Background: an optimization exercise with open tools, aiming at small area and a short achievable clock period. Do not read the settings as production practice.
At most, simulation tests tie the RTL to the original design; equivalence was not proved.
The series may have gaps, and a smaller design here may also do less where the tests do not look.
No functional check of the RTL was part of runs 1 and 9.

Figure 1. Met2 routing (run 1).
Scale bar: 100 microns.
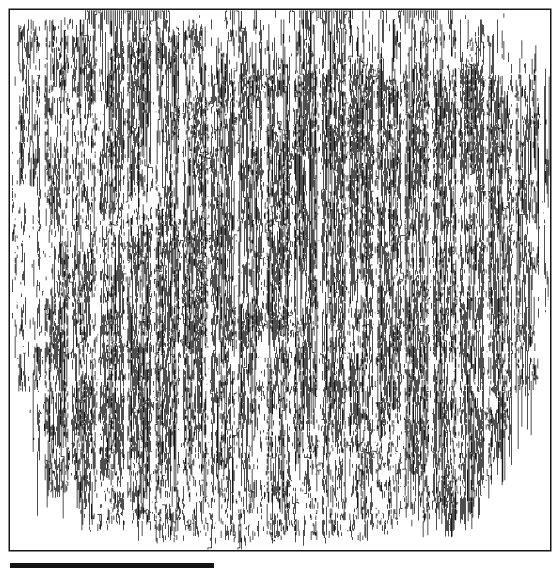
Figure 2. I/O nets highlighted (run 1).
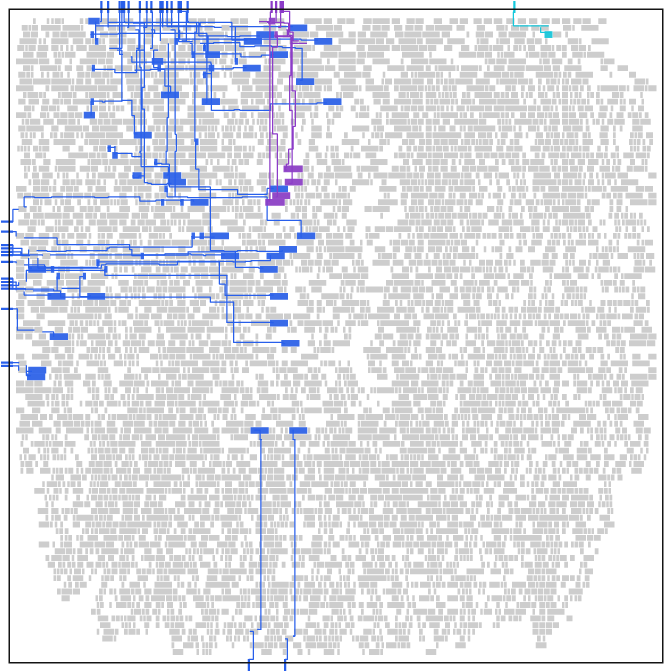
Figure 3. Cell classes on the final placement (run 1).
Scale bar: 100 microns. Fill, decap, tap and diode cells in grey.
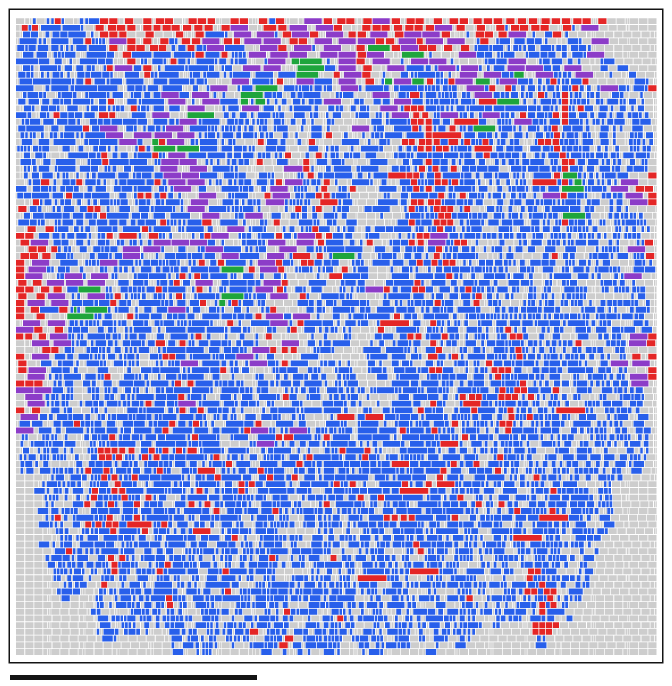
Figure 4. Zoomed window (run 1).
Window x 122 to 142, y 175 to 195 microns. Cells in grey, sequential cells in the stronger grey; small squares are vias.
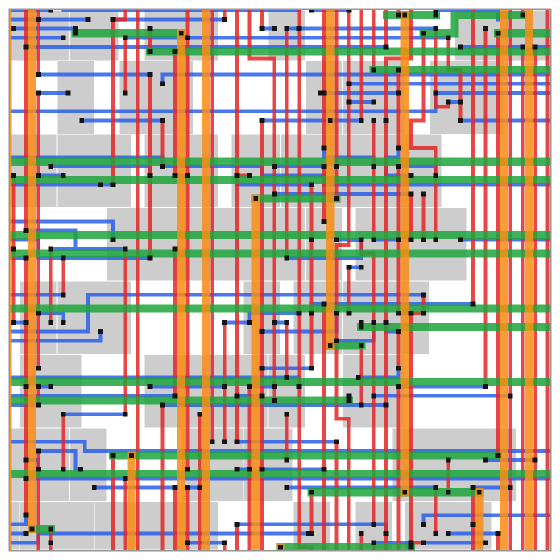
--- flow/design.v: outline only ---
// module alu_top: 4751 lines
module alu_top(
    input             clk,
    input      [31:0] a,
    input      [31:0] b,
    input      [3:0]  opcode,
    input             cin,
    input             bin,
    input             en,
    output reg [31:0] sum,
    output reg [31:0] diff,
    output reg [31:0] result,
    output reg        cout,
    output reg        bout,
    output            zero,
    output            sign,
    output reg        carry,
    output reg        overflow,
    output            parity
);
  // ...
==> flow/flow/run.sh <==
#!/bin/bash
# The standard layout (standard.sh), except that up to clock-tree synthesis
# repair_timing aims for SETUP_SLACK_MARGIN ns of setup slack instead of 0, so it sizes the
# long divider paths even though they meet the 125 ns clock. Routing and the rest run as in
# the standard flow.
set -euo pipefail
bash standard.sh SETUP_SLACK_MARGIN=82 cts > orfs_make_cts.log 2>&1
bash standard.sh finish > orfs_make_finish.log 2>&1
==> flow/standard.sh <==
#!/bin/bash
# synth_recipe.tcl (not shown) runs the flow's synth.tcl, then flattens the netlist and writes it again
# the make line also repeats each setting of config.mk as NAME=value (left out here)
make -C /OpenROAD-flow-scripts/flow DESIGN_CONFIG=/design/flow/config.mk WORK_HOME=/design/flow/orfs CLKGATE_MAP_FILE= SYNTH_SCRIPT=/design/flow/synth_recipe.tcl "${@:-finish}"
==> flow/config.mk <==
export PLATFORM = sky130hd
export DESIGN_NAME = alu_top
export DESIGN_NICKNAME = alu_top
export VERILOG_FILES = /design/flow/design.v
export SDC_FILE = /design/flow/constraint.sdc
export NUM_CORES = 4
export LEC_CHECK = 0
export ABC_AREA = 1
export CAP_MARGIN = 20
export CORE_MARGIN = 2
export CORE_UTILIZATION = 55
export PLACE_DENSITY = 0.7
export SLEW_MARGIN = 20
==> flow/constraint.sdc <==
create_clock -name core_clock -period 125.0 [get_ports {clk}]
set_input_delay 25.0000 -clock core_clock [delete_from_list [all_inputs] [get_ports {clk}]]
set_output_delay 25.0000 -clock core_clock [all_outputs]
set_load 0.01 [all_outputs]
==> impl_results.md, run 1 <==
* Outcome: complete, no violations
* TritonCTS clock tree: built
* Cell count after synthesis at 5182
* Syn Area/Cell at just over 7 sq um
* Slew Limit Fails at 0
* Synthesized-area fraction occupied by adder cells at 0.303
* Max stage delay on crit path at approximately 0.43 ns
* Final net count at around 6.5k
* Post-DRT Antenna Nets at 0
* Mux contribution to synthesized area at 0.00282
* Sink Count at 195
* Synthesis-stage register bit count at roughly 200
* Count of final hold-check violations at 0
* Synth async-reset ratio at 0
* Synth Area in XOR/XNOR at 0.0578
* First-pass DRT Iterations at 9
* Vias in the first global route at between 30k and 40k
* Netlist cell types at 87
* All-Layer GR Usage at 0.397
* Top layer in use: met5
* Synth Area in Simple Gates at 0.286
* CTS Buffer Depth at 2
* YS warnings at 1
* Max cap viols at 0
* Area of the die at around 70000 sq um
* Max_slew headroom at 0.221
* H-tree levels at 4
* Critical Path RT at ~130 ns
* Worst slew pin tran at ~1.2 ns
* Met3 wire length at roughly 14 mm
* Synth Flop Type: dfxtp_1
* Clk root buf: clkbuf_16
* R2R setup slack at around 68 ns
* Max Freq at between 15 and 20 MHz
* Worst r2r path cells at between 400 and 500
* Fin crit period at roughly 57 ns
* Cts bufs inserted at 17
* Critical Path Source Type: register
* Levels on crit path at around 490
* Routed met2 length at ~62 mm
* RSZ-0062 raised after global routing: false
* DIE HEIGHT at between 200 and 300 microns
* Wl on met1 at 54.5 mm
* Initial Util at 0.555
* Critical path arrival at roughly 58 ns
* Post-synth EDFFs at 0
Notes on Figure 1 above:
longest straight run = 78.7 microns
main direction = vertical
wire length on this layer = 61.6 mm
share of all routed wire = 44%
nets with wire on the layer = 5459
vias post-DR: 38.6k
WL final: 139 mm
grt met2 use: 0.637

Notes on Figure 2 above:
`a` -> blue  # bits 32, direction input, end cells 64, buffers 32, wire 2680 microns
`opcode` -> purple  # bits 4, direction input, end cells 6, buffers 4, wire 342 microns
`parity` -> cyan  # bits 1, direction output, end cells 1, buffers 1, wire 27.0 microns
I/O pins: 175
PortBufs: 174

Notes on Figure 3 above:
flops -> purple  # cells 195
other buffers and delay cells -> red  # cells 605
clock drivers and dummy loads -> green  # cells 32
all other logic -> blue  # cells 4864
Finished Cell Area: 45500 sq um
Seq area share: 0.0859
Row Count: 95

Notes on Figure 4 above:
met3 -> green
met2 -> red
met4 -> orange
met1 -> blue
sequential cells in the window = 0
most frequent = buf_4 (7), nand2_1 (5)
cells with their middle in the window = 36

==> run 1: kinds of logic (layout without fill, tap and decap cells) <==
group / after synthesis / after routing
and+or+nand+nor: 2319 / 2322
AOI/OAI and AO/OA: 881 / 891
adders and majority gates: 768 / 768
buffers and inverters: 766 / 1267
xor gates and xnor gates: 246 / 246
DFF: 195 / 195
muxes: 7 / 7
other: 0 / 2
==> run 1: worst min-delay path, stage by stage, from the launching register on <==
cell     delay, ns
dfxtp_1       0.36
nand2_2       0.09
inv_1         0.04
==> run 1: per-layer routing <==
layer	GRT usage	vias to the layer above
li1	-	18300
met1	0.486	17900
met2	0.637	1837
met3	0.101	574
met4	0.223	6
met5	0	-
==> run 1: repair_timing <==
| action | in CTS | in global routing |
|---|---|---|
| endpoints found under the setup margin | 47 | 0 |
| buffers inserted | 349 | 0 |
| resized for setup | 284 | 0 |
==> run 1: through the flow <==
stage	instance area (sq um)	setup WS, ns
finish	45500	67.76
global route	45500	62.99
CTS	45400	70.09
detailed placement	40500	59.24
global placement	40500	61.48
floorplan	38300	73.13
==> run 1: synthesized netlist by cell type, types with 10 or more instances <==
cell	n
a2111oi_0	20
a211oi_1	21
a211oi_2	11
a21o_1	41
a21oi_1	248
a221oi_1	29
a31oi_1	10
and2_1	71
buf_2	25
clkbuf_1	56
clkbuf_8	35
dfxtp_1	195
fa_1	225
ha_1	543
inv_1	589
inv_2	27
nand2_1	1262
nand2_2	55
nand3_1	409
nand3_2	55
nand3b_1	12
nand4_1	18
nor2_1	198
nor3_1	27
nor4_1	19
o211ai_1	12
o21ai_0	200
o21ai_1	49
o21ai_2	96
o221ai_1	13
o22ai_1	52
or2_1	11
or2_2	149
xnor2_1	130
xor2_1	116
==> run 1: final cells by class <==
cell class / instances / area [sq um]
well taps: 873 / 1090
diodes: 2 / 5.00
multi-input cells: 4234 / 31800
clock inverters: 13 / 195
repair inverters: 8 / 42.5
fillers: 5749 / 21700
flip-flops and latches: 195 / 3910
repair buffers: 605 / 5450
inverters: 622 / 2490
clock buffers: 19 / 443
Figure 5. Finished layout with every layer on (run 1).
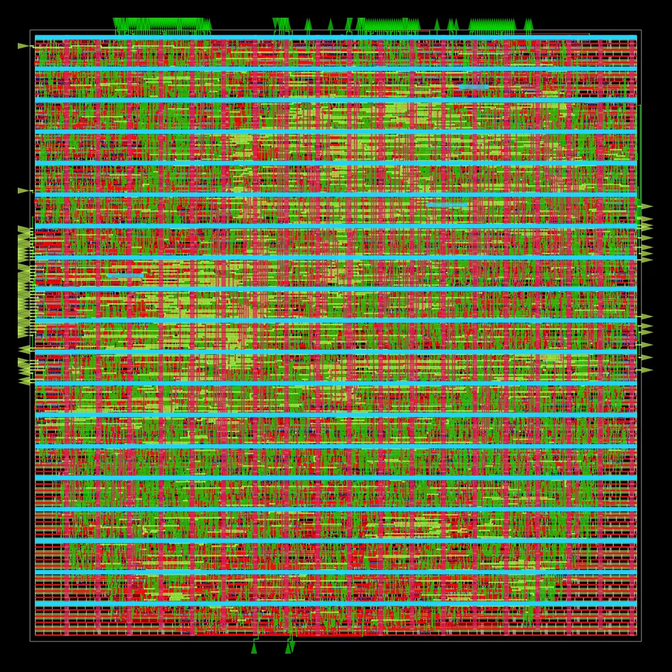

## Run 2: large edit since run 1, in outline
flow/design.v: 4751 -> 5278 lines; modules unchanged: 0
  alu_top: edited, 4751 -> 5278 lines
==> flow/run.sh (new file) <==
#!/bin/bash
# synth_recipe.tcl (not shown) runs the flow's synth.tcl, then flattens the netlist and writes it again
# the make line also repeats each setting of config.mk as NAME=value (left out here)
make -C /OpenROAD-flow-scripts/flow DESIGN_CONFIG=/design/flow/config.mk WORK_HOME=/design/flow/orfs CLKGATE_MAP_FILE= SYNTH_SCRIPT=/design/flow/synth_recipe.tcl finish
removed: flow/flow/run.sh
removed: flow/standard.sh
Figure 6. Finished layout with every layer on (run 2).
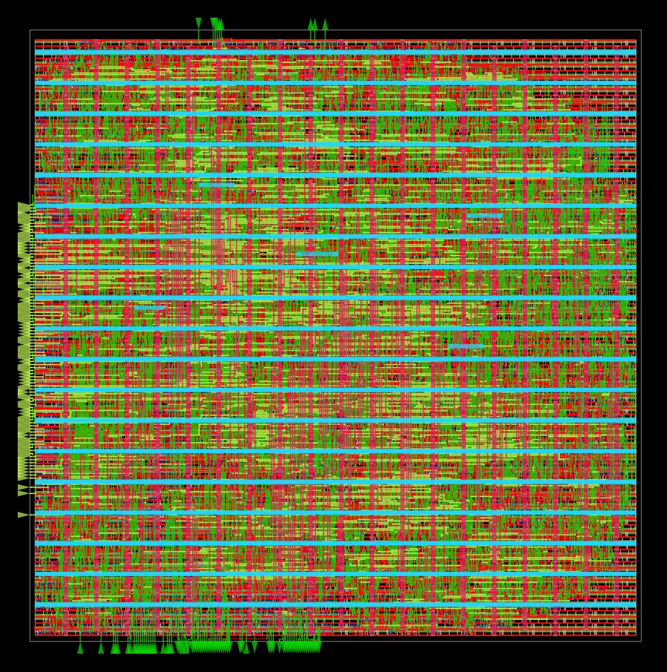
die width: 271 microns
Core Util, Final: 0.601
Row Count: 97
DIE HEIGHT: 271 microns

Figure 7. Cell classes on the final placement (run 2).
Scale bar: 100 microns. Fill, decap, tap and diode cells in grey.
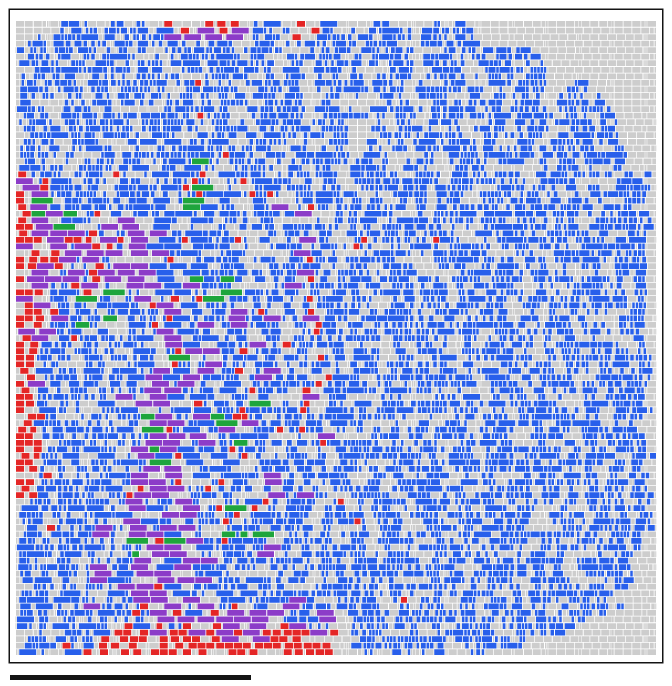
all other logic -> blue  # cells 5510
flops -> purple  # cells 195
other buffers and delay cells -> red  # cells 244
clock drivers and dummy loads -> green  # cells 32
Finished Cell Area: 42200 sq um
Core Area: 70300 sq um
Seq area share: 0.0924

Figure 8. Met2 routing (run 2).
Scale bar: 100 microns.
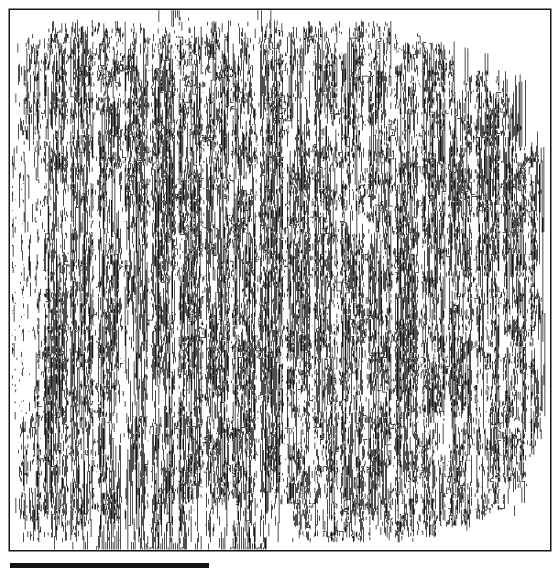
nets with wire on the layer = 5484
share of all routed wire = 42%
wire length on this layer = 64.6 mm
main direction = vertical
longest straight run = 80.9 microns
grt met2 use: 0.618
WL final: 153 mm

Figure 9. Clock tree after CTS (run 2).
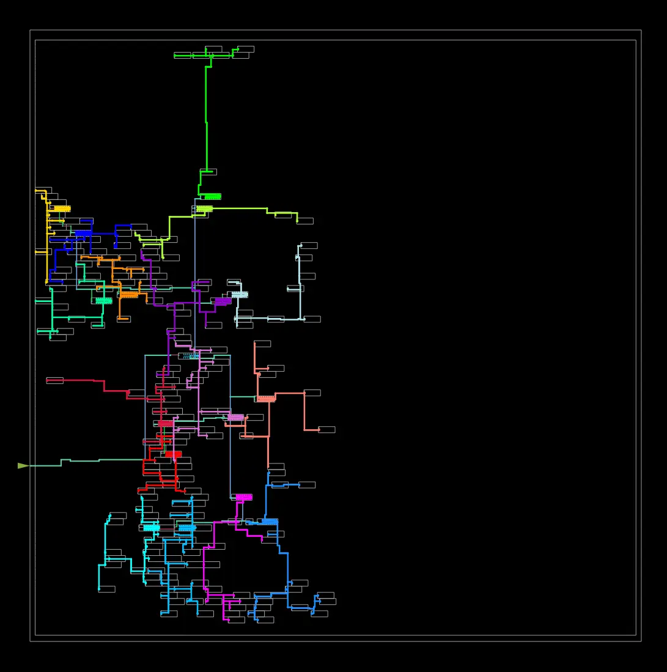
cts bufs inserted: 17
H-tree levels: 4

==> impl_results.md, run 2 <==
* Outcome: complete, no violations
* Critical Path RT at 125.39 ns
* Max cap viols at 0
* Count of final hold-check violations at 0
* Via density at roughly 6
* Setup Buffers After CTS at 0
* CTS resizes at 0
* # fillers at 6770
* Most frequent cells in the layout: 1230 x nand2_1, 902 x o21ai_0, 735 x inv_1
* First-pass DRT Iterations at 8
* YS warnings at 1
* Most common cell after layout, fill and taps aside: nand2_1
* Fin crit period at just under 60 ns
* Syn Area/Cell at 6.59 sq um
* Most frequent CP cell: nand2_1
* CP Capture Type: register
* Area of the die at roughly 73000 sq um
* RSZ-0062 raised after global routing: false
* Hold Path Cell Cnt at 2
* Worst-skew pair later-pin latency at ~0.46 ns
* Final net count at a little under 7k
* Critical Path Source Type: register
* Synth top cells by count: 1231 x nand2_1, 902 x o21ai_0, 737 x inv_1
* Slew Limit Fails at 0
* Max Freq at ~17 MHz
* All-Layer GR Usage at 0.406
* Fin Setup TNS at 0 ns
* Post-synth EDFFs at 0
* Synth Flop Type: dfxtp_1
* CTS Buffer Depth at 2
* Sink Count at 195
* Worst r2r path cells at about 320
* R2R setup slack at approximately 66 ns
* Clk root buf: clkbuf_16
* Hold-fix buffers at CTS at 0
* Netlist cell types at 64
* Cell count after synthesis at 5952
* Overflow after GRT at 0
* Final setup vio count at 0
* Vias post-DR at 42.4k
* Critical path arrival at a little under 60 ns
* Vias in the first global route at between 30k and 40k
* Synthesis-stage register bit count at 195
* Initial Util at 0.558
* TritonCTS clock tree: built
* Post-DRT Antenna Nets at 0
* Max_slew headroom at 0.262
* Synth async-reset ratio at 0
* I/O pins at around 180
* Max stage delay on crit path at 0.90 ns
* Synth-to-layout area growth at 7.73%
* PortBufs at 174
* Worst slew pin tran at 1.10 ns
* Most frequent cell after synthesis: nand2_1
## run 2: cell count changes after synthesis, sizes merged, moves of 35 or more
cell / delta
o21ai: +553
nand3: -209
nor2: +149
inv: +127
or2: -116
clkbuf: +114
a21oi: +107
and2: -53
xor2: +40
nand2: +35
## run 2: cell type report
class | instances | area (sq um) | share of cell area
clock buffers | 17 | 425 | 0.0101
inverters | 767 | 2880 | 0.0683
repair buffers | 244 | 2270 | 0.0537
multi-input cells | 4743 | 31400 | 0.742
flip-flops and latches | 195 | 3900 | 0.0924
clock inverters | 15 | 231 | 0.00548
diodes | 2 | 5.00 | 0.000118
well taps | 940 | 1180 | 0.0278
## run 2: critical path: cells and delay by family, from the launching register on
family                   cells  cell delay [ns]
flip-flops                   1             0.36
AND/OR/NAND/NOR            184            20.18
buffers and inverters       28            10.94
AO/OA/AOI/OAI               90            19.74
adder cells (fa/ha/maj)     22             7.76
## run 2: per-layer routing
metal | global-route usage | wire length [microns] | vias to the layer above
li1 | - | - | 19800
met1 | 0.535 | 60300 | 19600
met2 | 0.618 | 64600 | 2386
met3 | 0.0885 | 18400 | 518
met4 | 0.219 | 9410 | 10
met5 | 0 | 69 | -
## run 2: stage by stage
stage                     instance area [sq um]  std cells   util  setup slack (ns)
after CTS                                 42200       6921  0.601             66.93
after floorplan                           39200       5952      -             77.96
after detailed placement                  41600       6889  0.592             67.20
after global placement                    41600       6889  0.592             68.49
after global routing                      42200       6921  0.601             58.66
final                                     42200       6923  0.601             65.73
## run 2: cell families (layout without fill, tap and decap cells)
family | count (synthesis) | after routing | share of synthesized area
simple gates | 2177 | 2177 | 0.244
compound gates | 1535 | 1535 | 0.212
buf+inv | 1014 | 1043 | 0.102
fa+ha+maj | 751 | 751 | 0.279
xor+xnor | 272 | 272 | 0.0608
flops | 195 | 195 | 0.0996
mux | 8 | 8 | 0.00214
other cells | 0 | 2 | 0
Figure 10. Zoomed window (run 2).
Window x 126 to 146, y 180 to 200 microns. Cells in grey, sequential cells in the stronger grey; small squares are vias.
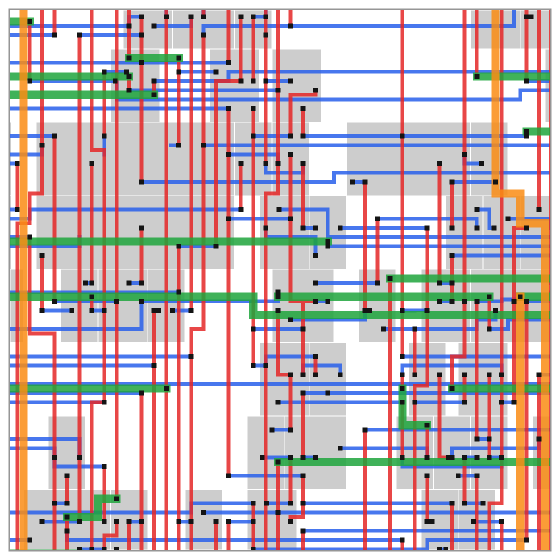

==> run 3: changes to the inputs <==
--- a/flow/config.mk
+++ b/flow/config.mk
@@ -8,6 +8,5 @@
 export ABC_AREA = 1
 export CAP_MARGIN = 20
 export CORE_MARGIN = 2
-export CORE_UTILIZATION = 55
-export PLACE_DENSITY = 0.7
+export CORE_UTILIZATION = 30
 export SLEW_MARGIN = 20
Figure 11. Zoomed window (run 3).
Window x 173 to 193, y 246 to 266 microns. Cells in grey, sequential cells in the stronger grey; small squares are vias.
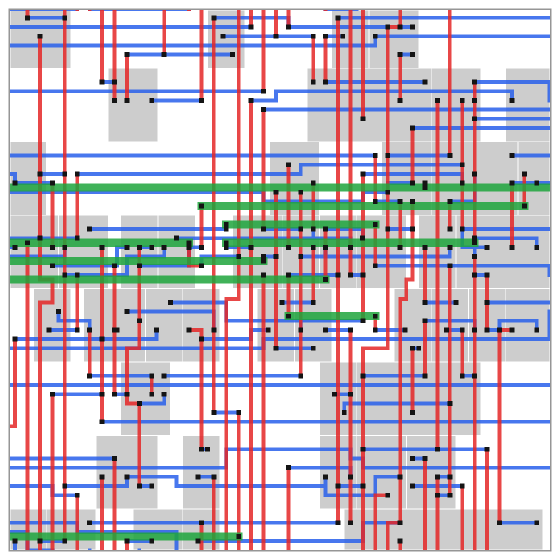
met1 -> blue
met3 -> green
met2 -> red
most frequent = inv_1 (10), nand2_1 (8)
sequential cells in the window = 0
cells with their middle in the window = 44

Figure 12. Cell classes on the final placement (run 3).
Scale bar: 100 microns. Fill, decap, tap and diode cells in grey.
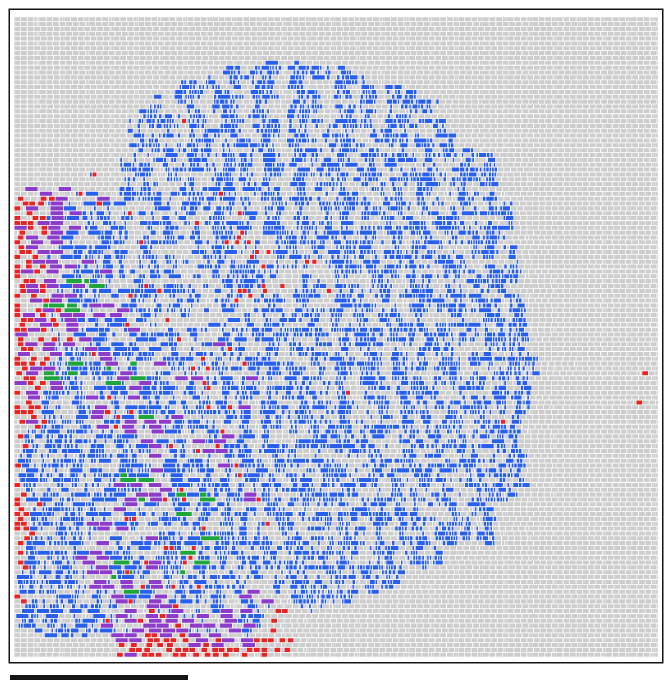
clock drivers and dummy loads -> green  # cells 32
other buffers and delay cells -> red  # cells 249
flops -> purple  # cells 195
all other logic -> blue  # cells 5510
Seq area share: 0.0902
Row Count: 132
Core Util, Final: 0.334

Figure 13. Met2 routing (run 3).
Scale bar: 100 microns.
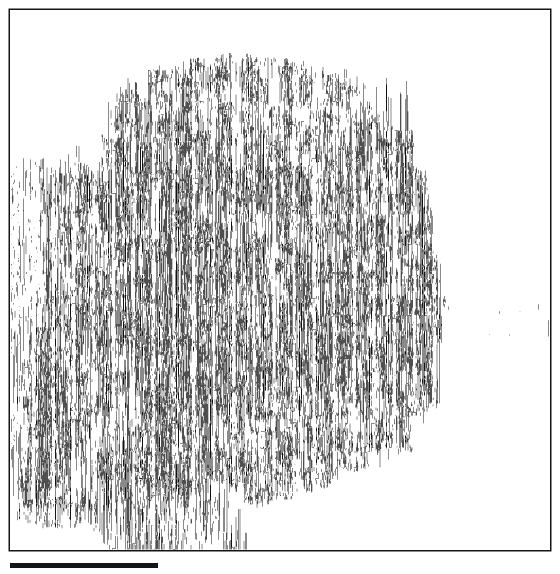
nets with wire on the layer = 5462
main direction = vertical
wire length on this layer = 71.8 mm
vias post-DR: 42.1k
grt met2 use: 0.387
WL final: 163 mm

Figure 14. Clock tree after CTS (run 3).
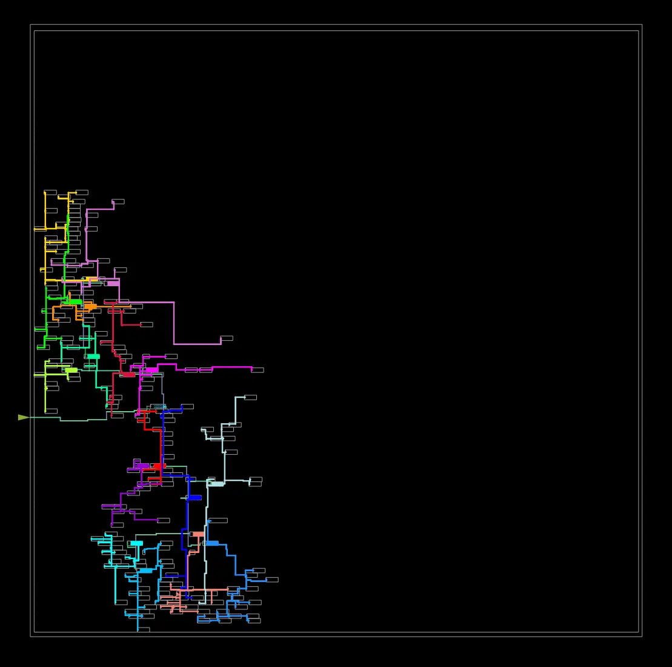
seq_cells: 195
Sink Count: 195
clk root buf: clkbuf_16

==> impl_results.md, run 3 <==
* Outcome: complete, no violations
* Critical Path Source Type: register
* Overflow after GRT at 0
* Worst slew pin tran at ~1.2 ns
* # fillers at 14.0k
* Most frequent cell after synthesis: nand2_1
* Area of the die at between 100000 and 150000 sq um
* DP Cell Count at 7696
* Largest delay share family, worst path: simple AND/OR/NAND/NOR gates
* Fin crit period at between 60 and 70 ns
* Initial Util at 0.302
* Worst setup margin at 64.12 ns
* Max Freq at approximately 16 MHz
* Area of the multi-input gates at roughly 31000 sq um
* Levels on crit path at between 300 and 400
* Most frequent CP cell: nand2_1
* Count of final hold-check violations at 0
* Worst-skew pair later-pin latency at around 0.47 ns
* Syn Area/Cell at 6.59 sq um
* Core Area at around 130000 sq um
* Synthesis-stage register bit count at approximately 200
* Final Non-Filler Cells at about 7.7k
* Buf+Inv Stages, Crit Path at 28
* Critical Path RT at between 100 and 150 ns
* DIE HEIGHT at 366 microns
* Worst r2r path cells at 321
* CP Capture Type: register
* Critical path arrival at a little over 60 ns
* H-tree levels at 4
==> run 3: metrics by stage <==
step           cell area [sq um]  hold WS [ns]
2_1_floorplan              39200         0.444
3_3_place_gp               42600         0.535
3_5_place_dp               42600         0.554
4_1_cts                    43300         0.589
5_1_grt                    43300         0.649
6_report                   43300         0.598
==> run 3: area by class of cell <==
class / instances / share of cell area
clock inverters: 14 / 0.00425
repair buffers: 249 / 0.0533
diodes: 2 / 0.000116
multi-input cells: 4743 / 0.725
well taps: 1742 / 0.0504
clock buffers: 18 / 0.00992
inverters: 767 / 0.0667
flip-flops and latches: 195 / 0.0902
==> run 3: kinds of logic (layout without fill, tap and decap cells) <==
family,after synthesis,count (layout),synth area share
AOI/OAI and AO/OA,1535,1535,0.212
adders and majority gates,751,751,0.279
and+or+nand+nor,2177,2177,0.244
xor gates and xnor gates,272,272,0.0608
other,0,2,0
buffers and inverters,1014,1048,0.102
muxes,8,8,0.00214
DFF,195,195,0.0996
==> run 3: worst register-to-register path, delay by kind of cell, from the launching register on <==
family / cells / cell delay [ns]
AOI/OAI and AO/OA: 81 / 19.70
xor gates and xnor gates: 1 / 0.18
adders and majority gates: 23 / 8.30
buffers and inverters: 28 / 10.78
DFF: 1 / 0.38
and+or+nand+nor: 188 / 21.40
==> run 3: routing by layer <==
layer / GRT usage / share of wire / routed length (microns)
met5: 0 / 0.00017 / 27
met4: 0.101 / 0.050 / 8200
met3: 0.0287 / 0.089 / 14500
met2: 0.387 / 0.44 / 71800
met1: 0.320 / 0.42 / 68500
Figure 15. Finished layout with every layer on (run 3).
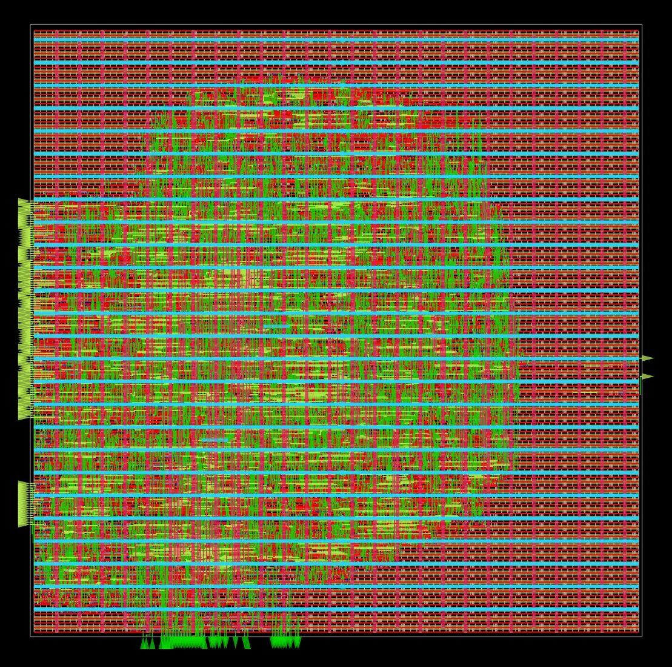

==> run 4: changes to the inputs <==
==> flow/flow/run.sh (new file) <==
#!/bin/bash
# The standard layout (standard.sh), except that repair_timing aims for extra setup
# slack (SETUP_SLACK_MARGIN ns instead of 0): 80 ns up to clock-tree synthesis and 72 ns after
# global routing, so it sizes the long divider paths even though they meet the 125 ns clock.
set -euo pipefail
bash standard.sh SETUP_SLACK_MARGIN=80 cts > orfs_make_cts.log 2>&1
bash standard.sh SETUP_SLACK_MARGIN=72 grt > orfs_make_grt.log 2>&1
bash standard.sh finish > orfs_make_finish.log 2>&1
==> flow/standard.sh (new file) <==
#!/bin/bash
# synth_recipe.tcl (not shown) runs the flow's synth.tcl, then flattens the netlist and writes it again
# the make line also repeats each setting of config.mk as NAME=value (left out here)
make -C /OpenROAD-flow-scripts/flow DESIGN_CONFIG=/design/flow/config.mk WORK_HOME=/design/flow/orfs CLKGATE_MAP_FILE= SYNTH_SCRIPT=/design/flow/synth_recipe.tcl "${@:-finish}"
--- a/flow/config.mk
+++ b/flow/config.mk
@@ -8,5 +8,6 @@
 export ABC_AREA = 1
 export CAP_MARGIN = 20
 export CORE_MARGIN = 2
-export CORE_UTILIZATION = 30
+export CORE_UTILIZATION = 55
+export PLACE_DENSITY = 0.7
 export SLEW_MARGIN = 20
removed: flow/run.sh
Figure 16. Finished layout with every layer on (run 4).
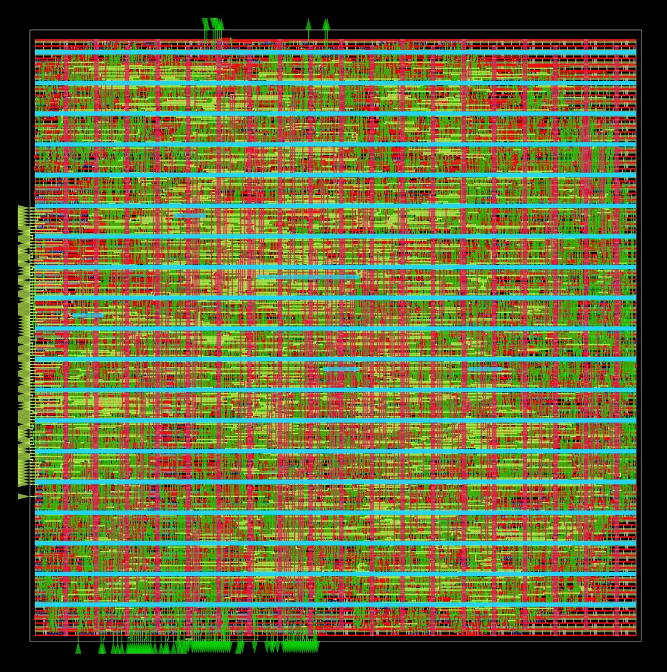
WL final: 162 mm
Final Non-Filler Cells: 7133

Figure 17. I/O nets highlighted (run 4).
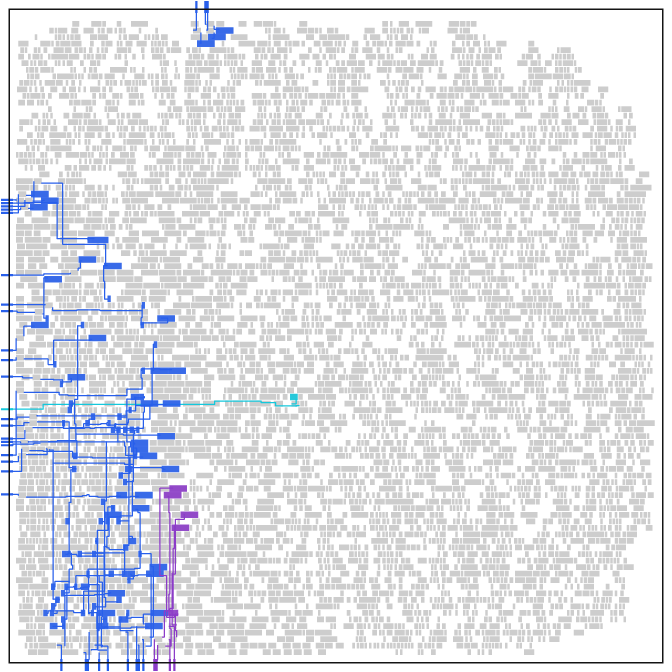
`a` -> blue  # bits 32, direction input, end cells 108, buffers 33, wire 2240 microns
`opcode` -> purple  # bits 4, direction input, end cells 6, buffers 4, wire 295 microns
`parity` -> cyan  # bits 1, direction output, end cells 1, buffers 1, wire 129 microns

==> impl_results.md, run 4 <==
* Outcome: complete, no violations
* Fin Setup TNS at 0 ns
* Netlist cell types at 64
* Most frequent cell after synthesis: nand2_1
* Most frequent cells in the layout: 1213 x nand2_1, 764 x o21ai_0, 715 x inv_1
* CTS Buffer Depth at 2
* Max Freq at 21.6 MHz
* Finished Cell Area at roughly 45000 sq um
* I/O pins at around 180
* RSZ-0062 raised after global routing: false
* Post-synth EDFFs at 0
* Area of the die at ~73000 sq um
* Slew Limit Fails at 0
* Row Count at 97
* Register area at 3900 sq um
* Cts bufs inserted at 17
* Final setup vio count at 0
* YS warnings at 1
* Overflow after GRT at 0
* Via density at between 6 and 7
* H-tree levels at 4
* Worst r2r path cells at 335
* First-pass DRT Iterations at 9
* Initial Util at 0.558
* Area of the multi-input gates at about 33000 sq um
* Worst-skew pair later-pin latency at 0.47 ns
* All-Layer GR Usage at 0.430
* Post-DRT Antenna Nets at 0
* Cell count after synthesis at a little under 6k
* Clk root buf: clkbuf_16
* Count of final hold-check violations at 0
* Hold Path Cell Cnt at 2
* TritonCTS clock tree: built
* PortBufs at around 170
* Critical path arrival at roughly 47 ns
* Vias in the first global route at about 42k
* R2R setup slack at roughly 80 ns
Figure 18. Met2 routing (run 4).
Scale bar: 100 microns.
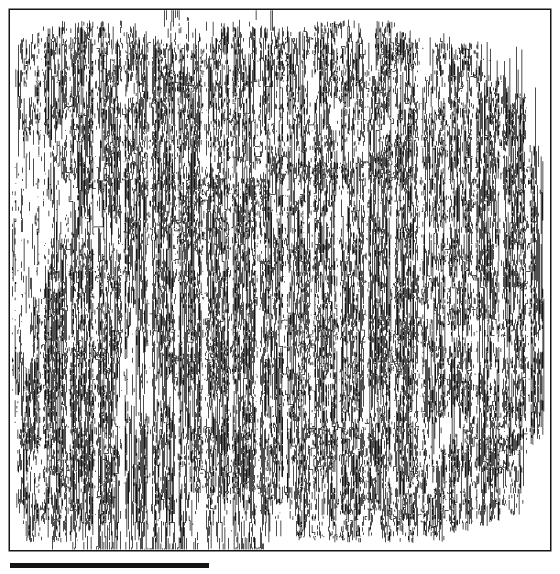
longest straight run = 91.1 microns
share of all routed wire = 42%
grt met2 use: 0.658
vias post-DR: 44.3k

Figure 19. Zoomed window (run 4).
Window x 126 to 146, y 180 to 200 microns. Cells in grey, sequential cells in the stronger grey; small squares are vias.
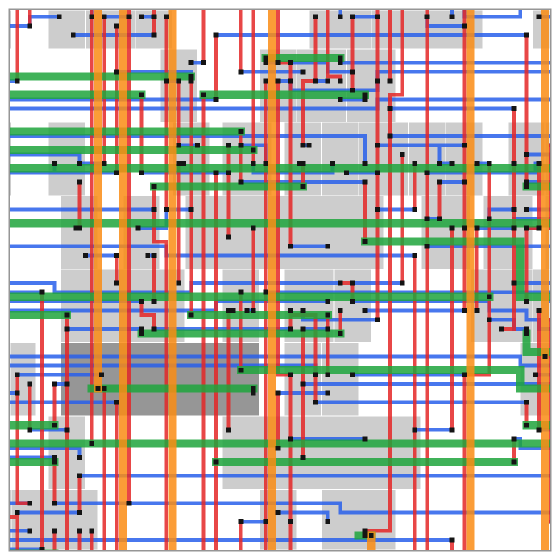
met2 -> red
met1 -> blue
met3 -> green
met4 -> orange
most frequent = inv_1 (8), nand2_1 (8)
cells with their middle in the window = 38
sequential cells in the window = 1

-- run 4: cell counts after synthesis --
No cell type changed its count.
-- run 4: area by class of cell --
class | instances | share of cell area
timing repair inverter | 23 | 0.00393
sequential | 195 | 0.0863
multi-input combinational | 4754 | 0.720
tap | 940 | 0.0260
timing repair buffer | 419 | 0.0822
inverter | 767 | 0.0678
clock inverter | 14 | 0.00398
clock buffer | 17 | 0.00941
antenna | 4 | 0.000221
-- run 4: critical path: cells and delay by family (launching register included) --
kind / cells / cell delay [ns]
compound gates: 79 / 13.55
fa+ha+maj: 23 / 7.63
simple gates: 199 / 20.02
buf+inv: 31 / 4.02
flops: 1 / 0.37
xor+xnor: 3 / 0.48
-- run 4: kinds of logic after synthesis --
logic type               synth area share
flip-flops                         0.0996
multiplexers                      0.00214
XOR/XNOR                           0.0608
AO/OA/AOI/OAI                       0.212
buffers and inverters               0.102
adder cells (fa/ha/maj)             0.279
AND/OR/NAND/NOR                     0.244
-- run 4: per-stage QoR --
| step | setup WS (ns) | hold slack [ns] | util | instances |
|---|---|---|---|---|
| 6_report | 78.73 | 0.600 | 0.644 | 7133 |
| 3_5_place_dp | 66.92 | 0.572 | 0.592 | 6888 |
| 5_1_grt | 74.01 | 0.640 | 0.643 | 7129 |
| 2_1_floorplan | 80.02 | 0.444 | - | 5952 |
| 4_1_cts | 80.02 | 0.584 | 0.643 | 7129 |
| 3_3_place_gp | 68.06 | 0.559 | 0.592 | 6888 |
-- run 4: repair_timing --
action,CTS,global route
buffers inserted,174,0
resized for setup,451,0
setup endpoints to repair,47,0
hold buffers,0,0
-- run 4: routing by layer --
layer | routed length, microns | track usage | vias to the layer above
li1 | - | - | 20300
met1 | 62100 | 0.556 | 20500
met2 | 68400 | 0.658 | 2871
met3 | 20400 | 0.0935 | 645
met4 | 11100 | 0.249 | 10
met5 | 93 | 0 | -
Figure 20. Cell classes on the final placement (run 4).
Scale bar: 100 microns. Fill, decap, tap and diode cells in grey.
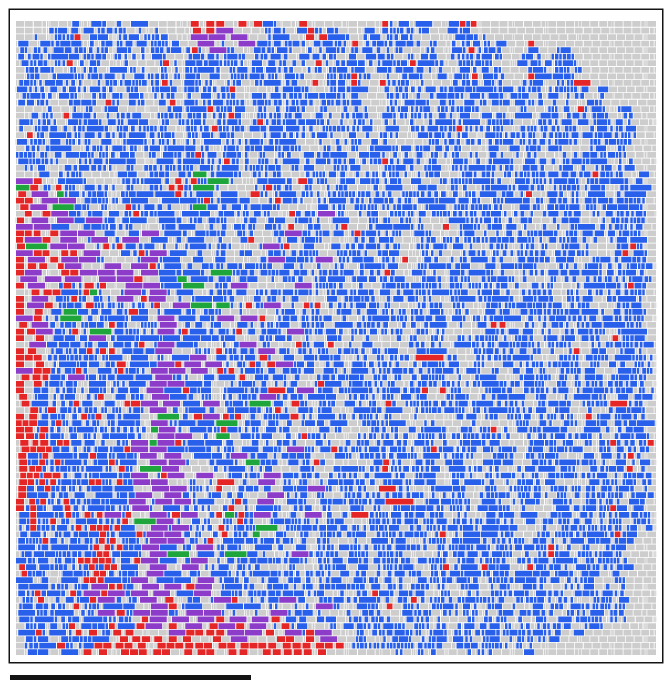

==> run 5: changes to the inputs <==
==> flow/flow/run.sh (replaced) <==
#!/bin/bash
# The standard layout (standard.sh), except that up to clock-tree synthesis
# repair_timing aims for SETUP_SLACK_MARGIN ns of setup slack instead of 0, so it sizes the
# long divider paths even though they meet the 125 ns clock. Routing and the rest run as in
# the standard flow.
set -euo pipefail
bash standard.sh SETUP_SLACK_MARGIN=86 cts > orfs_make_cts.log 2>&1
bash standard.sh finish > orfs_make_finish.log 2>&1
Figure 21. Cell classes on the final placement (run 5).
Scale bar: 100 microns. Fill, decap, tap and diode cells in grey.
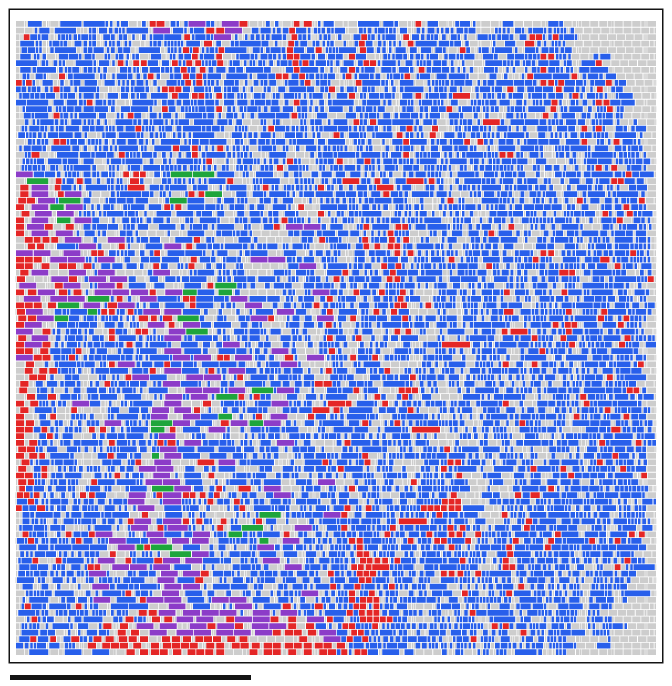
clock drivers and dummy loads -> green  # cells 32
other buffers and delay cells -> red  # cells 699
all other logic -> blue  # cells 5571
flops -> purple  # cells 195
Core Util, Final: 0.716
Seq area share: 0.0777
Finished Cell Area: 50300 sq um
Row Count: 97

Figure 22. Met2 routing (run 5).
Scale bar: 100 microns.
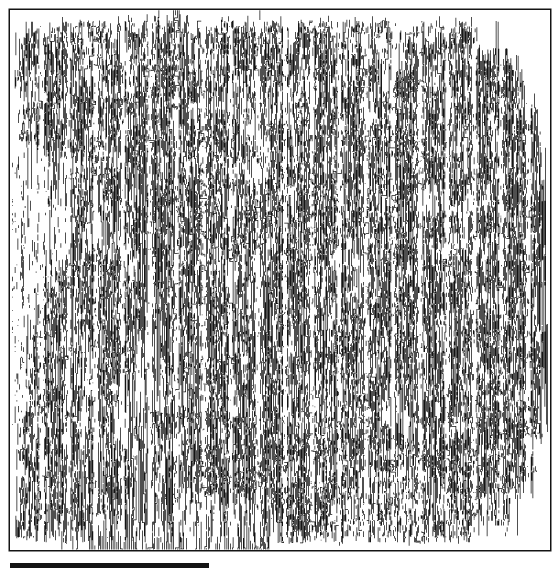
share of all routed wire = 42%
longest straight run = 80.1 microns
nets with wire on the layer = 6173
main direction = vertical
wire length on this layer = 73.0 mm
vias post-DR: 46.5k
grt met2 use: 0.702
WL final: 174 mm

Figure 23. I/O nets highlighted (run 5).
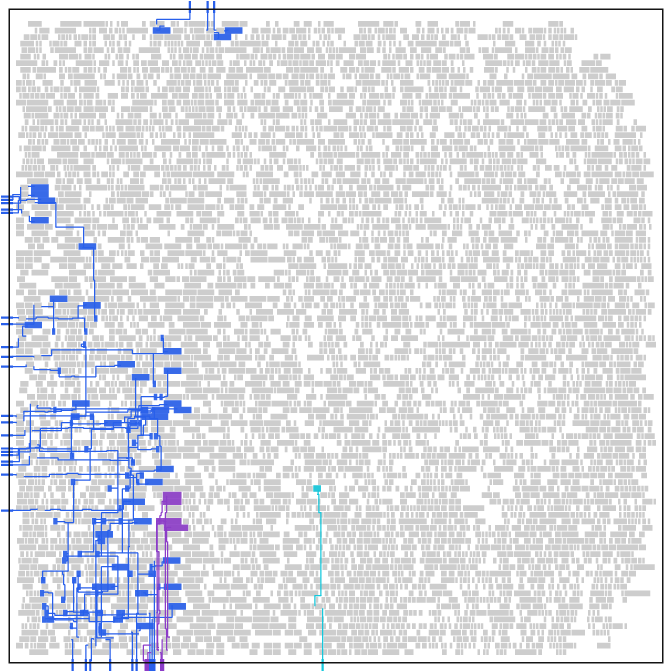
`opcode` -> purple  # bits 4, direction input, end cells 6, buffers 4, wire 271 microns
`parity` -> cyan  # bits 1, direction output, end cells 1, buffers 1, wire 74.0 microns
`a` -> blue  # bits 32, direction input, end cells 108, buffers 32, wire 2240 microns

Figure 24. Clock tree after CTS (run 5).
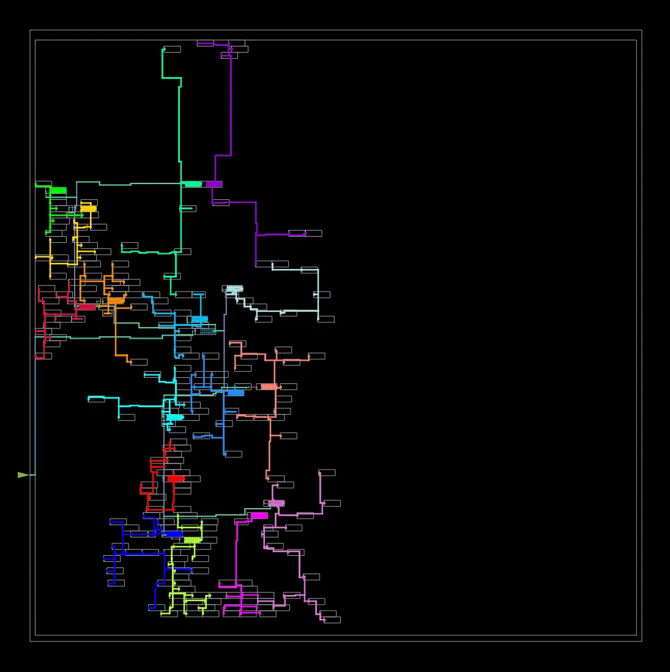

==> impl_results.md, run 5 <==
* Worst-skew pair later-pin latency at around 0.48 ns
* Initial Util at 0.558
* Sink Count at just under 200
* Fin crit period at roughly 45 ns
* Core Area at roughly 70000 sq um
* RSZ-0062 raised after global routing: false
* Netlist cell types at 64
* Clk root buf: clkbuf_16
* Hold-fix buffers at CTS at 0
* DIE HEIGHT at 271 microns
* YS warnings at 1
* Most frequent cells in the layout: 1130 x nand2_1, 694 x inv_1, 657 x o21ai_0
* Final net count at roughly 7.3k
* Post-DRT Antenna Nets at 0
* Cts bufs inserted at 17
* Cell count after synthesis at 5952
* Max cap viols at 0
* Overflow after GRT at 0
* Vias in the first global route at around 45k
* Worst slew pin tran at roughly 1.2 ns
* TritonCTS clock tree: built
* Via density at between 6 and 7
* Worst r2r path cells at around 330
* Outcome: complete, no violations
* Syn Area/Cell at roughly 6.6 sq um
* Synthesis-stage register bit count at around 200
* Fin Setup TNS at 0 ns
* Post-synth EDFFs at 0
* All-Layer GR Usage at 0.463
* Die width at approximately 270 microns
* Synth-to-layout area growth at 28.4%
* Critical path arrival at ~46 ns
* CTS Buffer Depth at 2
* Area of the die at 73400 sq um
* Synth Flop Type: dfxtp_1
* CP Capture Type: register
* Most frequent cell after synthesis: nand2_1
* Synth top cells by count: 1231 x nand2_1, 902 x o21ai_0, 737 x inv_1
run 5: cell families (layout without fill, tap and decap cells):
family          Yosys count  in the layout  synth area share
simple gates           2177           2203             0.244
compound gates         1535           1535             0.212
buf+inv                1014           1533             0.102
fa+ha+maj               751            751             0.279
xor+xnor                272            272            0.0608
flops                   195            195            0.0996
mux                       8              8           0.00214
other cells               0              1                 0
run 5: layer usage:
layer  global-route usage  up-vias  wire length [microns]
met5                    0        -                    115
met4                0.299       16                  13600
met3                0.124      772                  22100
met1                0.578    21700                  65100
li1                     -    21000                      -
met2                0.702     3063                  73000
run 5: layout make-up:
type / count / area [sq um]
repair inverters: 35 / 410
well taps: 940 / 1180
flip-flops and latches: 195 / 3910
inverters: 767 / 3100
clock inverters: 15 / 226
clock buffers: 17 / 425
multi-input cells: 4769 / 35100
repair buffers: 699 / 5930
fillers: 5857 / 19900
diodes: 1 / 2.50
run 5: per-stage QoR:
stage	cell area [sq um]	worst slack, ns	std cells	hold slack [ns]
2_1_floorplan	40600	81.80	5952	0.444
5_1_grt	50300	78.12	7437	0.594
3_5_place_dp	42500	75.29	6894	0.548
4_1_cts	50300	80.29	7437	0.569
6_report	50300	79.84	7438	0.569
3_3_place_gp	42500	76.28	6894	0.532
run 5: worst max-delay path: cells and delay by family:
family                     cells  cell delay (ns)
AOI/OAI and AO/OA             40             5.72
adders and majority gates     14             4.49
buffers and inverters         22             2.23
muxes                          1             0.30
and+or+nand+nor               65             7.79
run 5: timing repair:
action | in CTS | in global routing
gates resized for setup | 801 | 0
buffers inserted | 445 | 0
endpoints found under the setup margin | 49 | 0
Figure 25. Finished layout with every layer on (run 5).
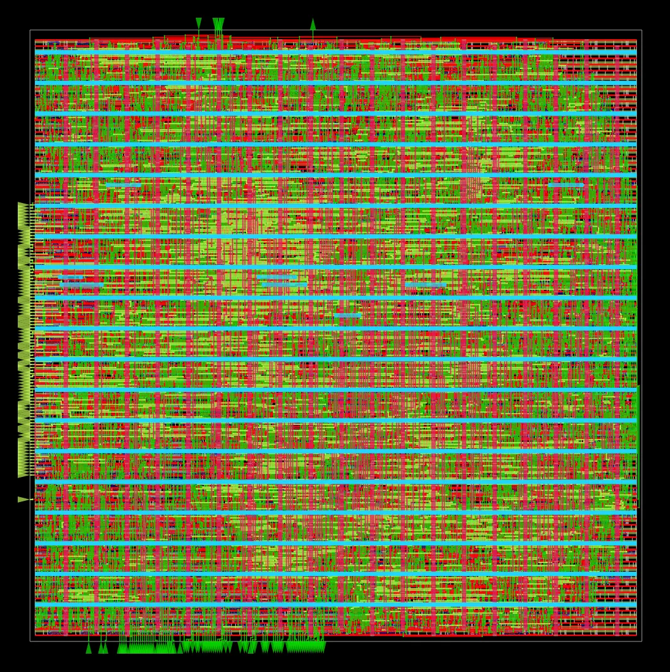

==> run 6: changes to the inputs <==
--- a/flow/flow/run.sh
+++ b/flow/flow/run.sh
@@ -4,5 +4,5 @@
 # long divider paths even though they meet the 125 ns clock. Routing and the rest run as in
 # the standard flow.
 set -euo pipefail
-bash standard.sh SETUP_SLACK_MARGIN=86 cts > orfs_make_cts.log 2>&1
+bash standard.sh SETUP_SLACK_MARGIN=81 cts > orfs_make_cts.log 2>&1
 bash standard.sh finish > orfs_make_finish.log 2>&1
Figure 26. Finished layout with every layer on (run 6).
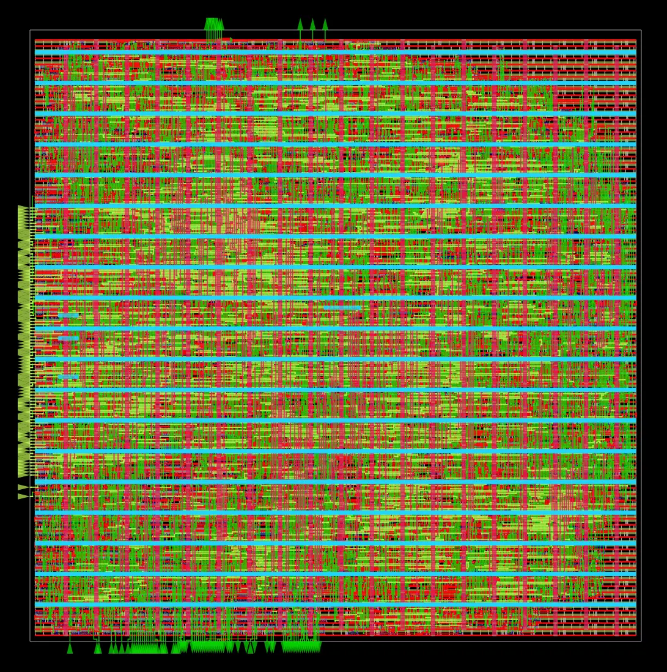
Core Util, Final: 0.659
WL final: 164 mm
Final Non-Filler Cells: 7195
area of the die: 73400 sq um
Finished Cell Area: 46300 sq um

Figure 27. Met2 routing (run 6).
Scale bar: 100 microns.
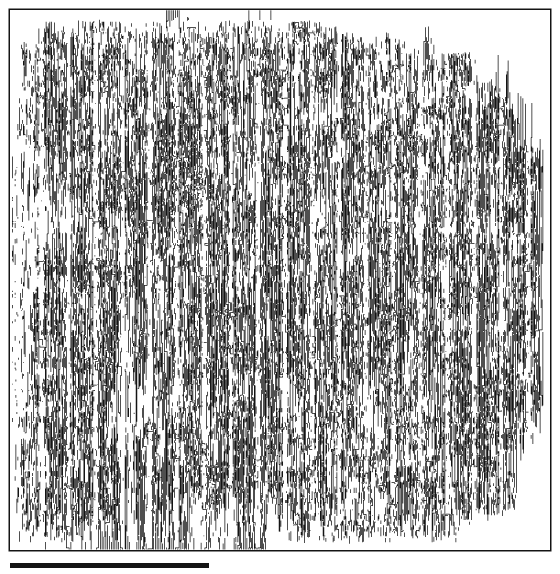
main direction = vertical
nets with wire on the layer = 5816
wire length on this layer = 68.6 mm
share of all routed wire = 42%
longest straight run = 80.9 microns
grt met2 use: 0.655
vias post-DR: 44.7k

Figure 28. Cell classes on the final placement (run 6).
Scale bar: 100 microns. Fill, decap, tap and diode cells in grey.
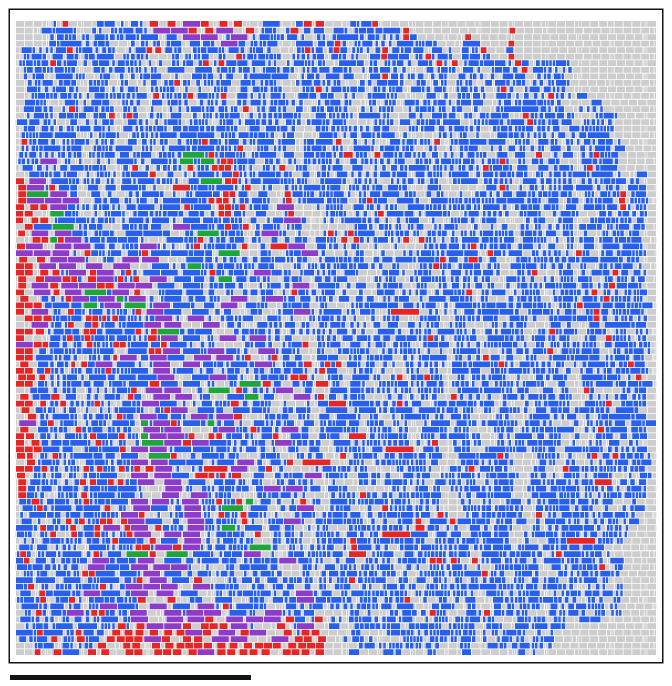
clock drivers and dummy loads -> green  # cells 31
flops -> purple  # cells 195
other buffers and delay cells -> red  # cells 478
all other logic -> blue  # cells 5545
Seq area share: 0.0843

Figure 29. Zoomed window (run 6).
Window x 126 to 146, y 180 to 200 microns. Cells in grey, sequential cells in the stronger grey; small squares are vias.
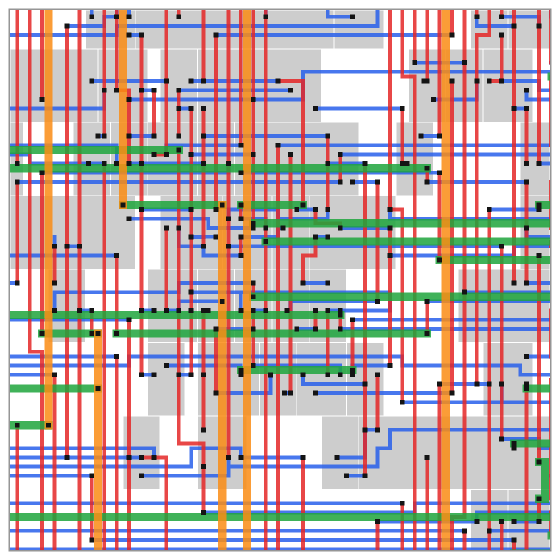
met1 -> blue
met3 -> green
met4 -> orange
met2 -> red
cells with their middle in the window = 42
sequential cells in the window = 0
most frequent = nand2_1 (9), inv_1 (8), nor2_1 (5)

==> impl_results.md, run 6 <==
* Outcome: complete, no violations
* Post-Place Setup Slack at roughly 70 ns
* Count of final hold-check violations at 0
* Initial Util at 0.558
* Worst setup margin at just under 80 ns
* Overflow after GRT at 0
* Final setup vio count at 0
* Critical Path RT at ~130 ns
* Synth Flop Type: dfxtp_1
* Die width at roughly 270 microns
* Fin Setup TNS at 0 ns
* Max stage delay on crit path at between 0.4 and 0.5 ns
* Core Area at 70300 sq um
* WHS at 0.583 ns
* Most frequent cells in the layout: 1200 x nand2_1, 741 x o21ai_0, 712 x inv_1
* Critical path arrival at about 46 ns
* Max cap viols at 0
* Hold Path Cell Cnt at 2
* Placement-stage cell area at roughly 42000 sq um
* Fin crit period at approximately 46 ns
* Most frequent CP cell: nand2_1
* Via density at just over 6
* Cell count after synthesis at between 5k and 6k
* Worst slew pin tran at 1.12 ns
* Sink Count at between 150 and 200
* Vias in the first global route at around 42k
* Row Count at 97
* R2R setup slack at roughly 80 ns
* Synth top cells by count: 1231 x nand2_1, 902 x o21ai_0, 737 x inv_1
* Final net count at between 7k and 8k
* Netlist cell types at 64
* Synthesis-stage register bit count at just under 200
* Worst-skew pair later-pin latency at about 0.47 ns
* Cts bufs inserted at 17
* Max Freq at approximately 22 MHz
* Worst r2r path cells at 330
* DIE HEIGHT at approximately 270 microns
* PortBufs at 174
* H-tree levels at 4
* TritonCTS clock tree: built
* Post-DRT Antenna Nets at 0
* Synth async-reset ratio at 0
* Most common cell after layout, fill and taps aside: nand2_1
* Slew Limit Fails at 0
* All-Layer GR Usage at 0.435
* Clk root buf: clkbuf_16
* CP Capture Type: register
* First-pass DRT Iterations at 7
* I/O pins at roughly 180
[run 6: cell counts after synthesis]
Identical to the previous run, type by type.
[run 6: critical path: cells and delay by family]
family | cells | cell delay (ns)
compound gates | 39 | 5.84
fa+ha+maj | 14 | 4.48
buf+inv | 29 | 3.13
mux | 1 | 0.30
simple gates | 62 | 7.10
[run 6: cell families after synthesis]
logic type | after synthesis | synth area share
AND/OR/NAND/NOR | 2177 | 0.244
AO/OA/AOI/OAI | 1535 | 0.212
buffers and inverters | 1014 | 0.102
adder cells (fa/ha/maj) | 751 | 0.279
XOR/XNOR | 272 | 0.0608
flip-flops | 195 | 0.0996
multiplexers | 8 | 0.00214
[run 6: layout make-up]
| cell class | instances | area (sq um) | share of cell area |
|---|---|---|---|
| repair buffers | 478 | 4260 | 0.0920 |
| clock inverters | 14 | 183 | 0.00394 |
| well taps | 940 | 1180 | 0.0254 |
| repair inverters | 22 | 204 | 0.00440 |
| flip-flops and latches | 195 | 3900 | 0.0843 |
| diodes | 6 | 15.0 | 0.000324 |
| clock buffers | 17 | 425 | 0.00918 |
| inverters | 767 | 3060 | 0.0661 |
| multi-input cells | 4756 | 33100 | 0.714 |
[run 6: layer usage]
metal	share of wire	GRT usage	vias to the layer above
li1	-	-	20500
met1	0.38	0.554	20600
met2	0.42	0.655	3005
met3	0.13	0.115	690
met4	0.073	0.264	8
met5	0.00022	0	-
[run 6: per-stage QoR]
stage           util  instances
6_report       0.659       7195
5_1_grt        0.659       7189
2_1_floorplan      -       5952
3_3_place_gp   0.595       6896
4_1_cts        0.659       7189
3_5_place_dp   0.595       6896
[run 6: timing repair]
action / in CTS / in global routing
hold buffers: 0 / 0
resized for setup: 542 / 0
endpoints found under the setup margin: 47 / 0
buffers inserted: 218 / 0
Figure 30. Clock tree after CTS (run 6).
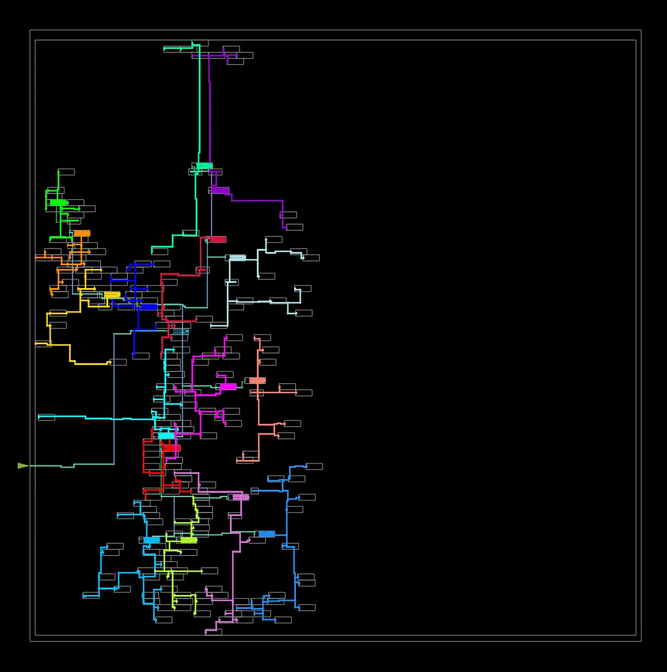

==> run 7: changes to the inputs <==
--- a/flow/flow/run.sh
+++ b/flow/flow/run.sh
@@ -4,5 +4,5 @@
 # long divider paths even though they meet the 125 ns clock. Routing and the rest run as in
 # the standard flow.
 set -euo pipefail
-bash standard.sh SETUP_SLACK_MARGIN=81 cts > orfs_make_cts.log 2>&1
+bash standard.sh SETUP_SLACK_MARGIN=78 cts > orfs_make_cts.log 2>&1
 bash standard.sh finish > orfs_make_finish.log 2>&1
Figure 31. Clock tree after CTS (run 7).
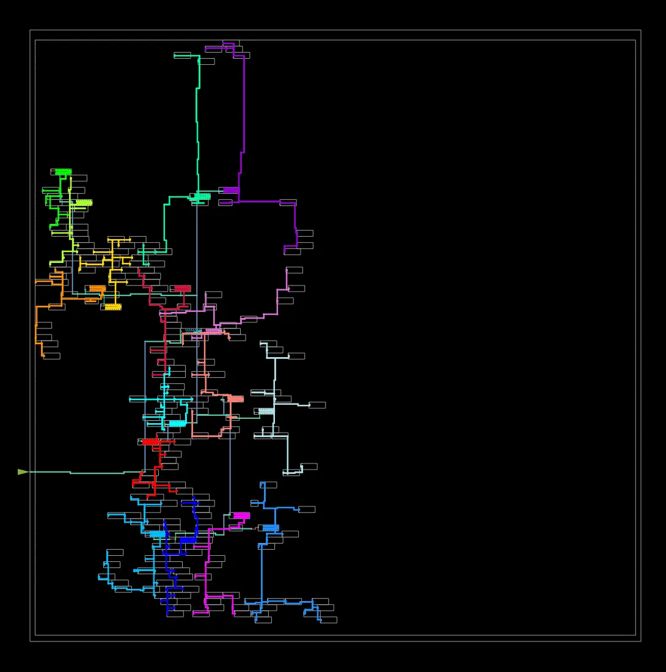

Figure 32. Zoomed window (run 7).
Window x 126 to 146, y 180 to 200 microns. Cells in grey, sequential cells in the stronger grey; small squares are vias.
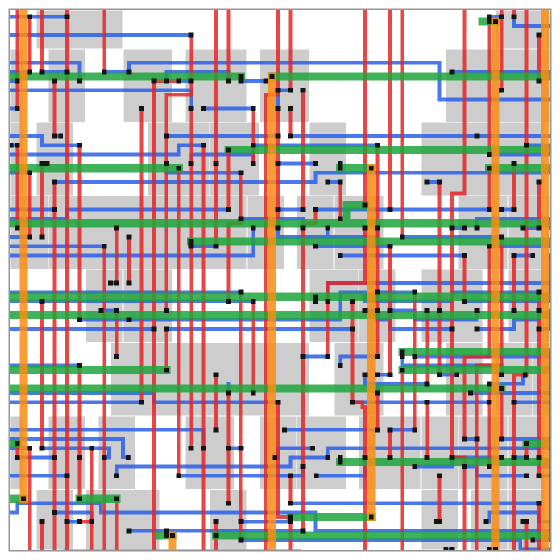
met2 -> red
met3 -> green
met1 -> blue
met4 -> orange
most frequent = nand2_1 (9), inv_1 (8), o21ai_0 (5)
sequential cells in the window = 0
cells with their middle in the window = 43

==> impl_results.md, run 7 <==
* Outcome: complete, no violations
* Final setup vio count at 0
* Fin Setup TNS at 0 ns
* Post-DRT Antenna Nets at 0
* Synth top cells by count: 1231 x nand2_1, 902 x o21ai_0, 737 x inv_1
* Netlist cell types at 64
* Worst-skew pair later-pin latency at between 0.4 and 0.5 ns
* Core Util, Final at 0.617
* CP Capture Type: register
* DIE HEIGHT at ~270 microns
* Most frequent cell after synthesis: nand2_1
* Initial Util at 0.558
* Hold-fix buffers at CTS at 0
* Final net count at 6859
* Most common cell after layout, fill and taps aside: nand2_1
* Via density at a little over 6
* Synthesis-stage register bit count at around 200
* Worst slew pin tran at 1.07 ns
* Cell count after synthesis at a little under 6k
* Fin crit period at between 40 and 50 ns
* Die width at 271 microns
* YS warnings at 1
* TritonCTS clock tree: built
* Synth Flop Type: dfxtp_1
* Post-synth EDFFs at 0
* Max cap viols at 0
* Critical Path Source Type: register
* Hold Path Cell Cnt at 2
* Sink Count at slightly below 200
* First-pass DRT Iterations at 8
* Critical path arrival at between 40 and 50 ns
* CTS Buffer Depth at 2
* Critical Path RT at ~130 ns
* H-tree levels at 4
* Synth async-reset ratio at 0
* Count of final hold-check violations at 0
* Most frequent cells in the layout: 1225 x nand2_1, 834 x o21ai_0, 727 x inv_1
* All-Layer GR Usage at 0.413
* Placement-stage cell area at about 42000 sq um
* Max stage delay on crit path at between 0.4 and 0.5 ns
* GR Layer Usage met1 at 0.546
* Max Freq at 20.8 MHz
* Most frequent CP cell: nand2_1
* Clk root buf: clkbuf_16
* GRT busiest layer: met2
* Cts bufs inserted at 17
* I/O pins at roughly 180
* Area of the die at about 73000 sq um
* WHS at ~0.58 ns
* Vias in the first global route at about 40k
* Max_slew headroom at 0.285
* PortBufs at between 150 and 200
* Finished Cell Area at roughly 43000 sq um
* Slew Limit Fails at 0
Figure 33. I/O nets highlighted (run 7).
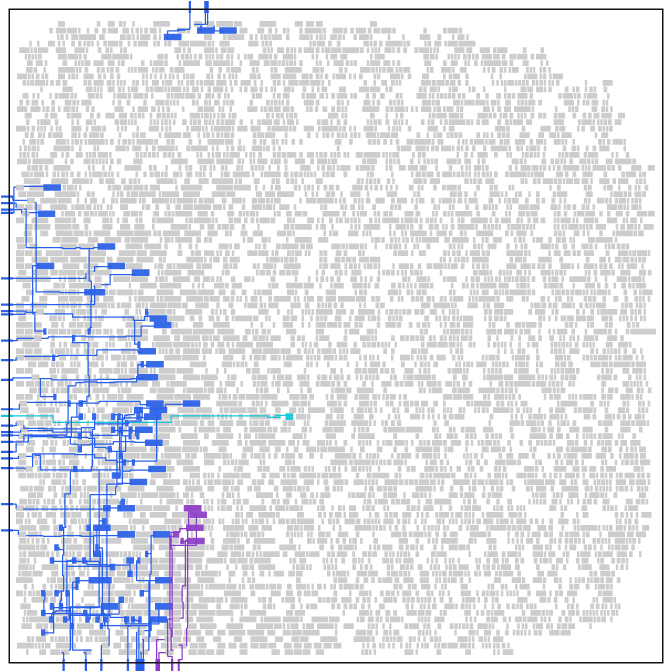
`parity` -> cyan  # bits 1, direction output, end cells 1, buffers 1, wire 127 microns
`opcode` -> purple  # bits 4, direction input, end cells 6, buffers 4, wire 281 microns
`a` -> blue  # bits 32, direction input, end cells 108, buffers 34, wire 2350 microns

Figure 34. Met2 routing (run 7).
Scale bar: 100 microns.
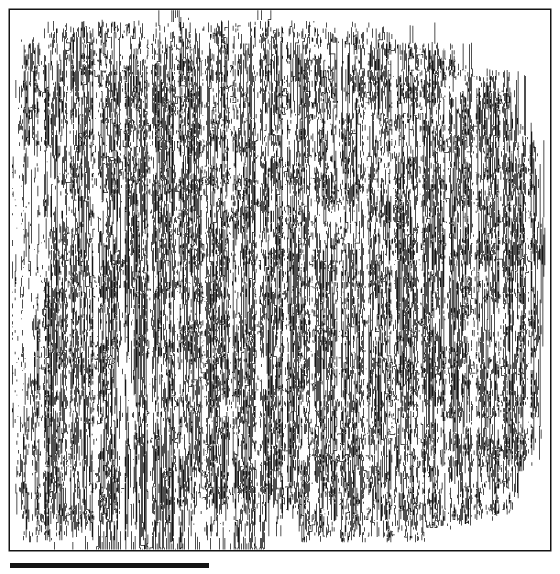
nets with wire on the layer = 5558
wire length on this layer = 66.0 mm
longest straight run = 83.8 microns
share of all routed wire = 42%
main direction = vertical
vias post-DR: 43.0k
WL final: 155 mm
grt met2 use: 0.636

-- run 7: layout make-up --
| cell class | count | area (sq um) |
|---|---|---|
| fill | 6776 | 26900 |
| timing repair buffer | 294 | 2690 |
| timing repair inverter | 14 | 96.3 |
| clock buffer | 17 | 425 |
| inverter | 767 | 3030 |
| antenna | 2 | 5.00 |
| sequential | 195 | 3900 |
| clock inverter | 15 | 234 |
| multi-input combinational | 4747 | 31800 |
| tap | 940 | 1180 |
-- run 7: metrics by stage --
step | worst slack [ns] | cells
after global routing | 72.03 | 6989
final | 76.84 | 6991
after floorplan | 78.40 | 5952
after global placement | 69.15 | 6897
after detailed placement | 67.61 | 6897
after CTS | 78.02 | 6989
-- run 7: cell families after synthesis --
logic type | count (synthesis) | share of synthesized area
multiplexers | 8 | 0.00214
XOR/XNOR | 272 | 0.0608
adder cells (fa/ha/maj) | 751 | 0.279
AND/OR/NAND/NOR | 2177 | 0.244
AO/OA/AOI/OAI | 1535 | 0.212
flip-flops | 195 | 0.0996
buffers and inverters | 1014 | 0.102
-- run 7: layer usage --
metal / wire length [microns] / vias up
met5: 0 / -
met2: 66000 / 2491
met1: 61600 / 20000
li1: - / 20000
met4: 9570 / 0
met3: 18100 / 542
-- run 7: critical path, delay by kind of cell, from the launching register on --
kind | cells | cell delay (ns)
AND/OR/NAND/NOR | 196 | 20.62
AO/OA/AOI/OAI | 77 | 13.85
adder cells (fa/ha/maj) | 22 | 7.96
buffers and inverters | 30 | 4.51
multiplexers | 1 | 0.39
flip-flops | 1 | 0.38
XOR/XNOR | 1 | 0.14
-- run 7: timing repair --
item                       4_1_cts  5_1_grt
hold endpoints to repair         0        0
setup endpoints to repair       47        0
setup buffers                   42        0
gates resized for setup        223        0
Figure 35. Cell classes on the final placement (run 7).
Scale bar: 100 microns. Fill, decap, tap and diode cells in grey.
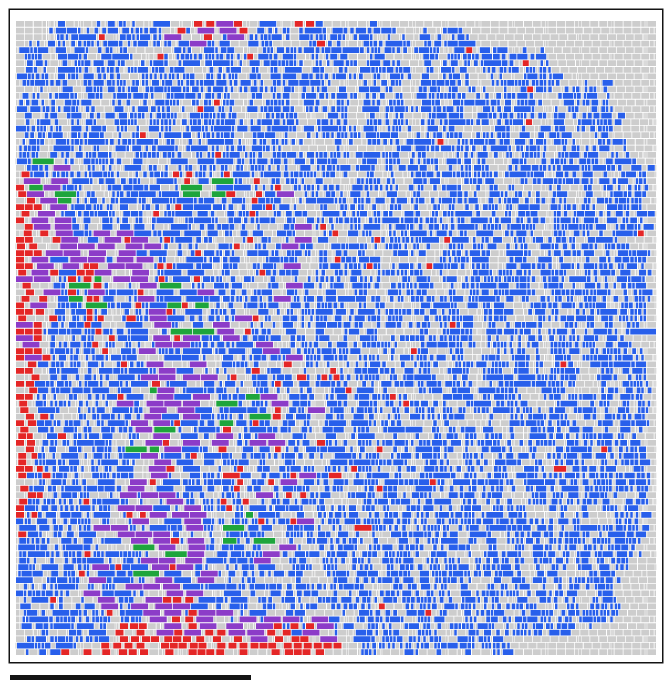

==> run 8: changes to the inputs <==
--- a/flow/config.mk
+++ b/flow/config.mk
@@ -8,6 +8,6 @@
 export ABC_AREA = 1
 export CAP_MARGIN = 20
 export CORE_MARGIN = 2
-export CORE_UTILIZATION = 55
-export PLACE_DENSITY = 0.7
+export CORE_UTILIZATION = 65
+export PLACE_DENSITY = 0.8
 export SLEW_MARGIN = 20
Figure 36. Cell classes on the final placement (run 8).
Scale bar: 50 microns. Fill, decap, tap and diode cells in grey.
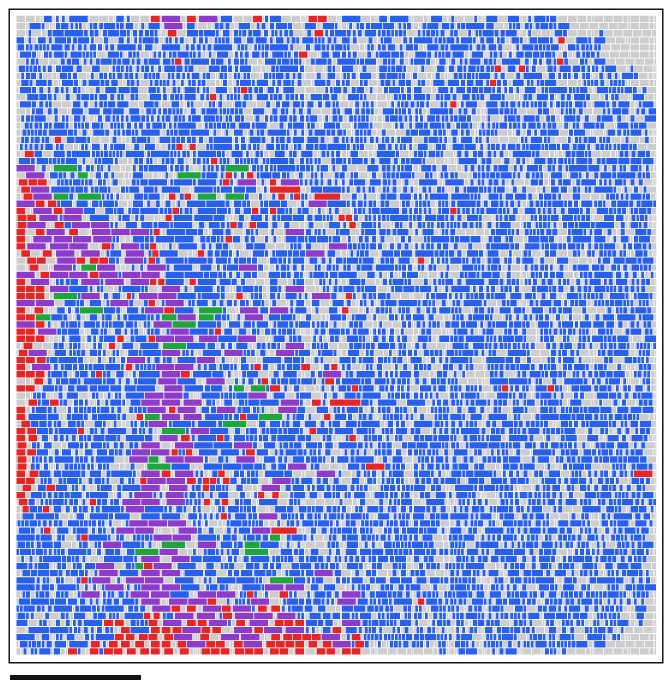
other buffers and delay cells -> red  # cells 271
clock drivers and dummy loads -> green  # cells 32
all other logic -> blue  # cells 5525
flops -> purple  # cells 195
Core Area: 60000 sq um
Row Count: 90
Finished Cell Area: 43000 sq um

Figure 37. Met2 routing (run 8).
Scale bar: 50 microns.
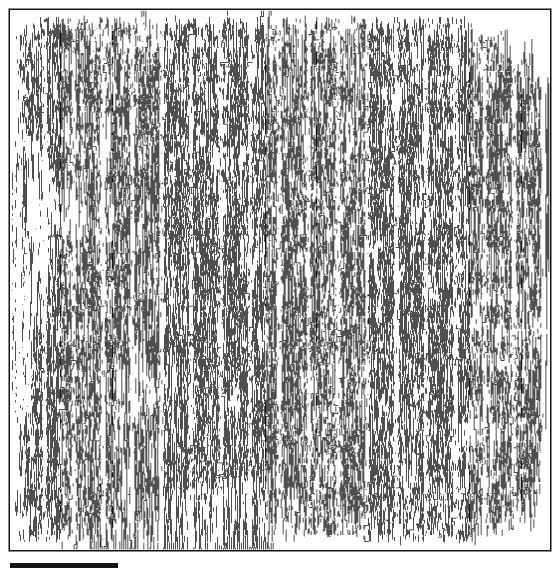
share of all routed wire = 41%
nets with wire on the layer = 5606
wire length on this layer = 62.2 mm
longest straight run = 87.0 microns
vias post-DR: 43.6k
grt met2 use: 0.712
WL final: 152 mm

Figure 38. Clock tree after CTS (run 8).
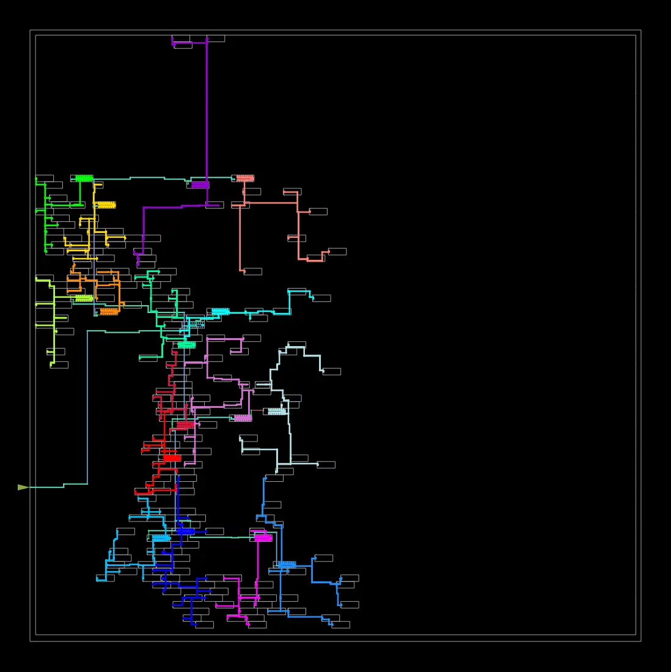

Figure 39. Finished layout with every layer on (run 8).
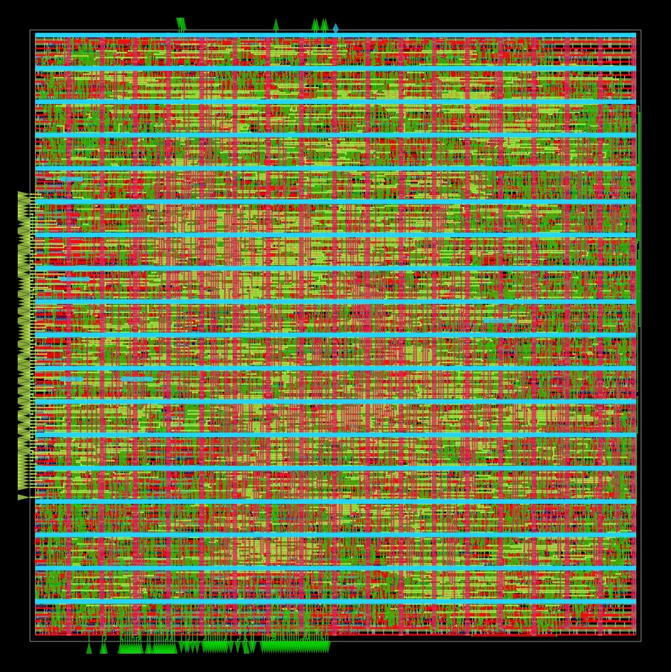
DIE HEIGHT: 250 microns
die width: 250 microns
Core Util, Final: 0.717
area of the die: 62300 sq um

==> impl_results.md, run 8 <==
* Fin Setup TNS at 0 ns
* Cell count after synthesis at around 6.0k
* Worst slew pin tran at around 1.2 ns
* Initial Util at 0.653
* Cts bufs inserted at 17
* H-tree levels at 4
* Synth top cells by count: 1231 x nand2_1, 902 x o21ai_0, 737 x inv_1
* Post-synth EDFFs at 0
* Most frequent cell after synthesis: nand2_1
* Final net count at about 6.8k
* I/O pins at around 180
* Levels on crit path at approximately 330
* First-pass DRT Iterations at 7
* Outcome: complete, no violations
* Most frequent cells in the layout: 1223 x nand2_1, 822 x o21ai_0, 726 x inv_1
* Worst r2r path cells at between 300 and 400
* Synth async-reset ratio at 0
* Critical Path Source Type: register
* Clk root buf: clkbuf_16
* Synth-to-layout area growth at 9.69%
* Max Freq at 20.7 MHz
* Hold-fix buffers at CTS at 0
* Max cap viols at 0
* Vias in the first global route at about 41k
* Fin crit period at 48.42 ns
* PortBufs at 174
* Buf+Inv Stages, Crit Path at 28
* Via density at between 6 and 7
* Most frequent CP cell: nand2_1
* All-Layer GR Usage at 0.477
* Max_slew headroom at 0.172
* Final setup vio count at 0
* Max stage delay on crit path at roughly 0.56 ns
-- run 8: cell counts after synthesis --
Identical to the previous run, type by type.
-- run 8: per-layer routing --
layer | global-route usage | share of wire
met4 | 0.330 | 0.085
met2 | 0.712 | 0.41
met5 | 0 | 0.00030
met3 | 0.126 | 0.14
met1 | 0.601 | 0.36
-- run 8: cells by family (layout without fill, tap and decap cells) --
| kind of cell | after synthesis | in the layout | synth area share |
|---|---|---|---|
| and+or+nand+nor | 2177 | 2181 | 0.244 |
| AOI/OAI and AO/OA | 1535 | 1535 | 0.212 |
| xor gates and xnor gates | 272 | 272 | 0.0608 |
| buffers and inverters | 1014 | 1081 | 0.102 |
| adders and majority gates | 751 | 751 | 0.279 |
| DFF | 195 | 195 | 0.0996 |
| other | 0 | 2 | 0 |
| muxes | 8 | 8 | 0.00214 |
-- run 8: timing repair --
| item | CTS | global route |
|---|---|---|
| setup endpoints to repair | 47 | 0 |
| gates resized for setup | 225 | 0 |
| setup buffers | 26 | 0 |
-- run 8: per-stage QoR --
step | std cells | setup WS (ns) | util | area (sq um)
final | 6807 | 76.59 | 0.717 | 43000
after global placement | 6729 | 69.22 | 0.689 | 41400
after global routing | 6805 | 71.54 | 0.717 | 43000
after floorplan | 5952 | 78.40 | - | 39200
after detailed placement | 6729 | 67.58 | 0.689 | 41400
after CTS | 6805 | 78.03 | 0.717 | 43000
-- run 8: final cells by class --
| type | count | area [sq um] | area share |
|---|---|---|---|
| Multi-Input combinational cell | 4747 | 31800 | 0.739 |
| Sequential cell | 195 | 3900 | 0.0908 |
| Inverter | 767 | 3000 | 0.0698 |
| Timing Repair Buffer | 271 | 2590 | 0.0602 |
| Tap cell | 782 | 978 | 0.0227 |
| Clock buffer | 17 | 425 | 0.00989 |
| Clock inverter | 15 | 224 | 0.00521 |
| Timing Repair inverter | 11 | 80.1 | 0.00186 |
| Antenna cell | 2 | 5.00 | 0.000116 |
-- run 8: worst min-delay path, stage by stage, from the launching register on --
cell and delay (ns):
dfxtp_1 0.36, nand2_1 0.08, inv_1 0.03
Figure 40. I/O nets highlighted (run 8).
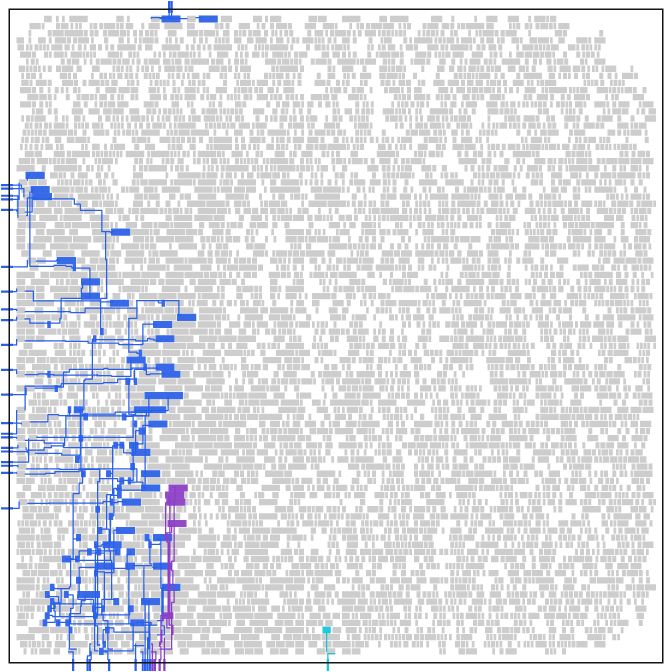

==> run 9: too many edits to list; what changed since run 8 <==
flow/design.v: 5278 -> 5271 lines; modules unchanged: 0
  alu_top: edited, 5278 -> 5271 lines
--- a/flow/config.mk
+++ b/flow/config.mk
@@ -9,5 +9,5 @@
 export CAP_MARGIN = 20
 export CORE_MARGIN = 2
-export CORE_UTILIZATION = 65
-export PLACE_DENSITY = 0.8
+export CORE_UTILIZATION = 55
+export PLACE_DENSITY = 0.7
 export SLEW_MARGIN = 20
Figure 41. I/O nets highlighted (run 9).
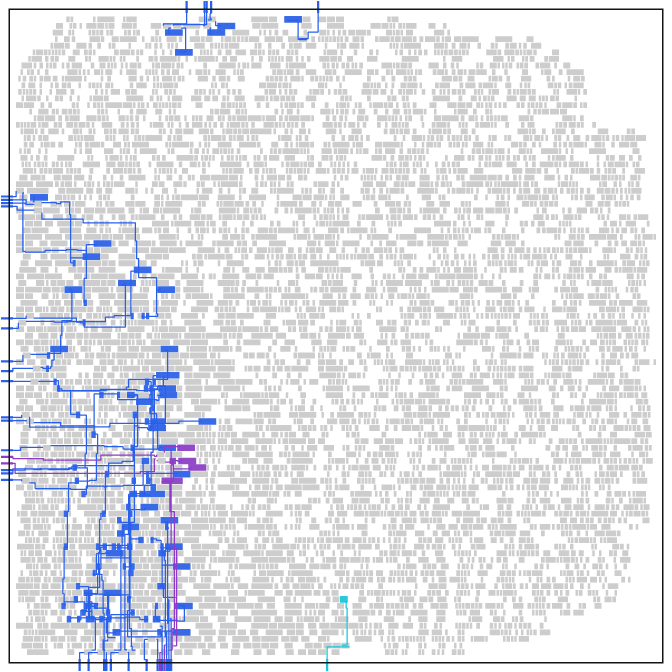
`a` -> blue  # bits 32, direction input, end cells 115, buffers 32, wire 2500 microns
`parity` -> cyan  # bits 1, direction output, end cells 1, buffers 1, wire 36.4 microns
`opcode` -> purple  # bits 4, direction input, end cells 6, buffers 4, wire 348 microns

Figure 42. Cell classes on the final placement (run 9).
Scale bar: 100 microns. Fill, decap, tap and diode cells in grey.
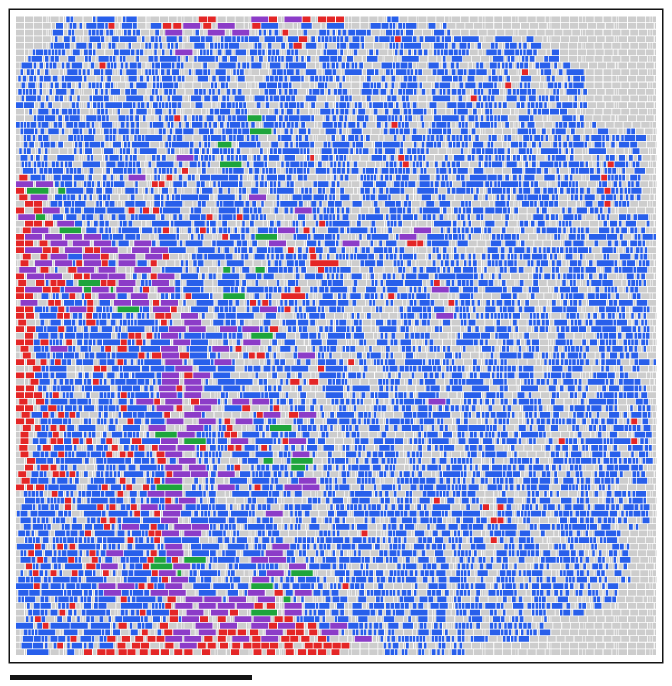
all other logic -> blue  # cells 5426
other buffers and delay cells -> red  # cells 386
clock drivers and dummy loads -> green  # cells 32
flops -> purple  # cells 197
Seq area share: 0.0900
Core Util, Final: 0.628
Core Area: 69800 sq um
Row Count: 97
Finished Cell Area: 43800 sq um

Figure 43. Clock tree after CTS (run 9).
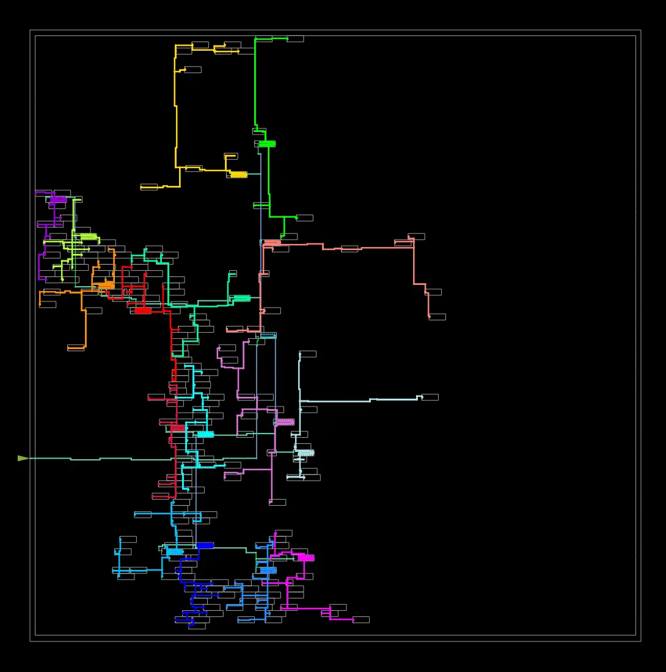
Sink Count: 197
seq_cells: 197

Figure 44. Finished layout with every layer on (run 9).
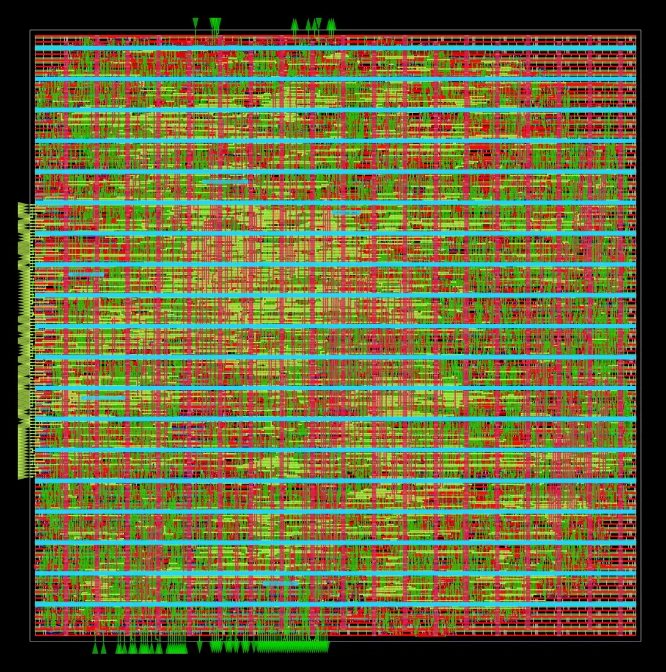
die width: 269 microns
Final Non-Filler Cells: 6987

==> impl_results.md, run 9 <==
* Outcome: complete, no violations
* Count of final hold-check violations at 0
* Initial Util at 0.554
* Final net count at a little under 7k
* Synth top cells by count: 1163 x nand2_1, 916 x o21ai_0, 751 x inv_1
* R2R setup slack at 76.90 ns
* Syn Area/Cell at roughly 6.6 sq um
* Post-Place Setup Slack at just under 70 ns
* Synthesis-stage register bit count at 197
* RSZ-0062 raised after global routing: false
* Max cap viols at 0
* I/O pins at 175
* Vias post-DR at between 40k and 50k
* Via density at between 6 and 7
* Synth Flop Type: dfxtp_1
* CTS Buffer Depth at 2
* Max stage delay on crit path at 0.58 ns
* Fin crit period at approximately 48 ns
* Worst-skew pair later-pin latency at 0.48 ns
* Cell count after synthesis at between 5k and 6k
* Max Freq at roughly 21 MHz
* All-Layer GR Usage at 0.427
* Post-synth EDFFs at 0
## run 9: cell count changes in the layout (fill, tap and decap cells not counted), moves of 19 or more
cell | previous run | this run
a2111oi_0 | 25 | 2
a21oi_1 | 358 | 393
buf_4 | 88 | 198
ha_1 | 544 | 507
nand2_1 | 1223 | 1149
nand3_1 | 249 | 229
nand3_2 | 6 | 28
nor2_1 | 335 | 315
nor4_1 | 32 | 13
o21ai_2 | 11 | 33
o22ai_1 | 74 | 30
## run 9: per-stage QoR
step           std cells  hold slack [ns]
5_1_grt             6981            0.503
2_1_floorplan       5833            0.417
3_3_place_gp        6781            0.428
3_5_place_dp        6781            0.436
6_report            6987            0.459
4_1_cts             6981            0.456
## run 9: cells by family (layout without fill, tap and decap cells)
kind of cell               after synthesis  in the layout  synth area share
AOI/OAI and AO/OA                     1540           1540             0.213
xor gates and xnor gates               272            272            0.0616
adders and majority gates              721            721             0.274
buffers and inverters                 1003           1204             0.104
DFF                                    197            197             0.102
muxes                                    5              5           0.00136
other                                    0              6                 0
and+or+nand+nor                       2095           2102             0.244
## run 9: timing repair
action | CTS | global route
setup endpoints to repair | 47 | 0
resized for setup | 319 | 0
hold endpoints to repair | 0 | 0
setup buffers | 145 | 0
## run 9: cell type report
class	instances	area (sq um)
Timing Repair inverter	15	114
Clock buffer	19	443
Inverter	771	3010
Fill cell	6519	26000
Antenna cell	6	15.0
Multi-Input combinational cell	4640	31500
Sequential cell	197	3940
Timing Repair Buffer	386	3410
Tap cell	940	1180
Clock inverter	13	183
## run 9: layer usage
layer  global-route usage  wire [microns]  vias up  share of wire
met5                    0              74        -        0.00047
li1                     -               -    19800              -
met4                0.265           11400       10          0.072
met3                0.111           19800      653           0.13
met2                0.650           65800     2689           0.42
met1                0.539           60000    19700           0.38
## run 9: critical path: cells and delay by family
kind | cells | cell delay [ns]
simple gates | 62 | 7.38
compound gates | 43 | 7.09
buf+inv | 42 | 5.01
fa+ha+maj | 14 | 4.25
xor+xnor | 1 | 0.11
Figure 45. Met2 routing (run 9).
Scale bar: 100 microns.
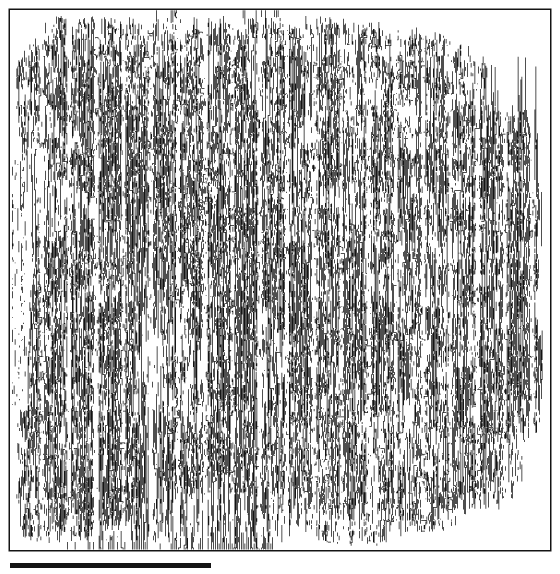

--- run 10: outline of the changes from run 9 ---
flow/design.v: 5271 -> 3711 lines; modules unchanged: 0
  alu_top: edited, 5271 -> 3711 lines
==> flow/flow/run.sh (replaced) <==
#!/bin/bash
# The standard layout (standard.sh), with one change: synthesis skips the adder-cell
# step (extract_fa + ADDER_MAP_FILE), so ABC maps the adders of the divide/multiply array
# itself. Registers and everything else are as in the standard flow.
set -euo pipefail
bash standard.sh ADDER_MAP_FILE= finish > orfs_make.log 2>&1
--- a/flow/config.mk
+++ b/flow/config.mk
@@ -9,5 +9,4 @@
 export CAP_MARGIN = 20
 export CORE_MARGIN = 2
-export CORE_UTILIZATION = 55
-export PLACE_DENSITY = 0.7
+export CORE_UTILIZATION = 30
 export SLEW_MARGIN = 20
Figure 46. Met2 routing (run 10).
Scale bar: 100 microns.
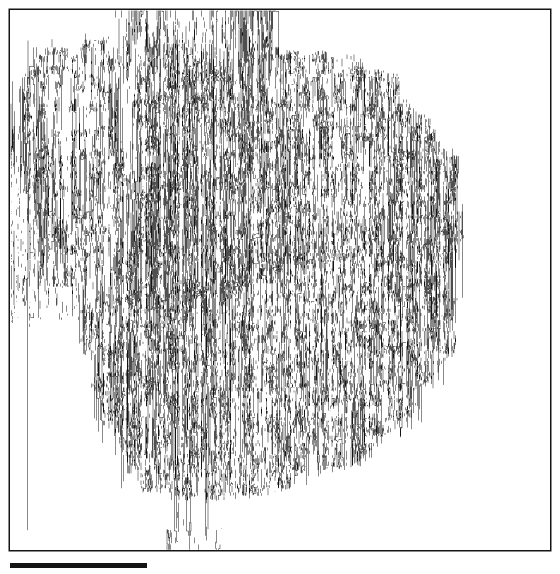
main direction = vertical
wire length on this layer = 77.2 mm
share of all routed wire = 45%
nets with wire on the layer = 6361
grt met2 use: 0.359
vias post-DR: 49.5k

Figure 47. Finished layout with every layer on (run 10).
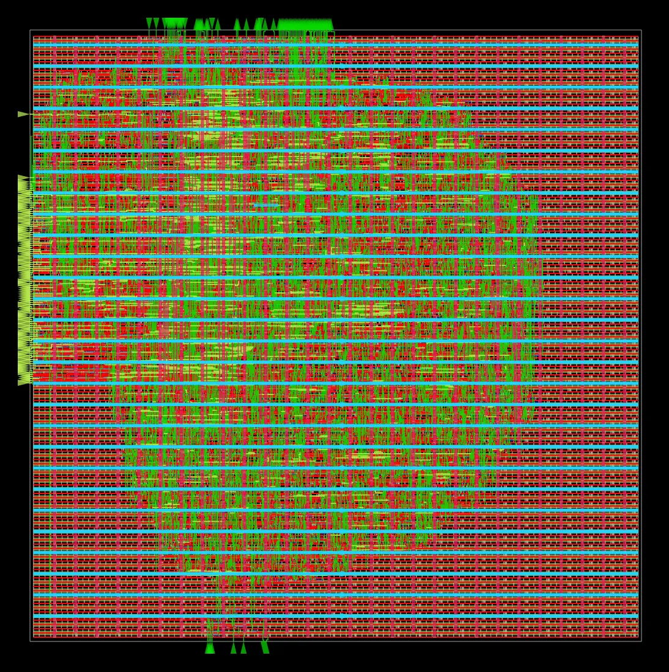
Finished Cell Area: 48200 sq um
area of the die: 155000 sq um
Final Non-Filler Cells: 9830
WL final: 171 mm
Core Util, Final: 0.321

Figure 48. Zoomed window (run 10).
Window x 187 to 207, y 265 to 285 microns. Cells in grey, sequential cells in the stronger grey; small squares are vias.
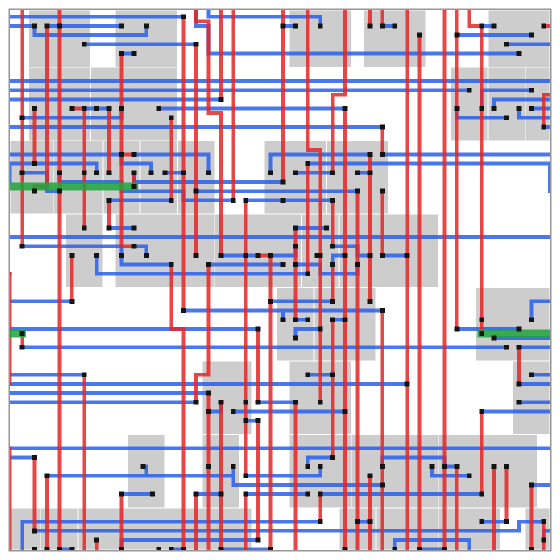
met1 -> blue
met3 -> green
met2 -> red
cells with their middle in the window = 38
sequential cells in the window = 0
most frequent = nand2_1 (7), nand2_2 (7)

Figure 49. Clock tree after CTS (run 10).
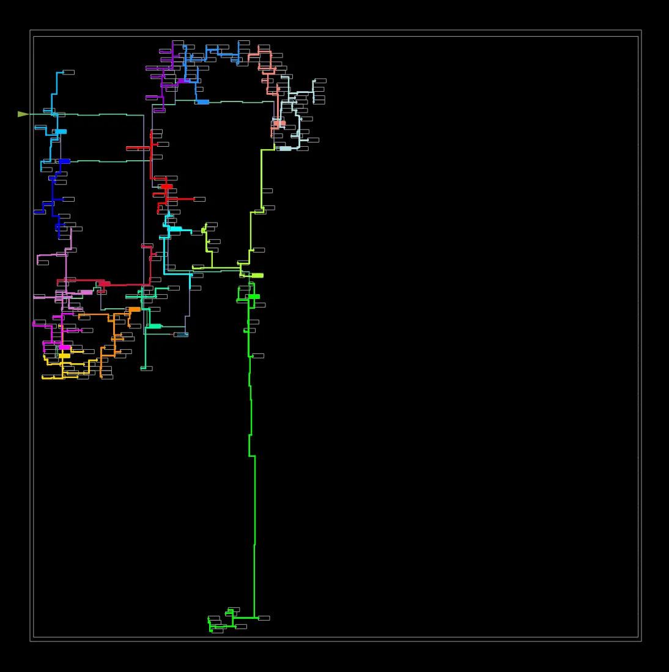
seq_cells: 195
Sink Count: 195

==> impl_results.md, run 10 <==
* Outcome: complete, no violations
* Clk root buf: clkbuf_16
* Via density at around 5
* Vias in the first global route at 45.2k
* RSZ-0062 raised after global routing: false
* Fin crit period at approximately 51 ns
* Initial Util at 0.303
* CP Capture Type: register
* Hold Path Cell Cnt at 2
* Max stage delay on crit path at 0.62 ns
* Most common cell after layout, fill and taps aside: nand2_1
* CTS resizes at 0
* Max_slew headroom at 0.157
* Worst r2r path cells at around 300
* Synth Area in Simple Gates at 0.597
* First-pass DRT Iterations at 9
* Buf+Inv Stages, Crit Path at 19
* Max cap viols at 0
* Largest family of logic cells by synthesized area: simple AND/OR/NAND/NOR gates
* Final setup vio count at 0
* Critical path arrival at roughly 52 ns
* Synth top cells by count: 2565 x nand2_1, 780 x nand3_1, 711 x inv_1
* Most frequent cell after synthesis: nand2_1
* Max Freq at about 19 MHz
* Largest delay share family, worst path: simple AND/OR/NAND/NOR gates
* Worst-skew pair later-pin latency at ~0.51 ns
* Critical Path Source Type: input pin
* CTS Buffer Depth at 2
* Levels on crit path at approximately 200
* YS warnings at 1
* Synthesized-area fraction occupied by adder cells at 0.000220
* Hold-fix buffers at CTS at 0
* Final net count at 7871
[run 10: changes by cell type in the layout (fill, tap and decap cells not counted), moves of 90 or more]
cell,previous run,this run
o21ai_0,816,185
ha_1,507,0
a21oi_1,393,181
fa_1,195,0
nand3_1,229,780
nand2_4,60,150
buf_4,198,80
inv_2,11,201
nand2_2,75,579
o21ai_2,33,188
nor2_1,315,444
nand2_1,1149,2565
nand3_2,28,170
[run 10: cells by family after synthesis]
kind of cell | count (synthesis)
flip-flops | 195
AO/OA/AOI/OAI | 885
AND/OR/NAND/NOR | 5256
XOR/XNOR | 181
buffers and inverters | 1224
adder cells (fa/ha/maj) | 1
[run 10: layout make-up]
cell class	count	area share
multi-input combinational	6323	0.722
inverter	1008	0.0828
sequential	195	0.0810
tap	2016	0.0523
timing repair buffer	254	0.0486
clock buffer	19	0.00940
clock inverter	13	0.00330
antenna	2	0.000104
[run 10: per-stage QoR]
step	setup WS (ns)	cells
6_report	73.69	9830
4_1_cts	73.69	9828
3_3_place_gp	73.57	9796
2_1_floorplan	80.59	7742
3_5_place_dp	73.25	9796
5_1_grt	69.22	9828
[run 10: worst min-delay path, stage by stage, from the launching register on]
cell and delay (ns):
dfxtp_1 0.36, nand2_2 0.10, inv_1 0.04
[run 10: routing by layer]
layer | global-route usage | share of wire | vias to the layer above
met3 | 0.0281 | 0.064 | 303
met1 | 0.285 | 0.45 | 22800
met2 | 0.359 | 0.45 | 1581
li1 | - | - | 24800
met4 | 0.0731 | 0.037 | 2
met5 | 0 | 0.000076 | -
Figure 50. I/O nets highlighted (run 10).
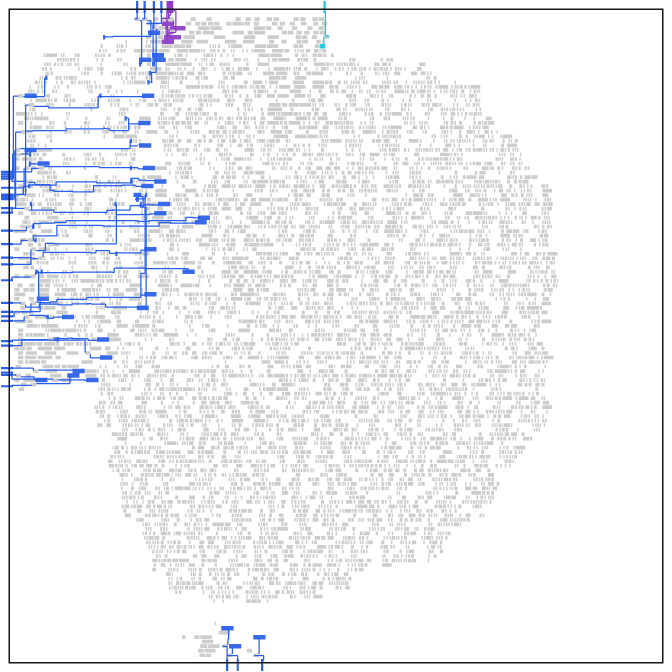

==> run 11: too many edits to list; what changed since run 10 <==
flow/design.v: 3711 -> 3711 lines; modules unchanged: 0
  alu_top: edited, 3711 -> 3711 lines
==> flow/flow/run.sh (replaced) <==
#!/bin/bash
# The standard layout (standard.sh) with two changes:
#  - synthesis skips the adder-cell step (extract_fa + ADDER_MAP_FILE), so ABC maps the
#    adders of the divide/multiply array itself;
#  - repair_timing aims for SETUP_SLACK_MARGIN ns of setup slack instead of 0, so it
#    sizes and buffers the long divider paths even though they meet the 125 ns clock.
# Registers, constraints and everything else are as in the standard flow.
set -euo pipefail
bash standard.sh ADDER_MAP_FILE= SETUP_SLACK_MARGIN=85 finish > orfs_make.log 2>&1
--- a/flow/config.mk
+++ b/flow/config.mk
@@ -9,4 +9,4 @@
 export CAP_MARGIN = 20
 export CORE_MARGIN = 2
-export CORE_UTILIZATION = 30
+export CORE_UTILIZATION = 40
 export SLEW_MARGIN = 20
Figure 51. I/O nets highlighted (run 11).
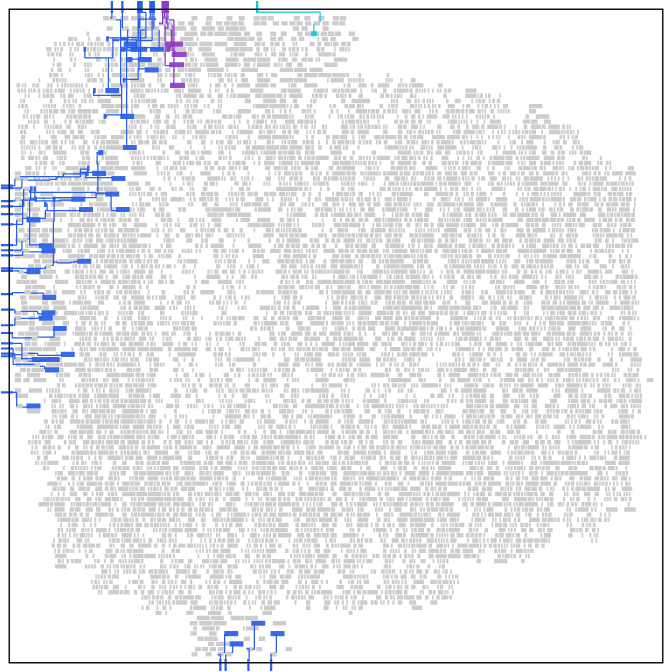
`opcode` -> purple  # bits 4, direction input, end cells 6, buffers 4, wire 132 microns
`parity` -> cyan  # bits 1, direction output, end cells 1, buffers 1, wire 44.4 microns
`a` -> blue  # bits 32, direction input, end cells 50, buffers 32, wire 1230 microns

Figure 52. Met2 routing (run 11).
Scale bar: 100 microns.
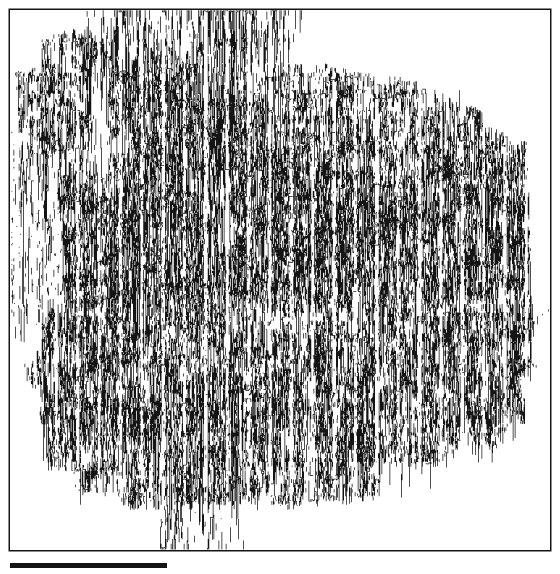
longest straight run = 124 microns
main direction = vertical
wire length on this layer = 88.4 mm
vias post-DR: 55.8k
WL final: 206 mm

==> impl_results.md, run 11 <==
* Largest delay share family, worst path: simple AND/OR/NAND/NOR gates
* Synth Area in Simple Gates at 0.597
* Overflow after GRT at 0
* DIE HEIGHT at around 340 microns
* Violated Checks: max-capacitance violations, max-slew violations
* Slew Limit Fails at 11
* I/O pins at 175
* Clk root buf: clkbuf_16
* RSZ-0062 raised after global routing: true
* Outcome: finished with violations
* Final setup vio count at 0
* Synth async-reset ratio at 0
* Worst slew pin tran at 1.51 ns
* Cts bufs inserted at 17
* Max_slew headroom at -0.00959
* All-Layer GR Usage at 0.310
* Largest family of logic cells by synthesized area: simple AND/OR/NAND/NOR gates
* Max cap viols at 2
* R2R setup slack at 85.76 ns
* H-tree levels at 4
* Worst r2r path cells at approximately 340
* CP Capture Type: register
* Critical Path RT at roughly 130 ns
* PortBufs at between 150 and 200
* Synth-to-layout area growth at 29.7%
* Synth Area in XOR/XNOR at 0.0372
* CTS Buffer Depth at 2
* Mux contribution to synthesized area at 0
* Via density at 5.55
* Synthesis-stage register bit count at 187
Figure 53. Cell classes on the final placement (run 11).
Scale bar: 100 microns. Fill, decap, tap and diode cells in grey.
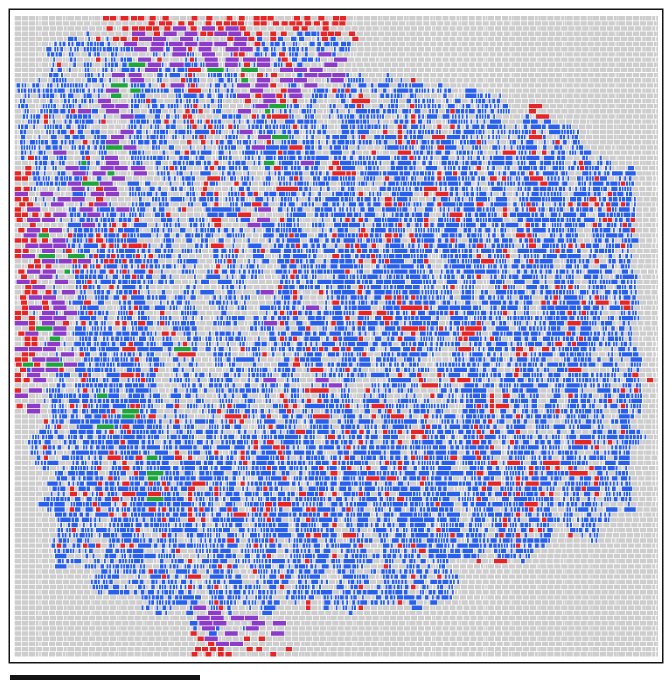
flops -> purple  # cells 187
all other logic -> blue  # cells 7509
clock drivers and dummy loads -> green  # cells 32
other buffers and delay cells -> red  # cells 802
Row Count: 124
Seq area share: 0.0629
Core Util, Final: 0.522

Figure 54. Clock tree after CTS (run 11).
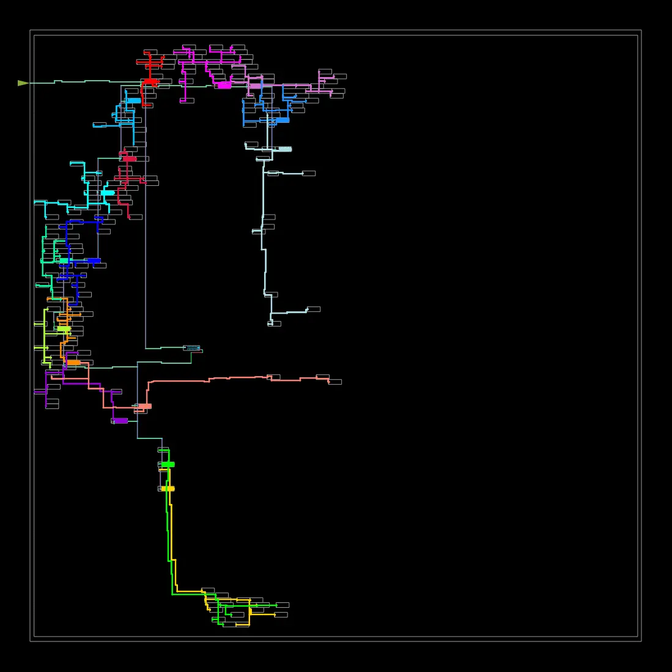
Sink Count: 187
seq_cells: 187

## run 11: cell types whose count changed after synthesis, sizes merged, moves of 12 or more
cell    delta
or2       -19
buf       +24
nor3      +12
a21oi     -32
nand3b    -15
clkbuf    -21
nand2     +84
and2      +18
nor2      -31
o21ai     -18
nand3     +31
inv       +18
## run 11: stage by stage
stage           util  instances  setup WS [ns]  hold WS (ns)  cell area [sq um]
6_report       0.522      10000          85.76         0.483              59600
5_1_grt        0.522      10000          83.71         0.484              59600
4_1_cts        0.437       9501          85.03         0.476              49900
3_5_place_dp   0.414       9357          78.21         0.470              47300
3_3_place_gp   0.414       9356          78.93         0.473              47300
2_1_floorplan      -       7814          88.52         0.447              46000
## run 11: layer usage
metal  vias to the layer above  GRT usage  part of all wire
met5                         -          0           0.00022
met4                         6      0.154             0.072
met3                       752     0.0469             0.099
met2                      2879      0.486              0.43
met1                     25700      0.411              0.40
li1                      26500          -                 -
## run 11: cells by family after synthesis
kind of cell | Yosys count
AND/OR/NAND/NOR | 5333
flip-flops | 187
buffers and inverters | 1247
adder cells (fa/ha/maj) | 4
AO/OA/AOI/OAI | 851
XOR/XNOR | 192
## run 11: timing repair
item / in CTS / in global routing
hold buffers: 0 / 0
setup buffers: 61 / 481
setup endpoints to repair: 33 / 42
hold endpoints to repair: 0 / 0
pin swaps: 36 / 411
gates cloned: 51 / 60
gates resized for setup: 110 / 1239
## run 11: area by class of cell
type | instances | area (sq um)
Clock buffer | 17 | 425
Timing Repair inverter | 8 | 77.6
Sequential cell | 187 | 3750
Timing Repair Buffer | 802 | 7590
Fill cell | 11300 | 54600
Tap cell | 1512 | 1890
Clock inverter | 15 | 215
Multi-Input combinational cell | 6472 | 41400
Inverter | 1029 | 4300

==> layout pictures side by side <==
I/O nets highlighted.
(a)
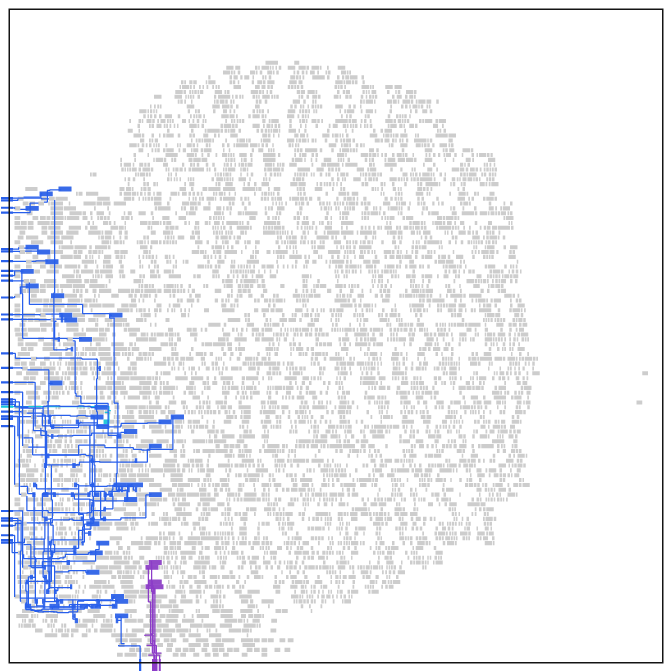
(b)
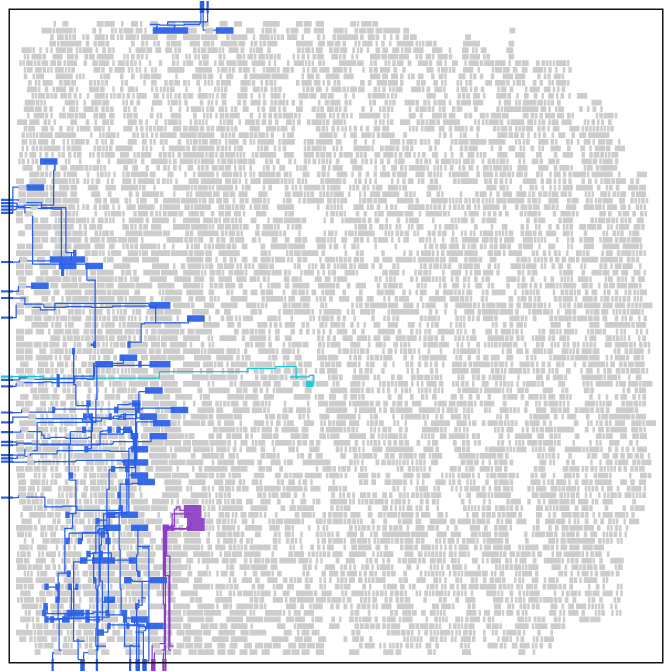
(a) comes from run 3.
(b) comes from run 6.


==> layout pictures side by side <==
Zoomed window.
panel A
Window x 125 to 145, y 178 to 198 microns. Cells in grey, sequential cells in the stronger grey; small squares are vias.
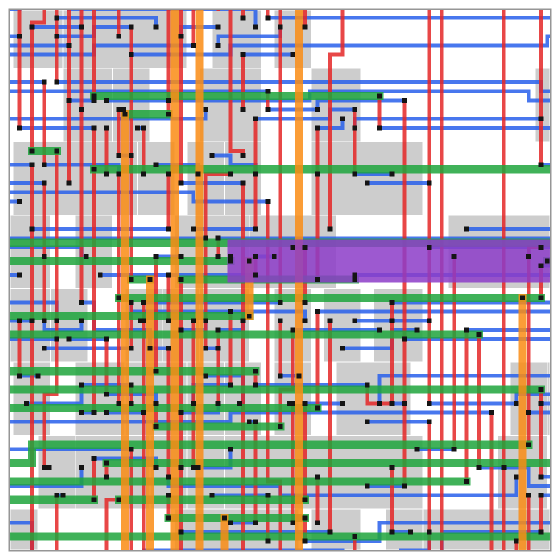
panel B
Window x 161 to 181, y 230 to 250 microns. Cells in grey, sequential cells in the stronger grey; small squares are vias.
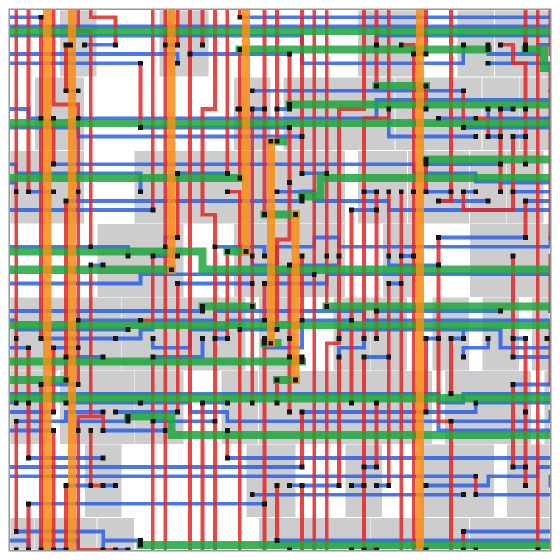
panel C
Window x 115 to 135, y 165 to 185 microns. Cells in grey, sequential cells in the stronger grey; small squares are vias.
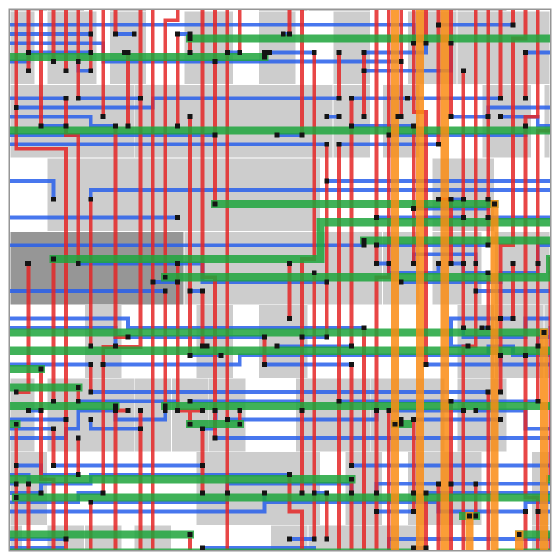
panel D
Window x 126 to 146, y 180 to 200 microns. Cells in grey, sequential cells in the stronger grey; small squares are vias.
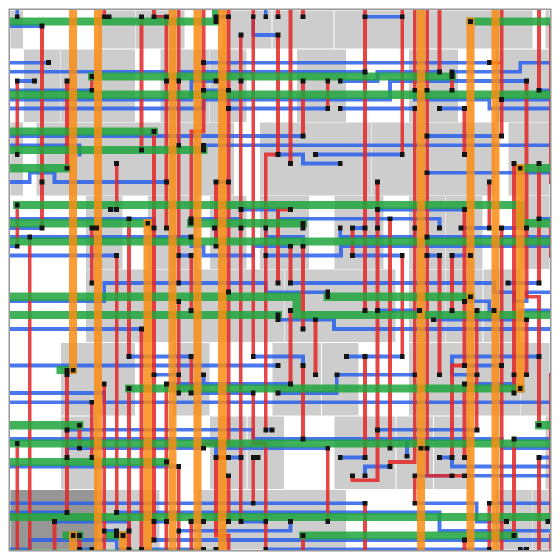
Panel A is run 9.
Panel D is run 5.
Panel B is run 11.
Panel C is run 8.

Key to panel B:
met2 -> red
met4 -> orange
met1 -> blue
met3 -> green
most frequent = nand2_1 (10), nand2_2 (7), nand3_1 (4)
cells with their middle in the window = 42
sequential cells in the window = 0

==> re-timing with driven ports <==
No port has a modelled driver above. Below, the same layouts with a new extraction and two added sets of constraints.
Step 1: set_driving_cell puts a clkbuf_16 on clk and a buf_2 on each other input, an assumption about the parent block.
Step 2 times the ports against the registers' clock, not the clock port: input delays grow and output delays shrink by t, the midpoint of the rising clock arrivals with the driver on.
Three values: ideal ports, drivers, drivers and shift; two values: the first two.
run | t (ns) | slack for setup (ns) | pins driven straight from the clock port
run 1 | 0.532 | 67.758 / 67.758 / 67.758 | 1
run 2 | 0.503 | 65.731 / 65.731 / 65.731 | 1
run 3 | 0.490 | 64.116 / 64.116 / 64.116 | 1
run 4 | 0.518 | 78.730 / 78.730 / 78.701 | 1
run 5 | 0.514 | 79.835 / 79.846 / 79.332 | 1
run 6 | 0.506 | 79.471 / 79.496 / 78.990 | 1
run 7 | 0.506 | 76.842 / 76.842 / 76.842 | 1
run 8 | 0.512 | 76.585 / 76.585 / 76.585 | 1
run 9 | 0.520 | 76.509 / 76.521 / 76.000 | 1
run 10 | 0.557 | 73.690 / 73.728 / 73.171 | 1
run 11 | 0.549 | 85.756 / 85.756 / 85.756 | 1
For run 10, which loses most, drivers alone change the setup slack by +0.038 ns; drivers and shift together by -0.519 ns.
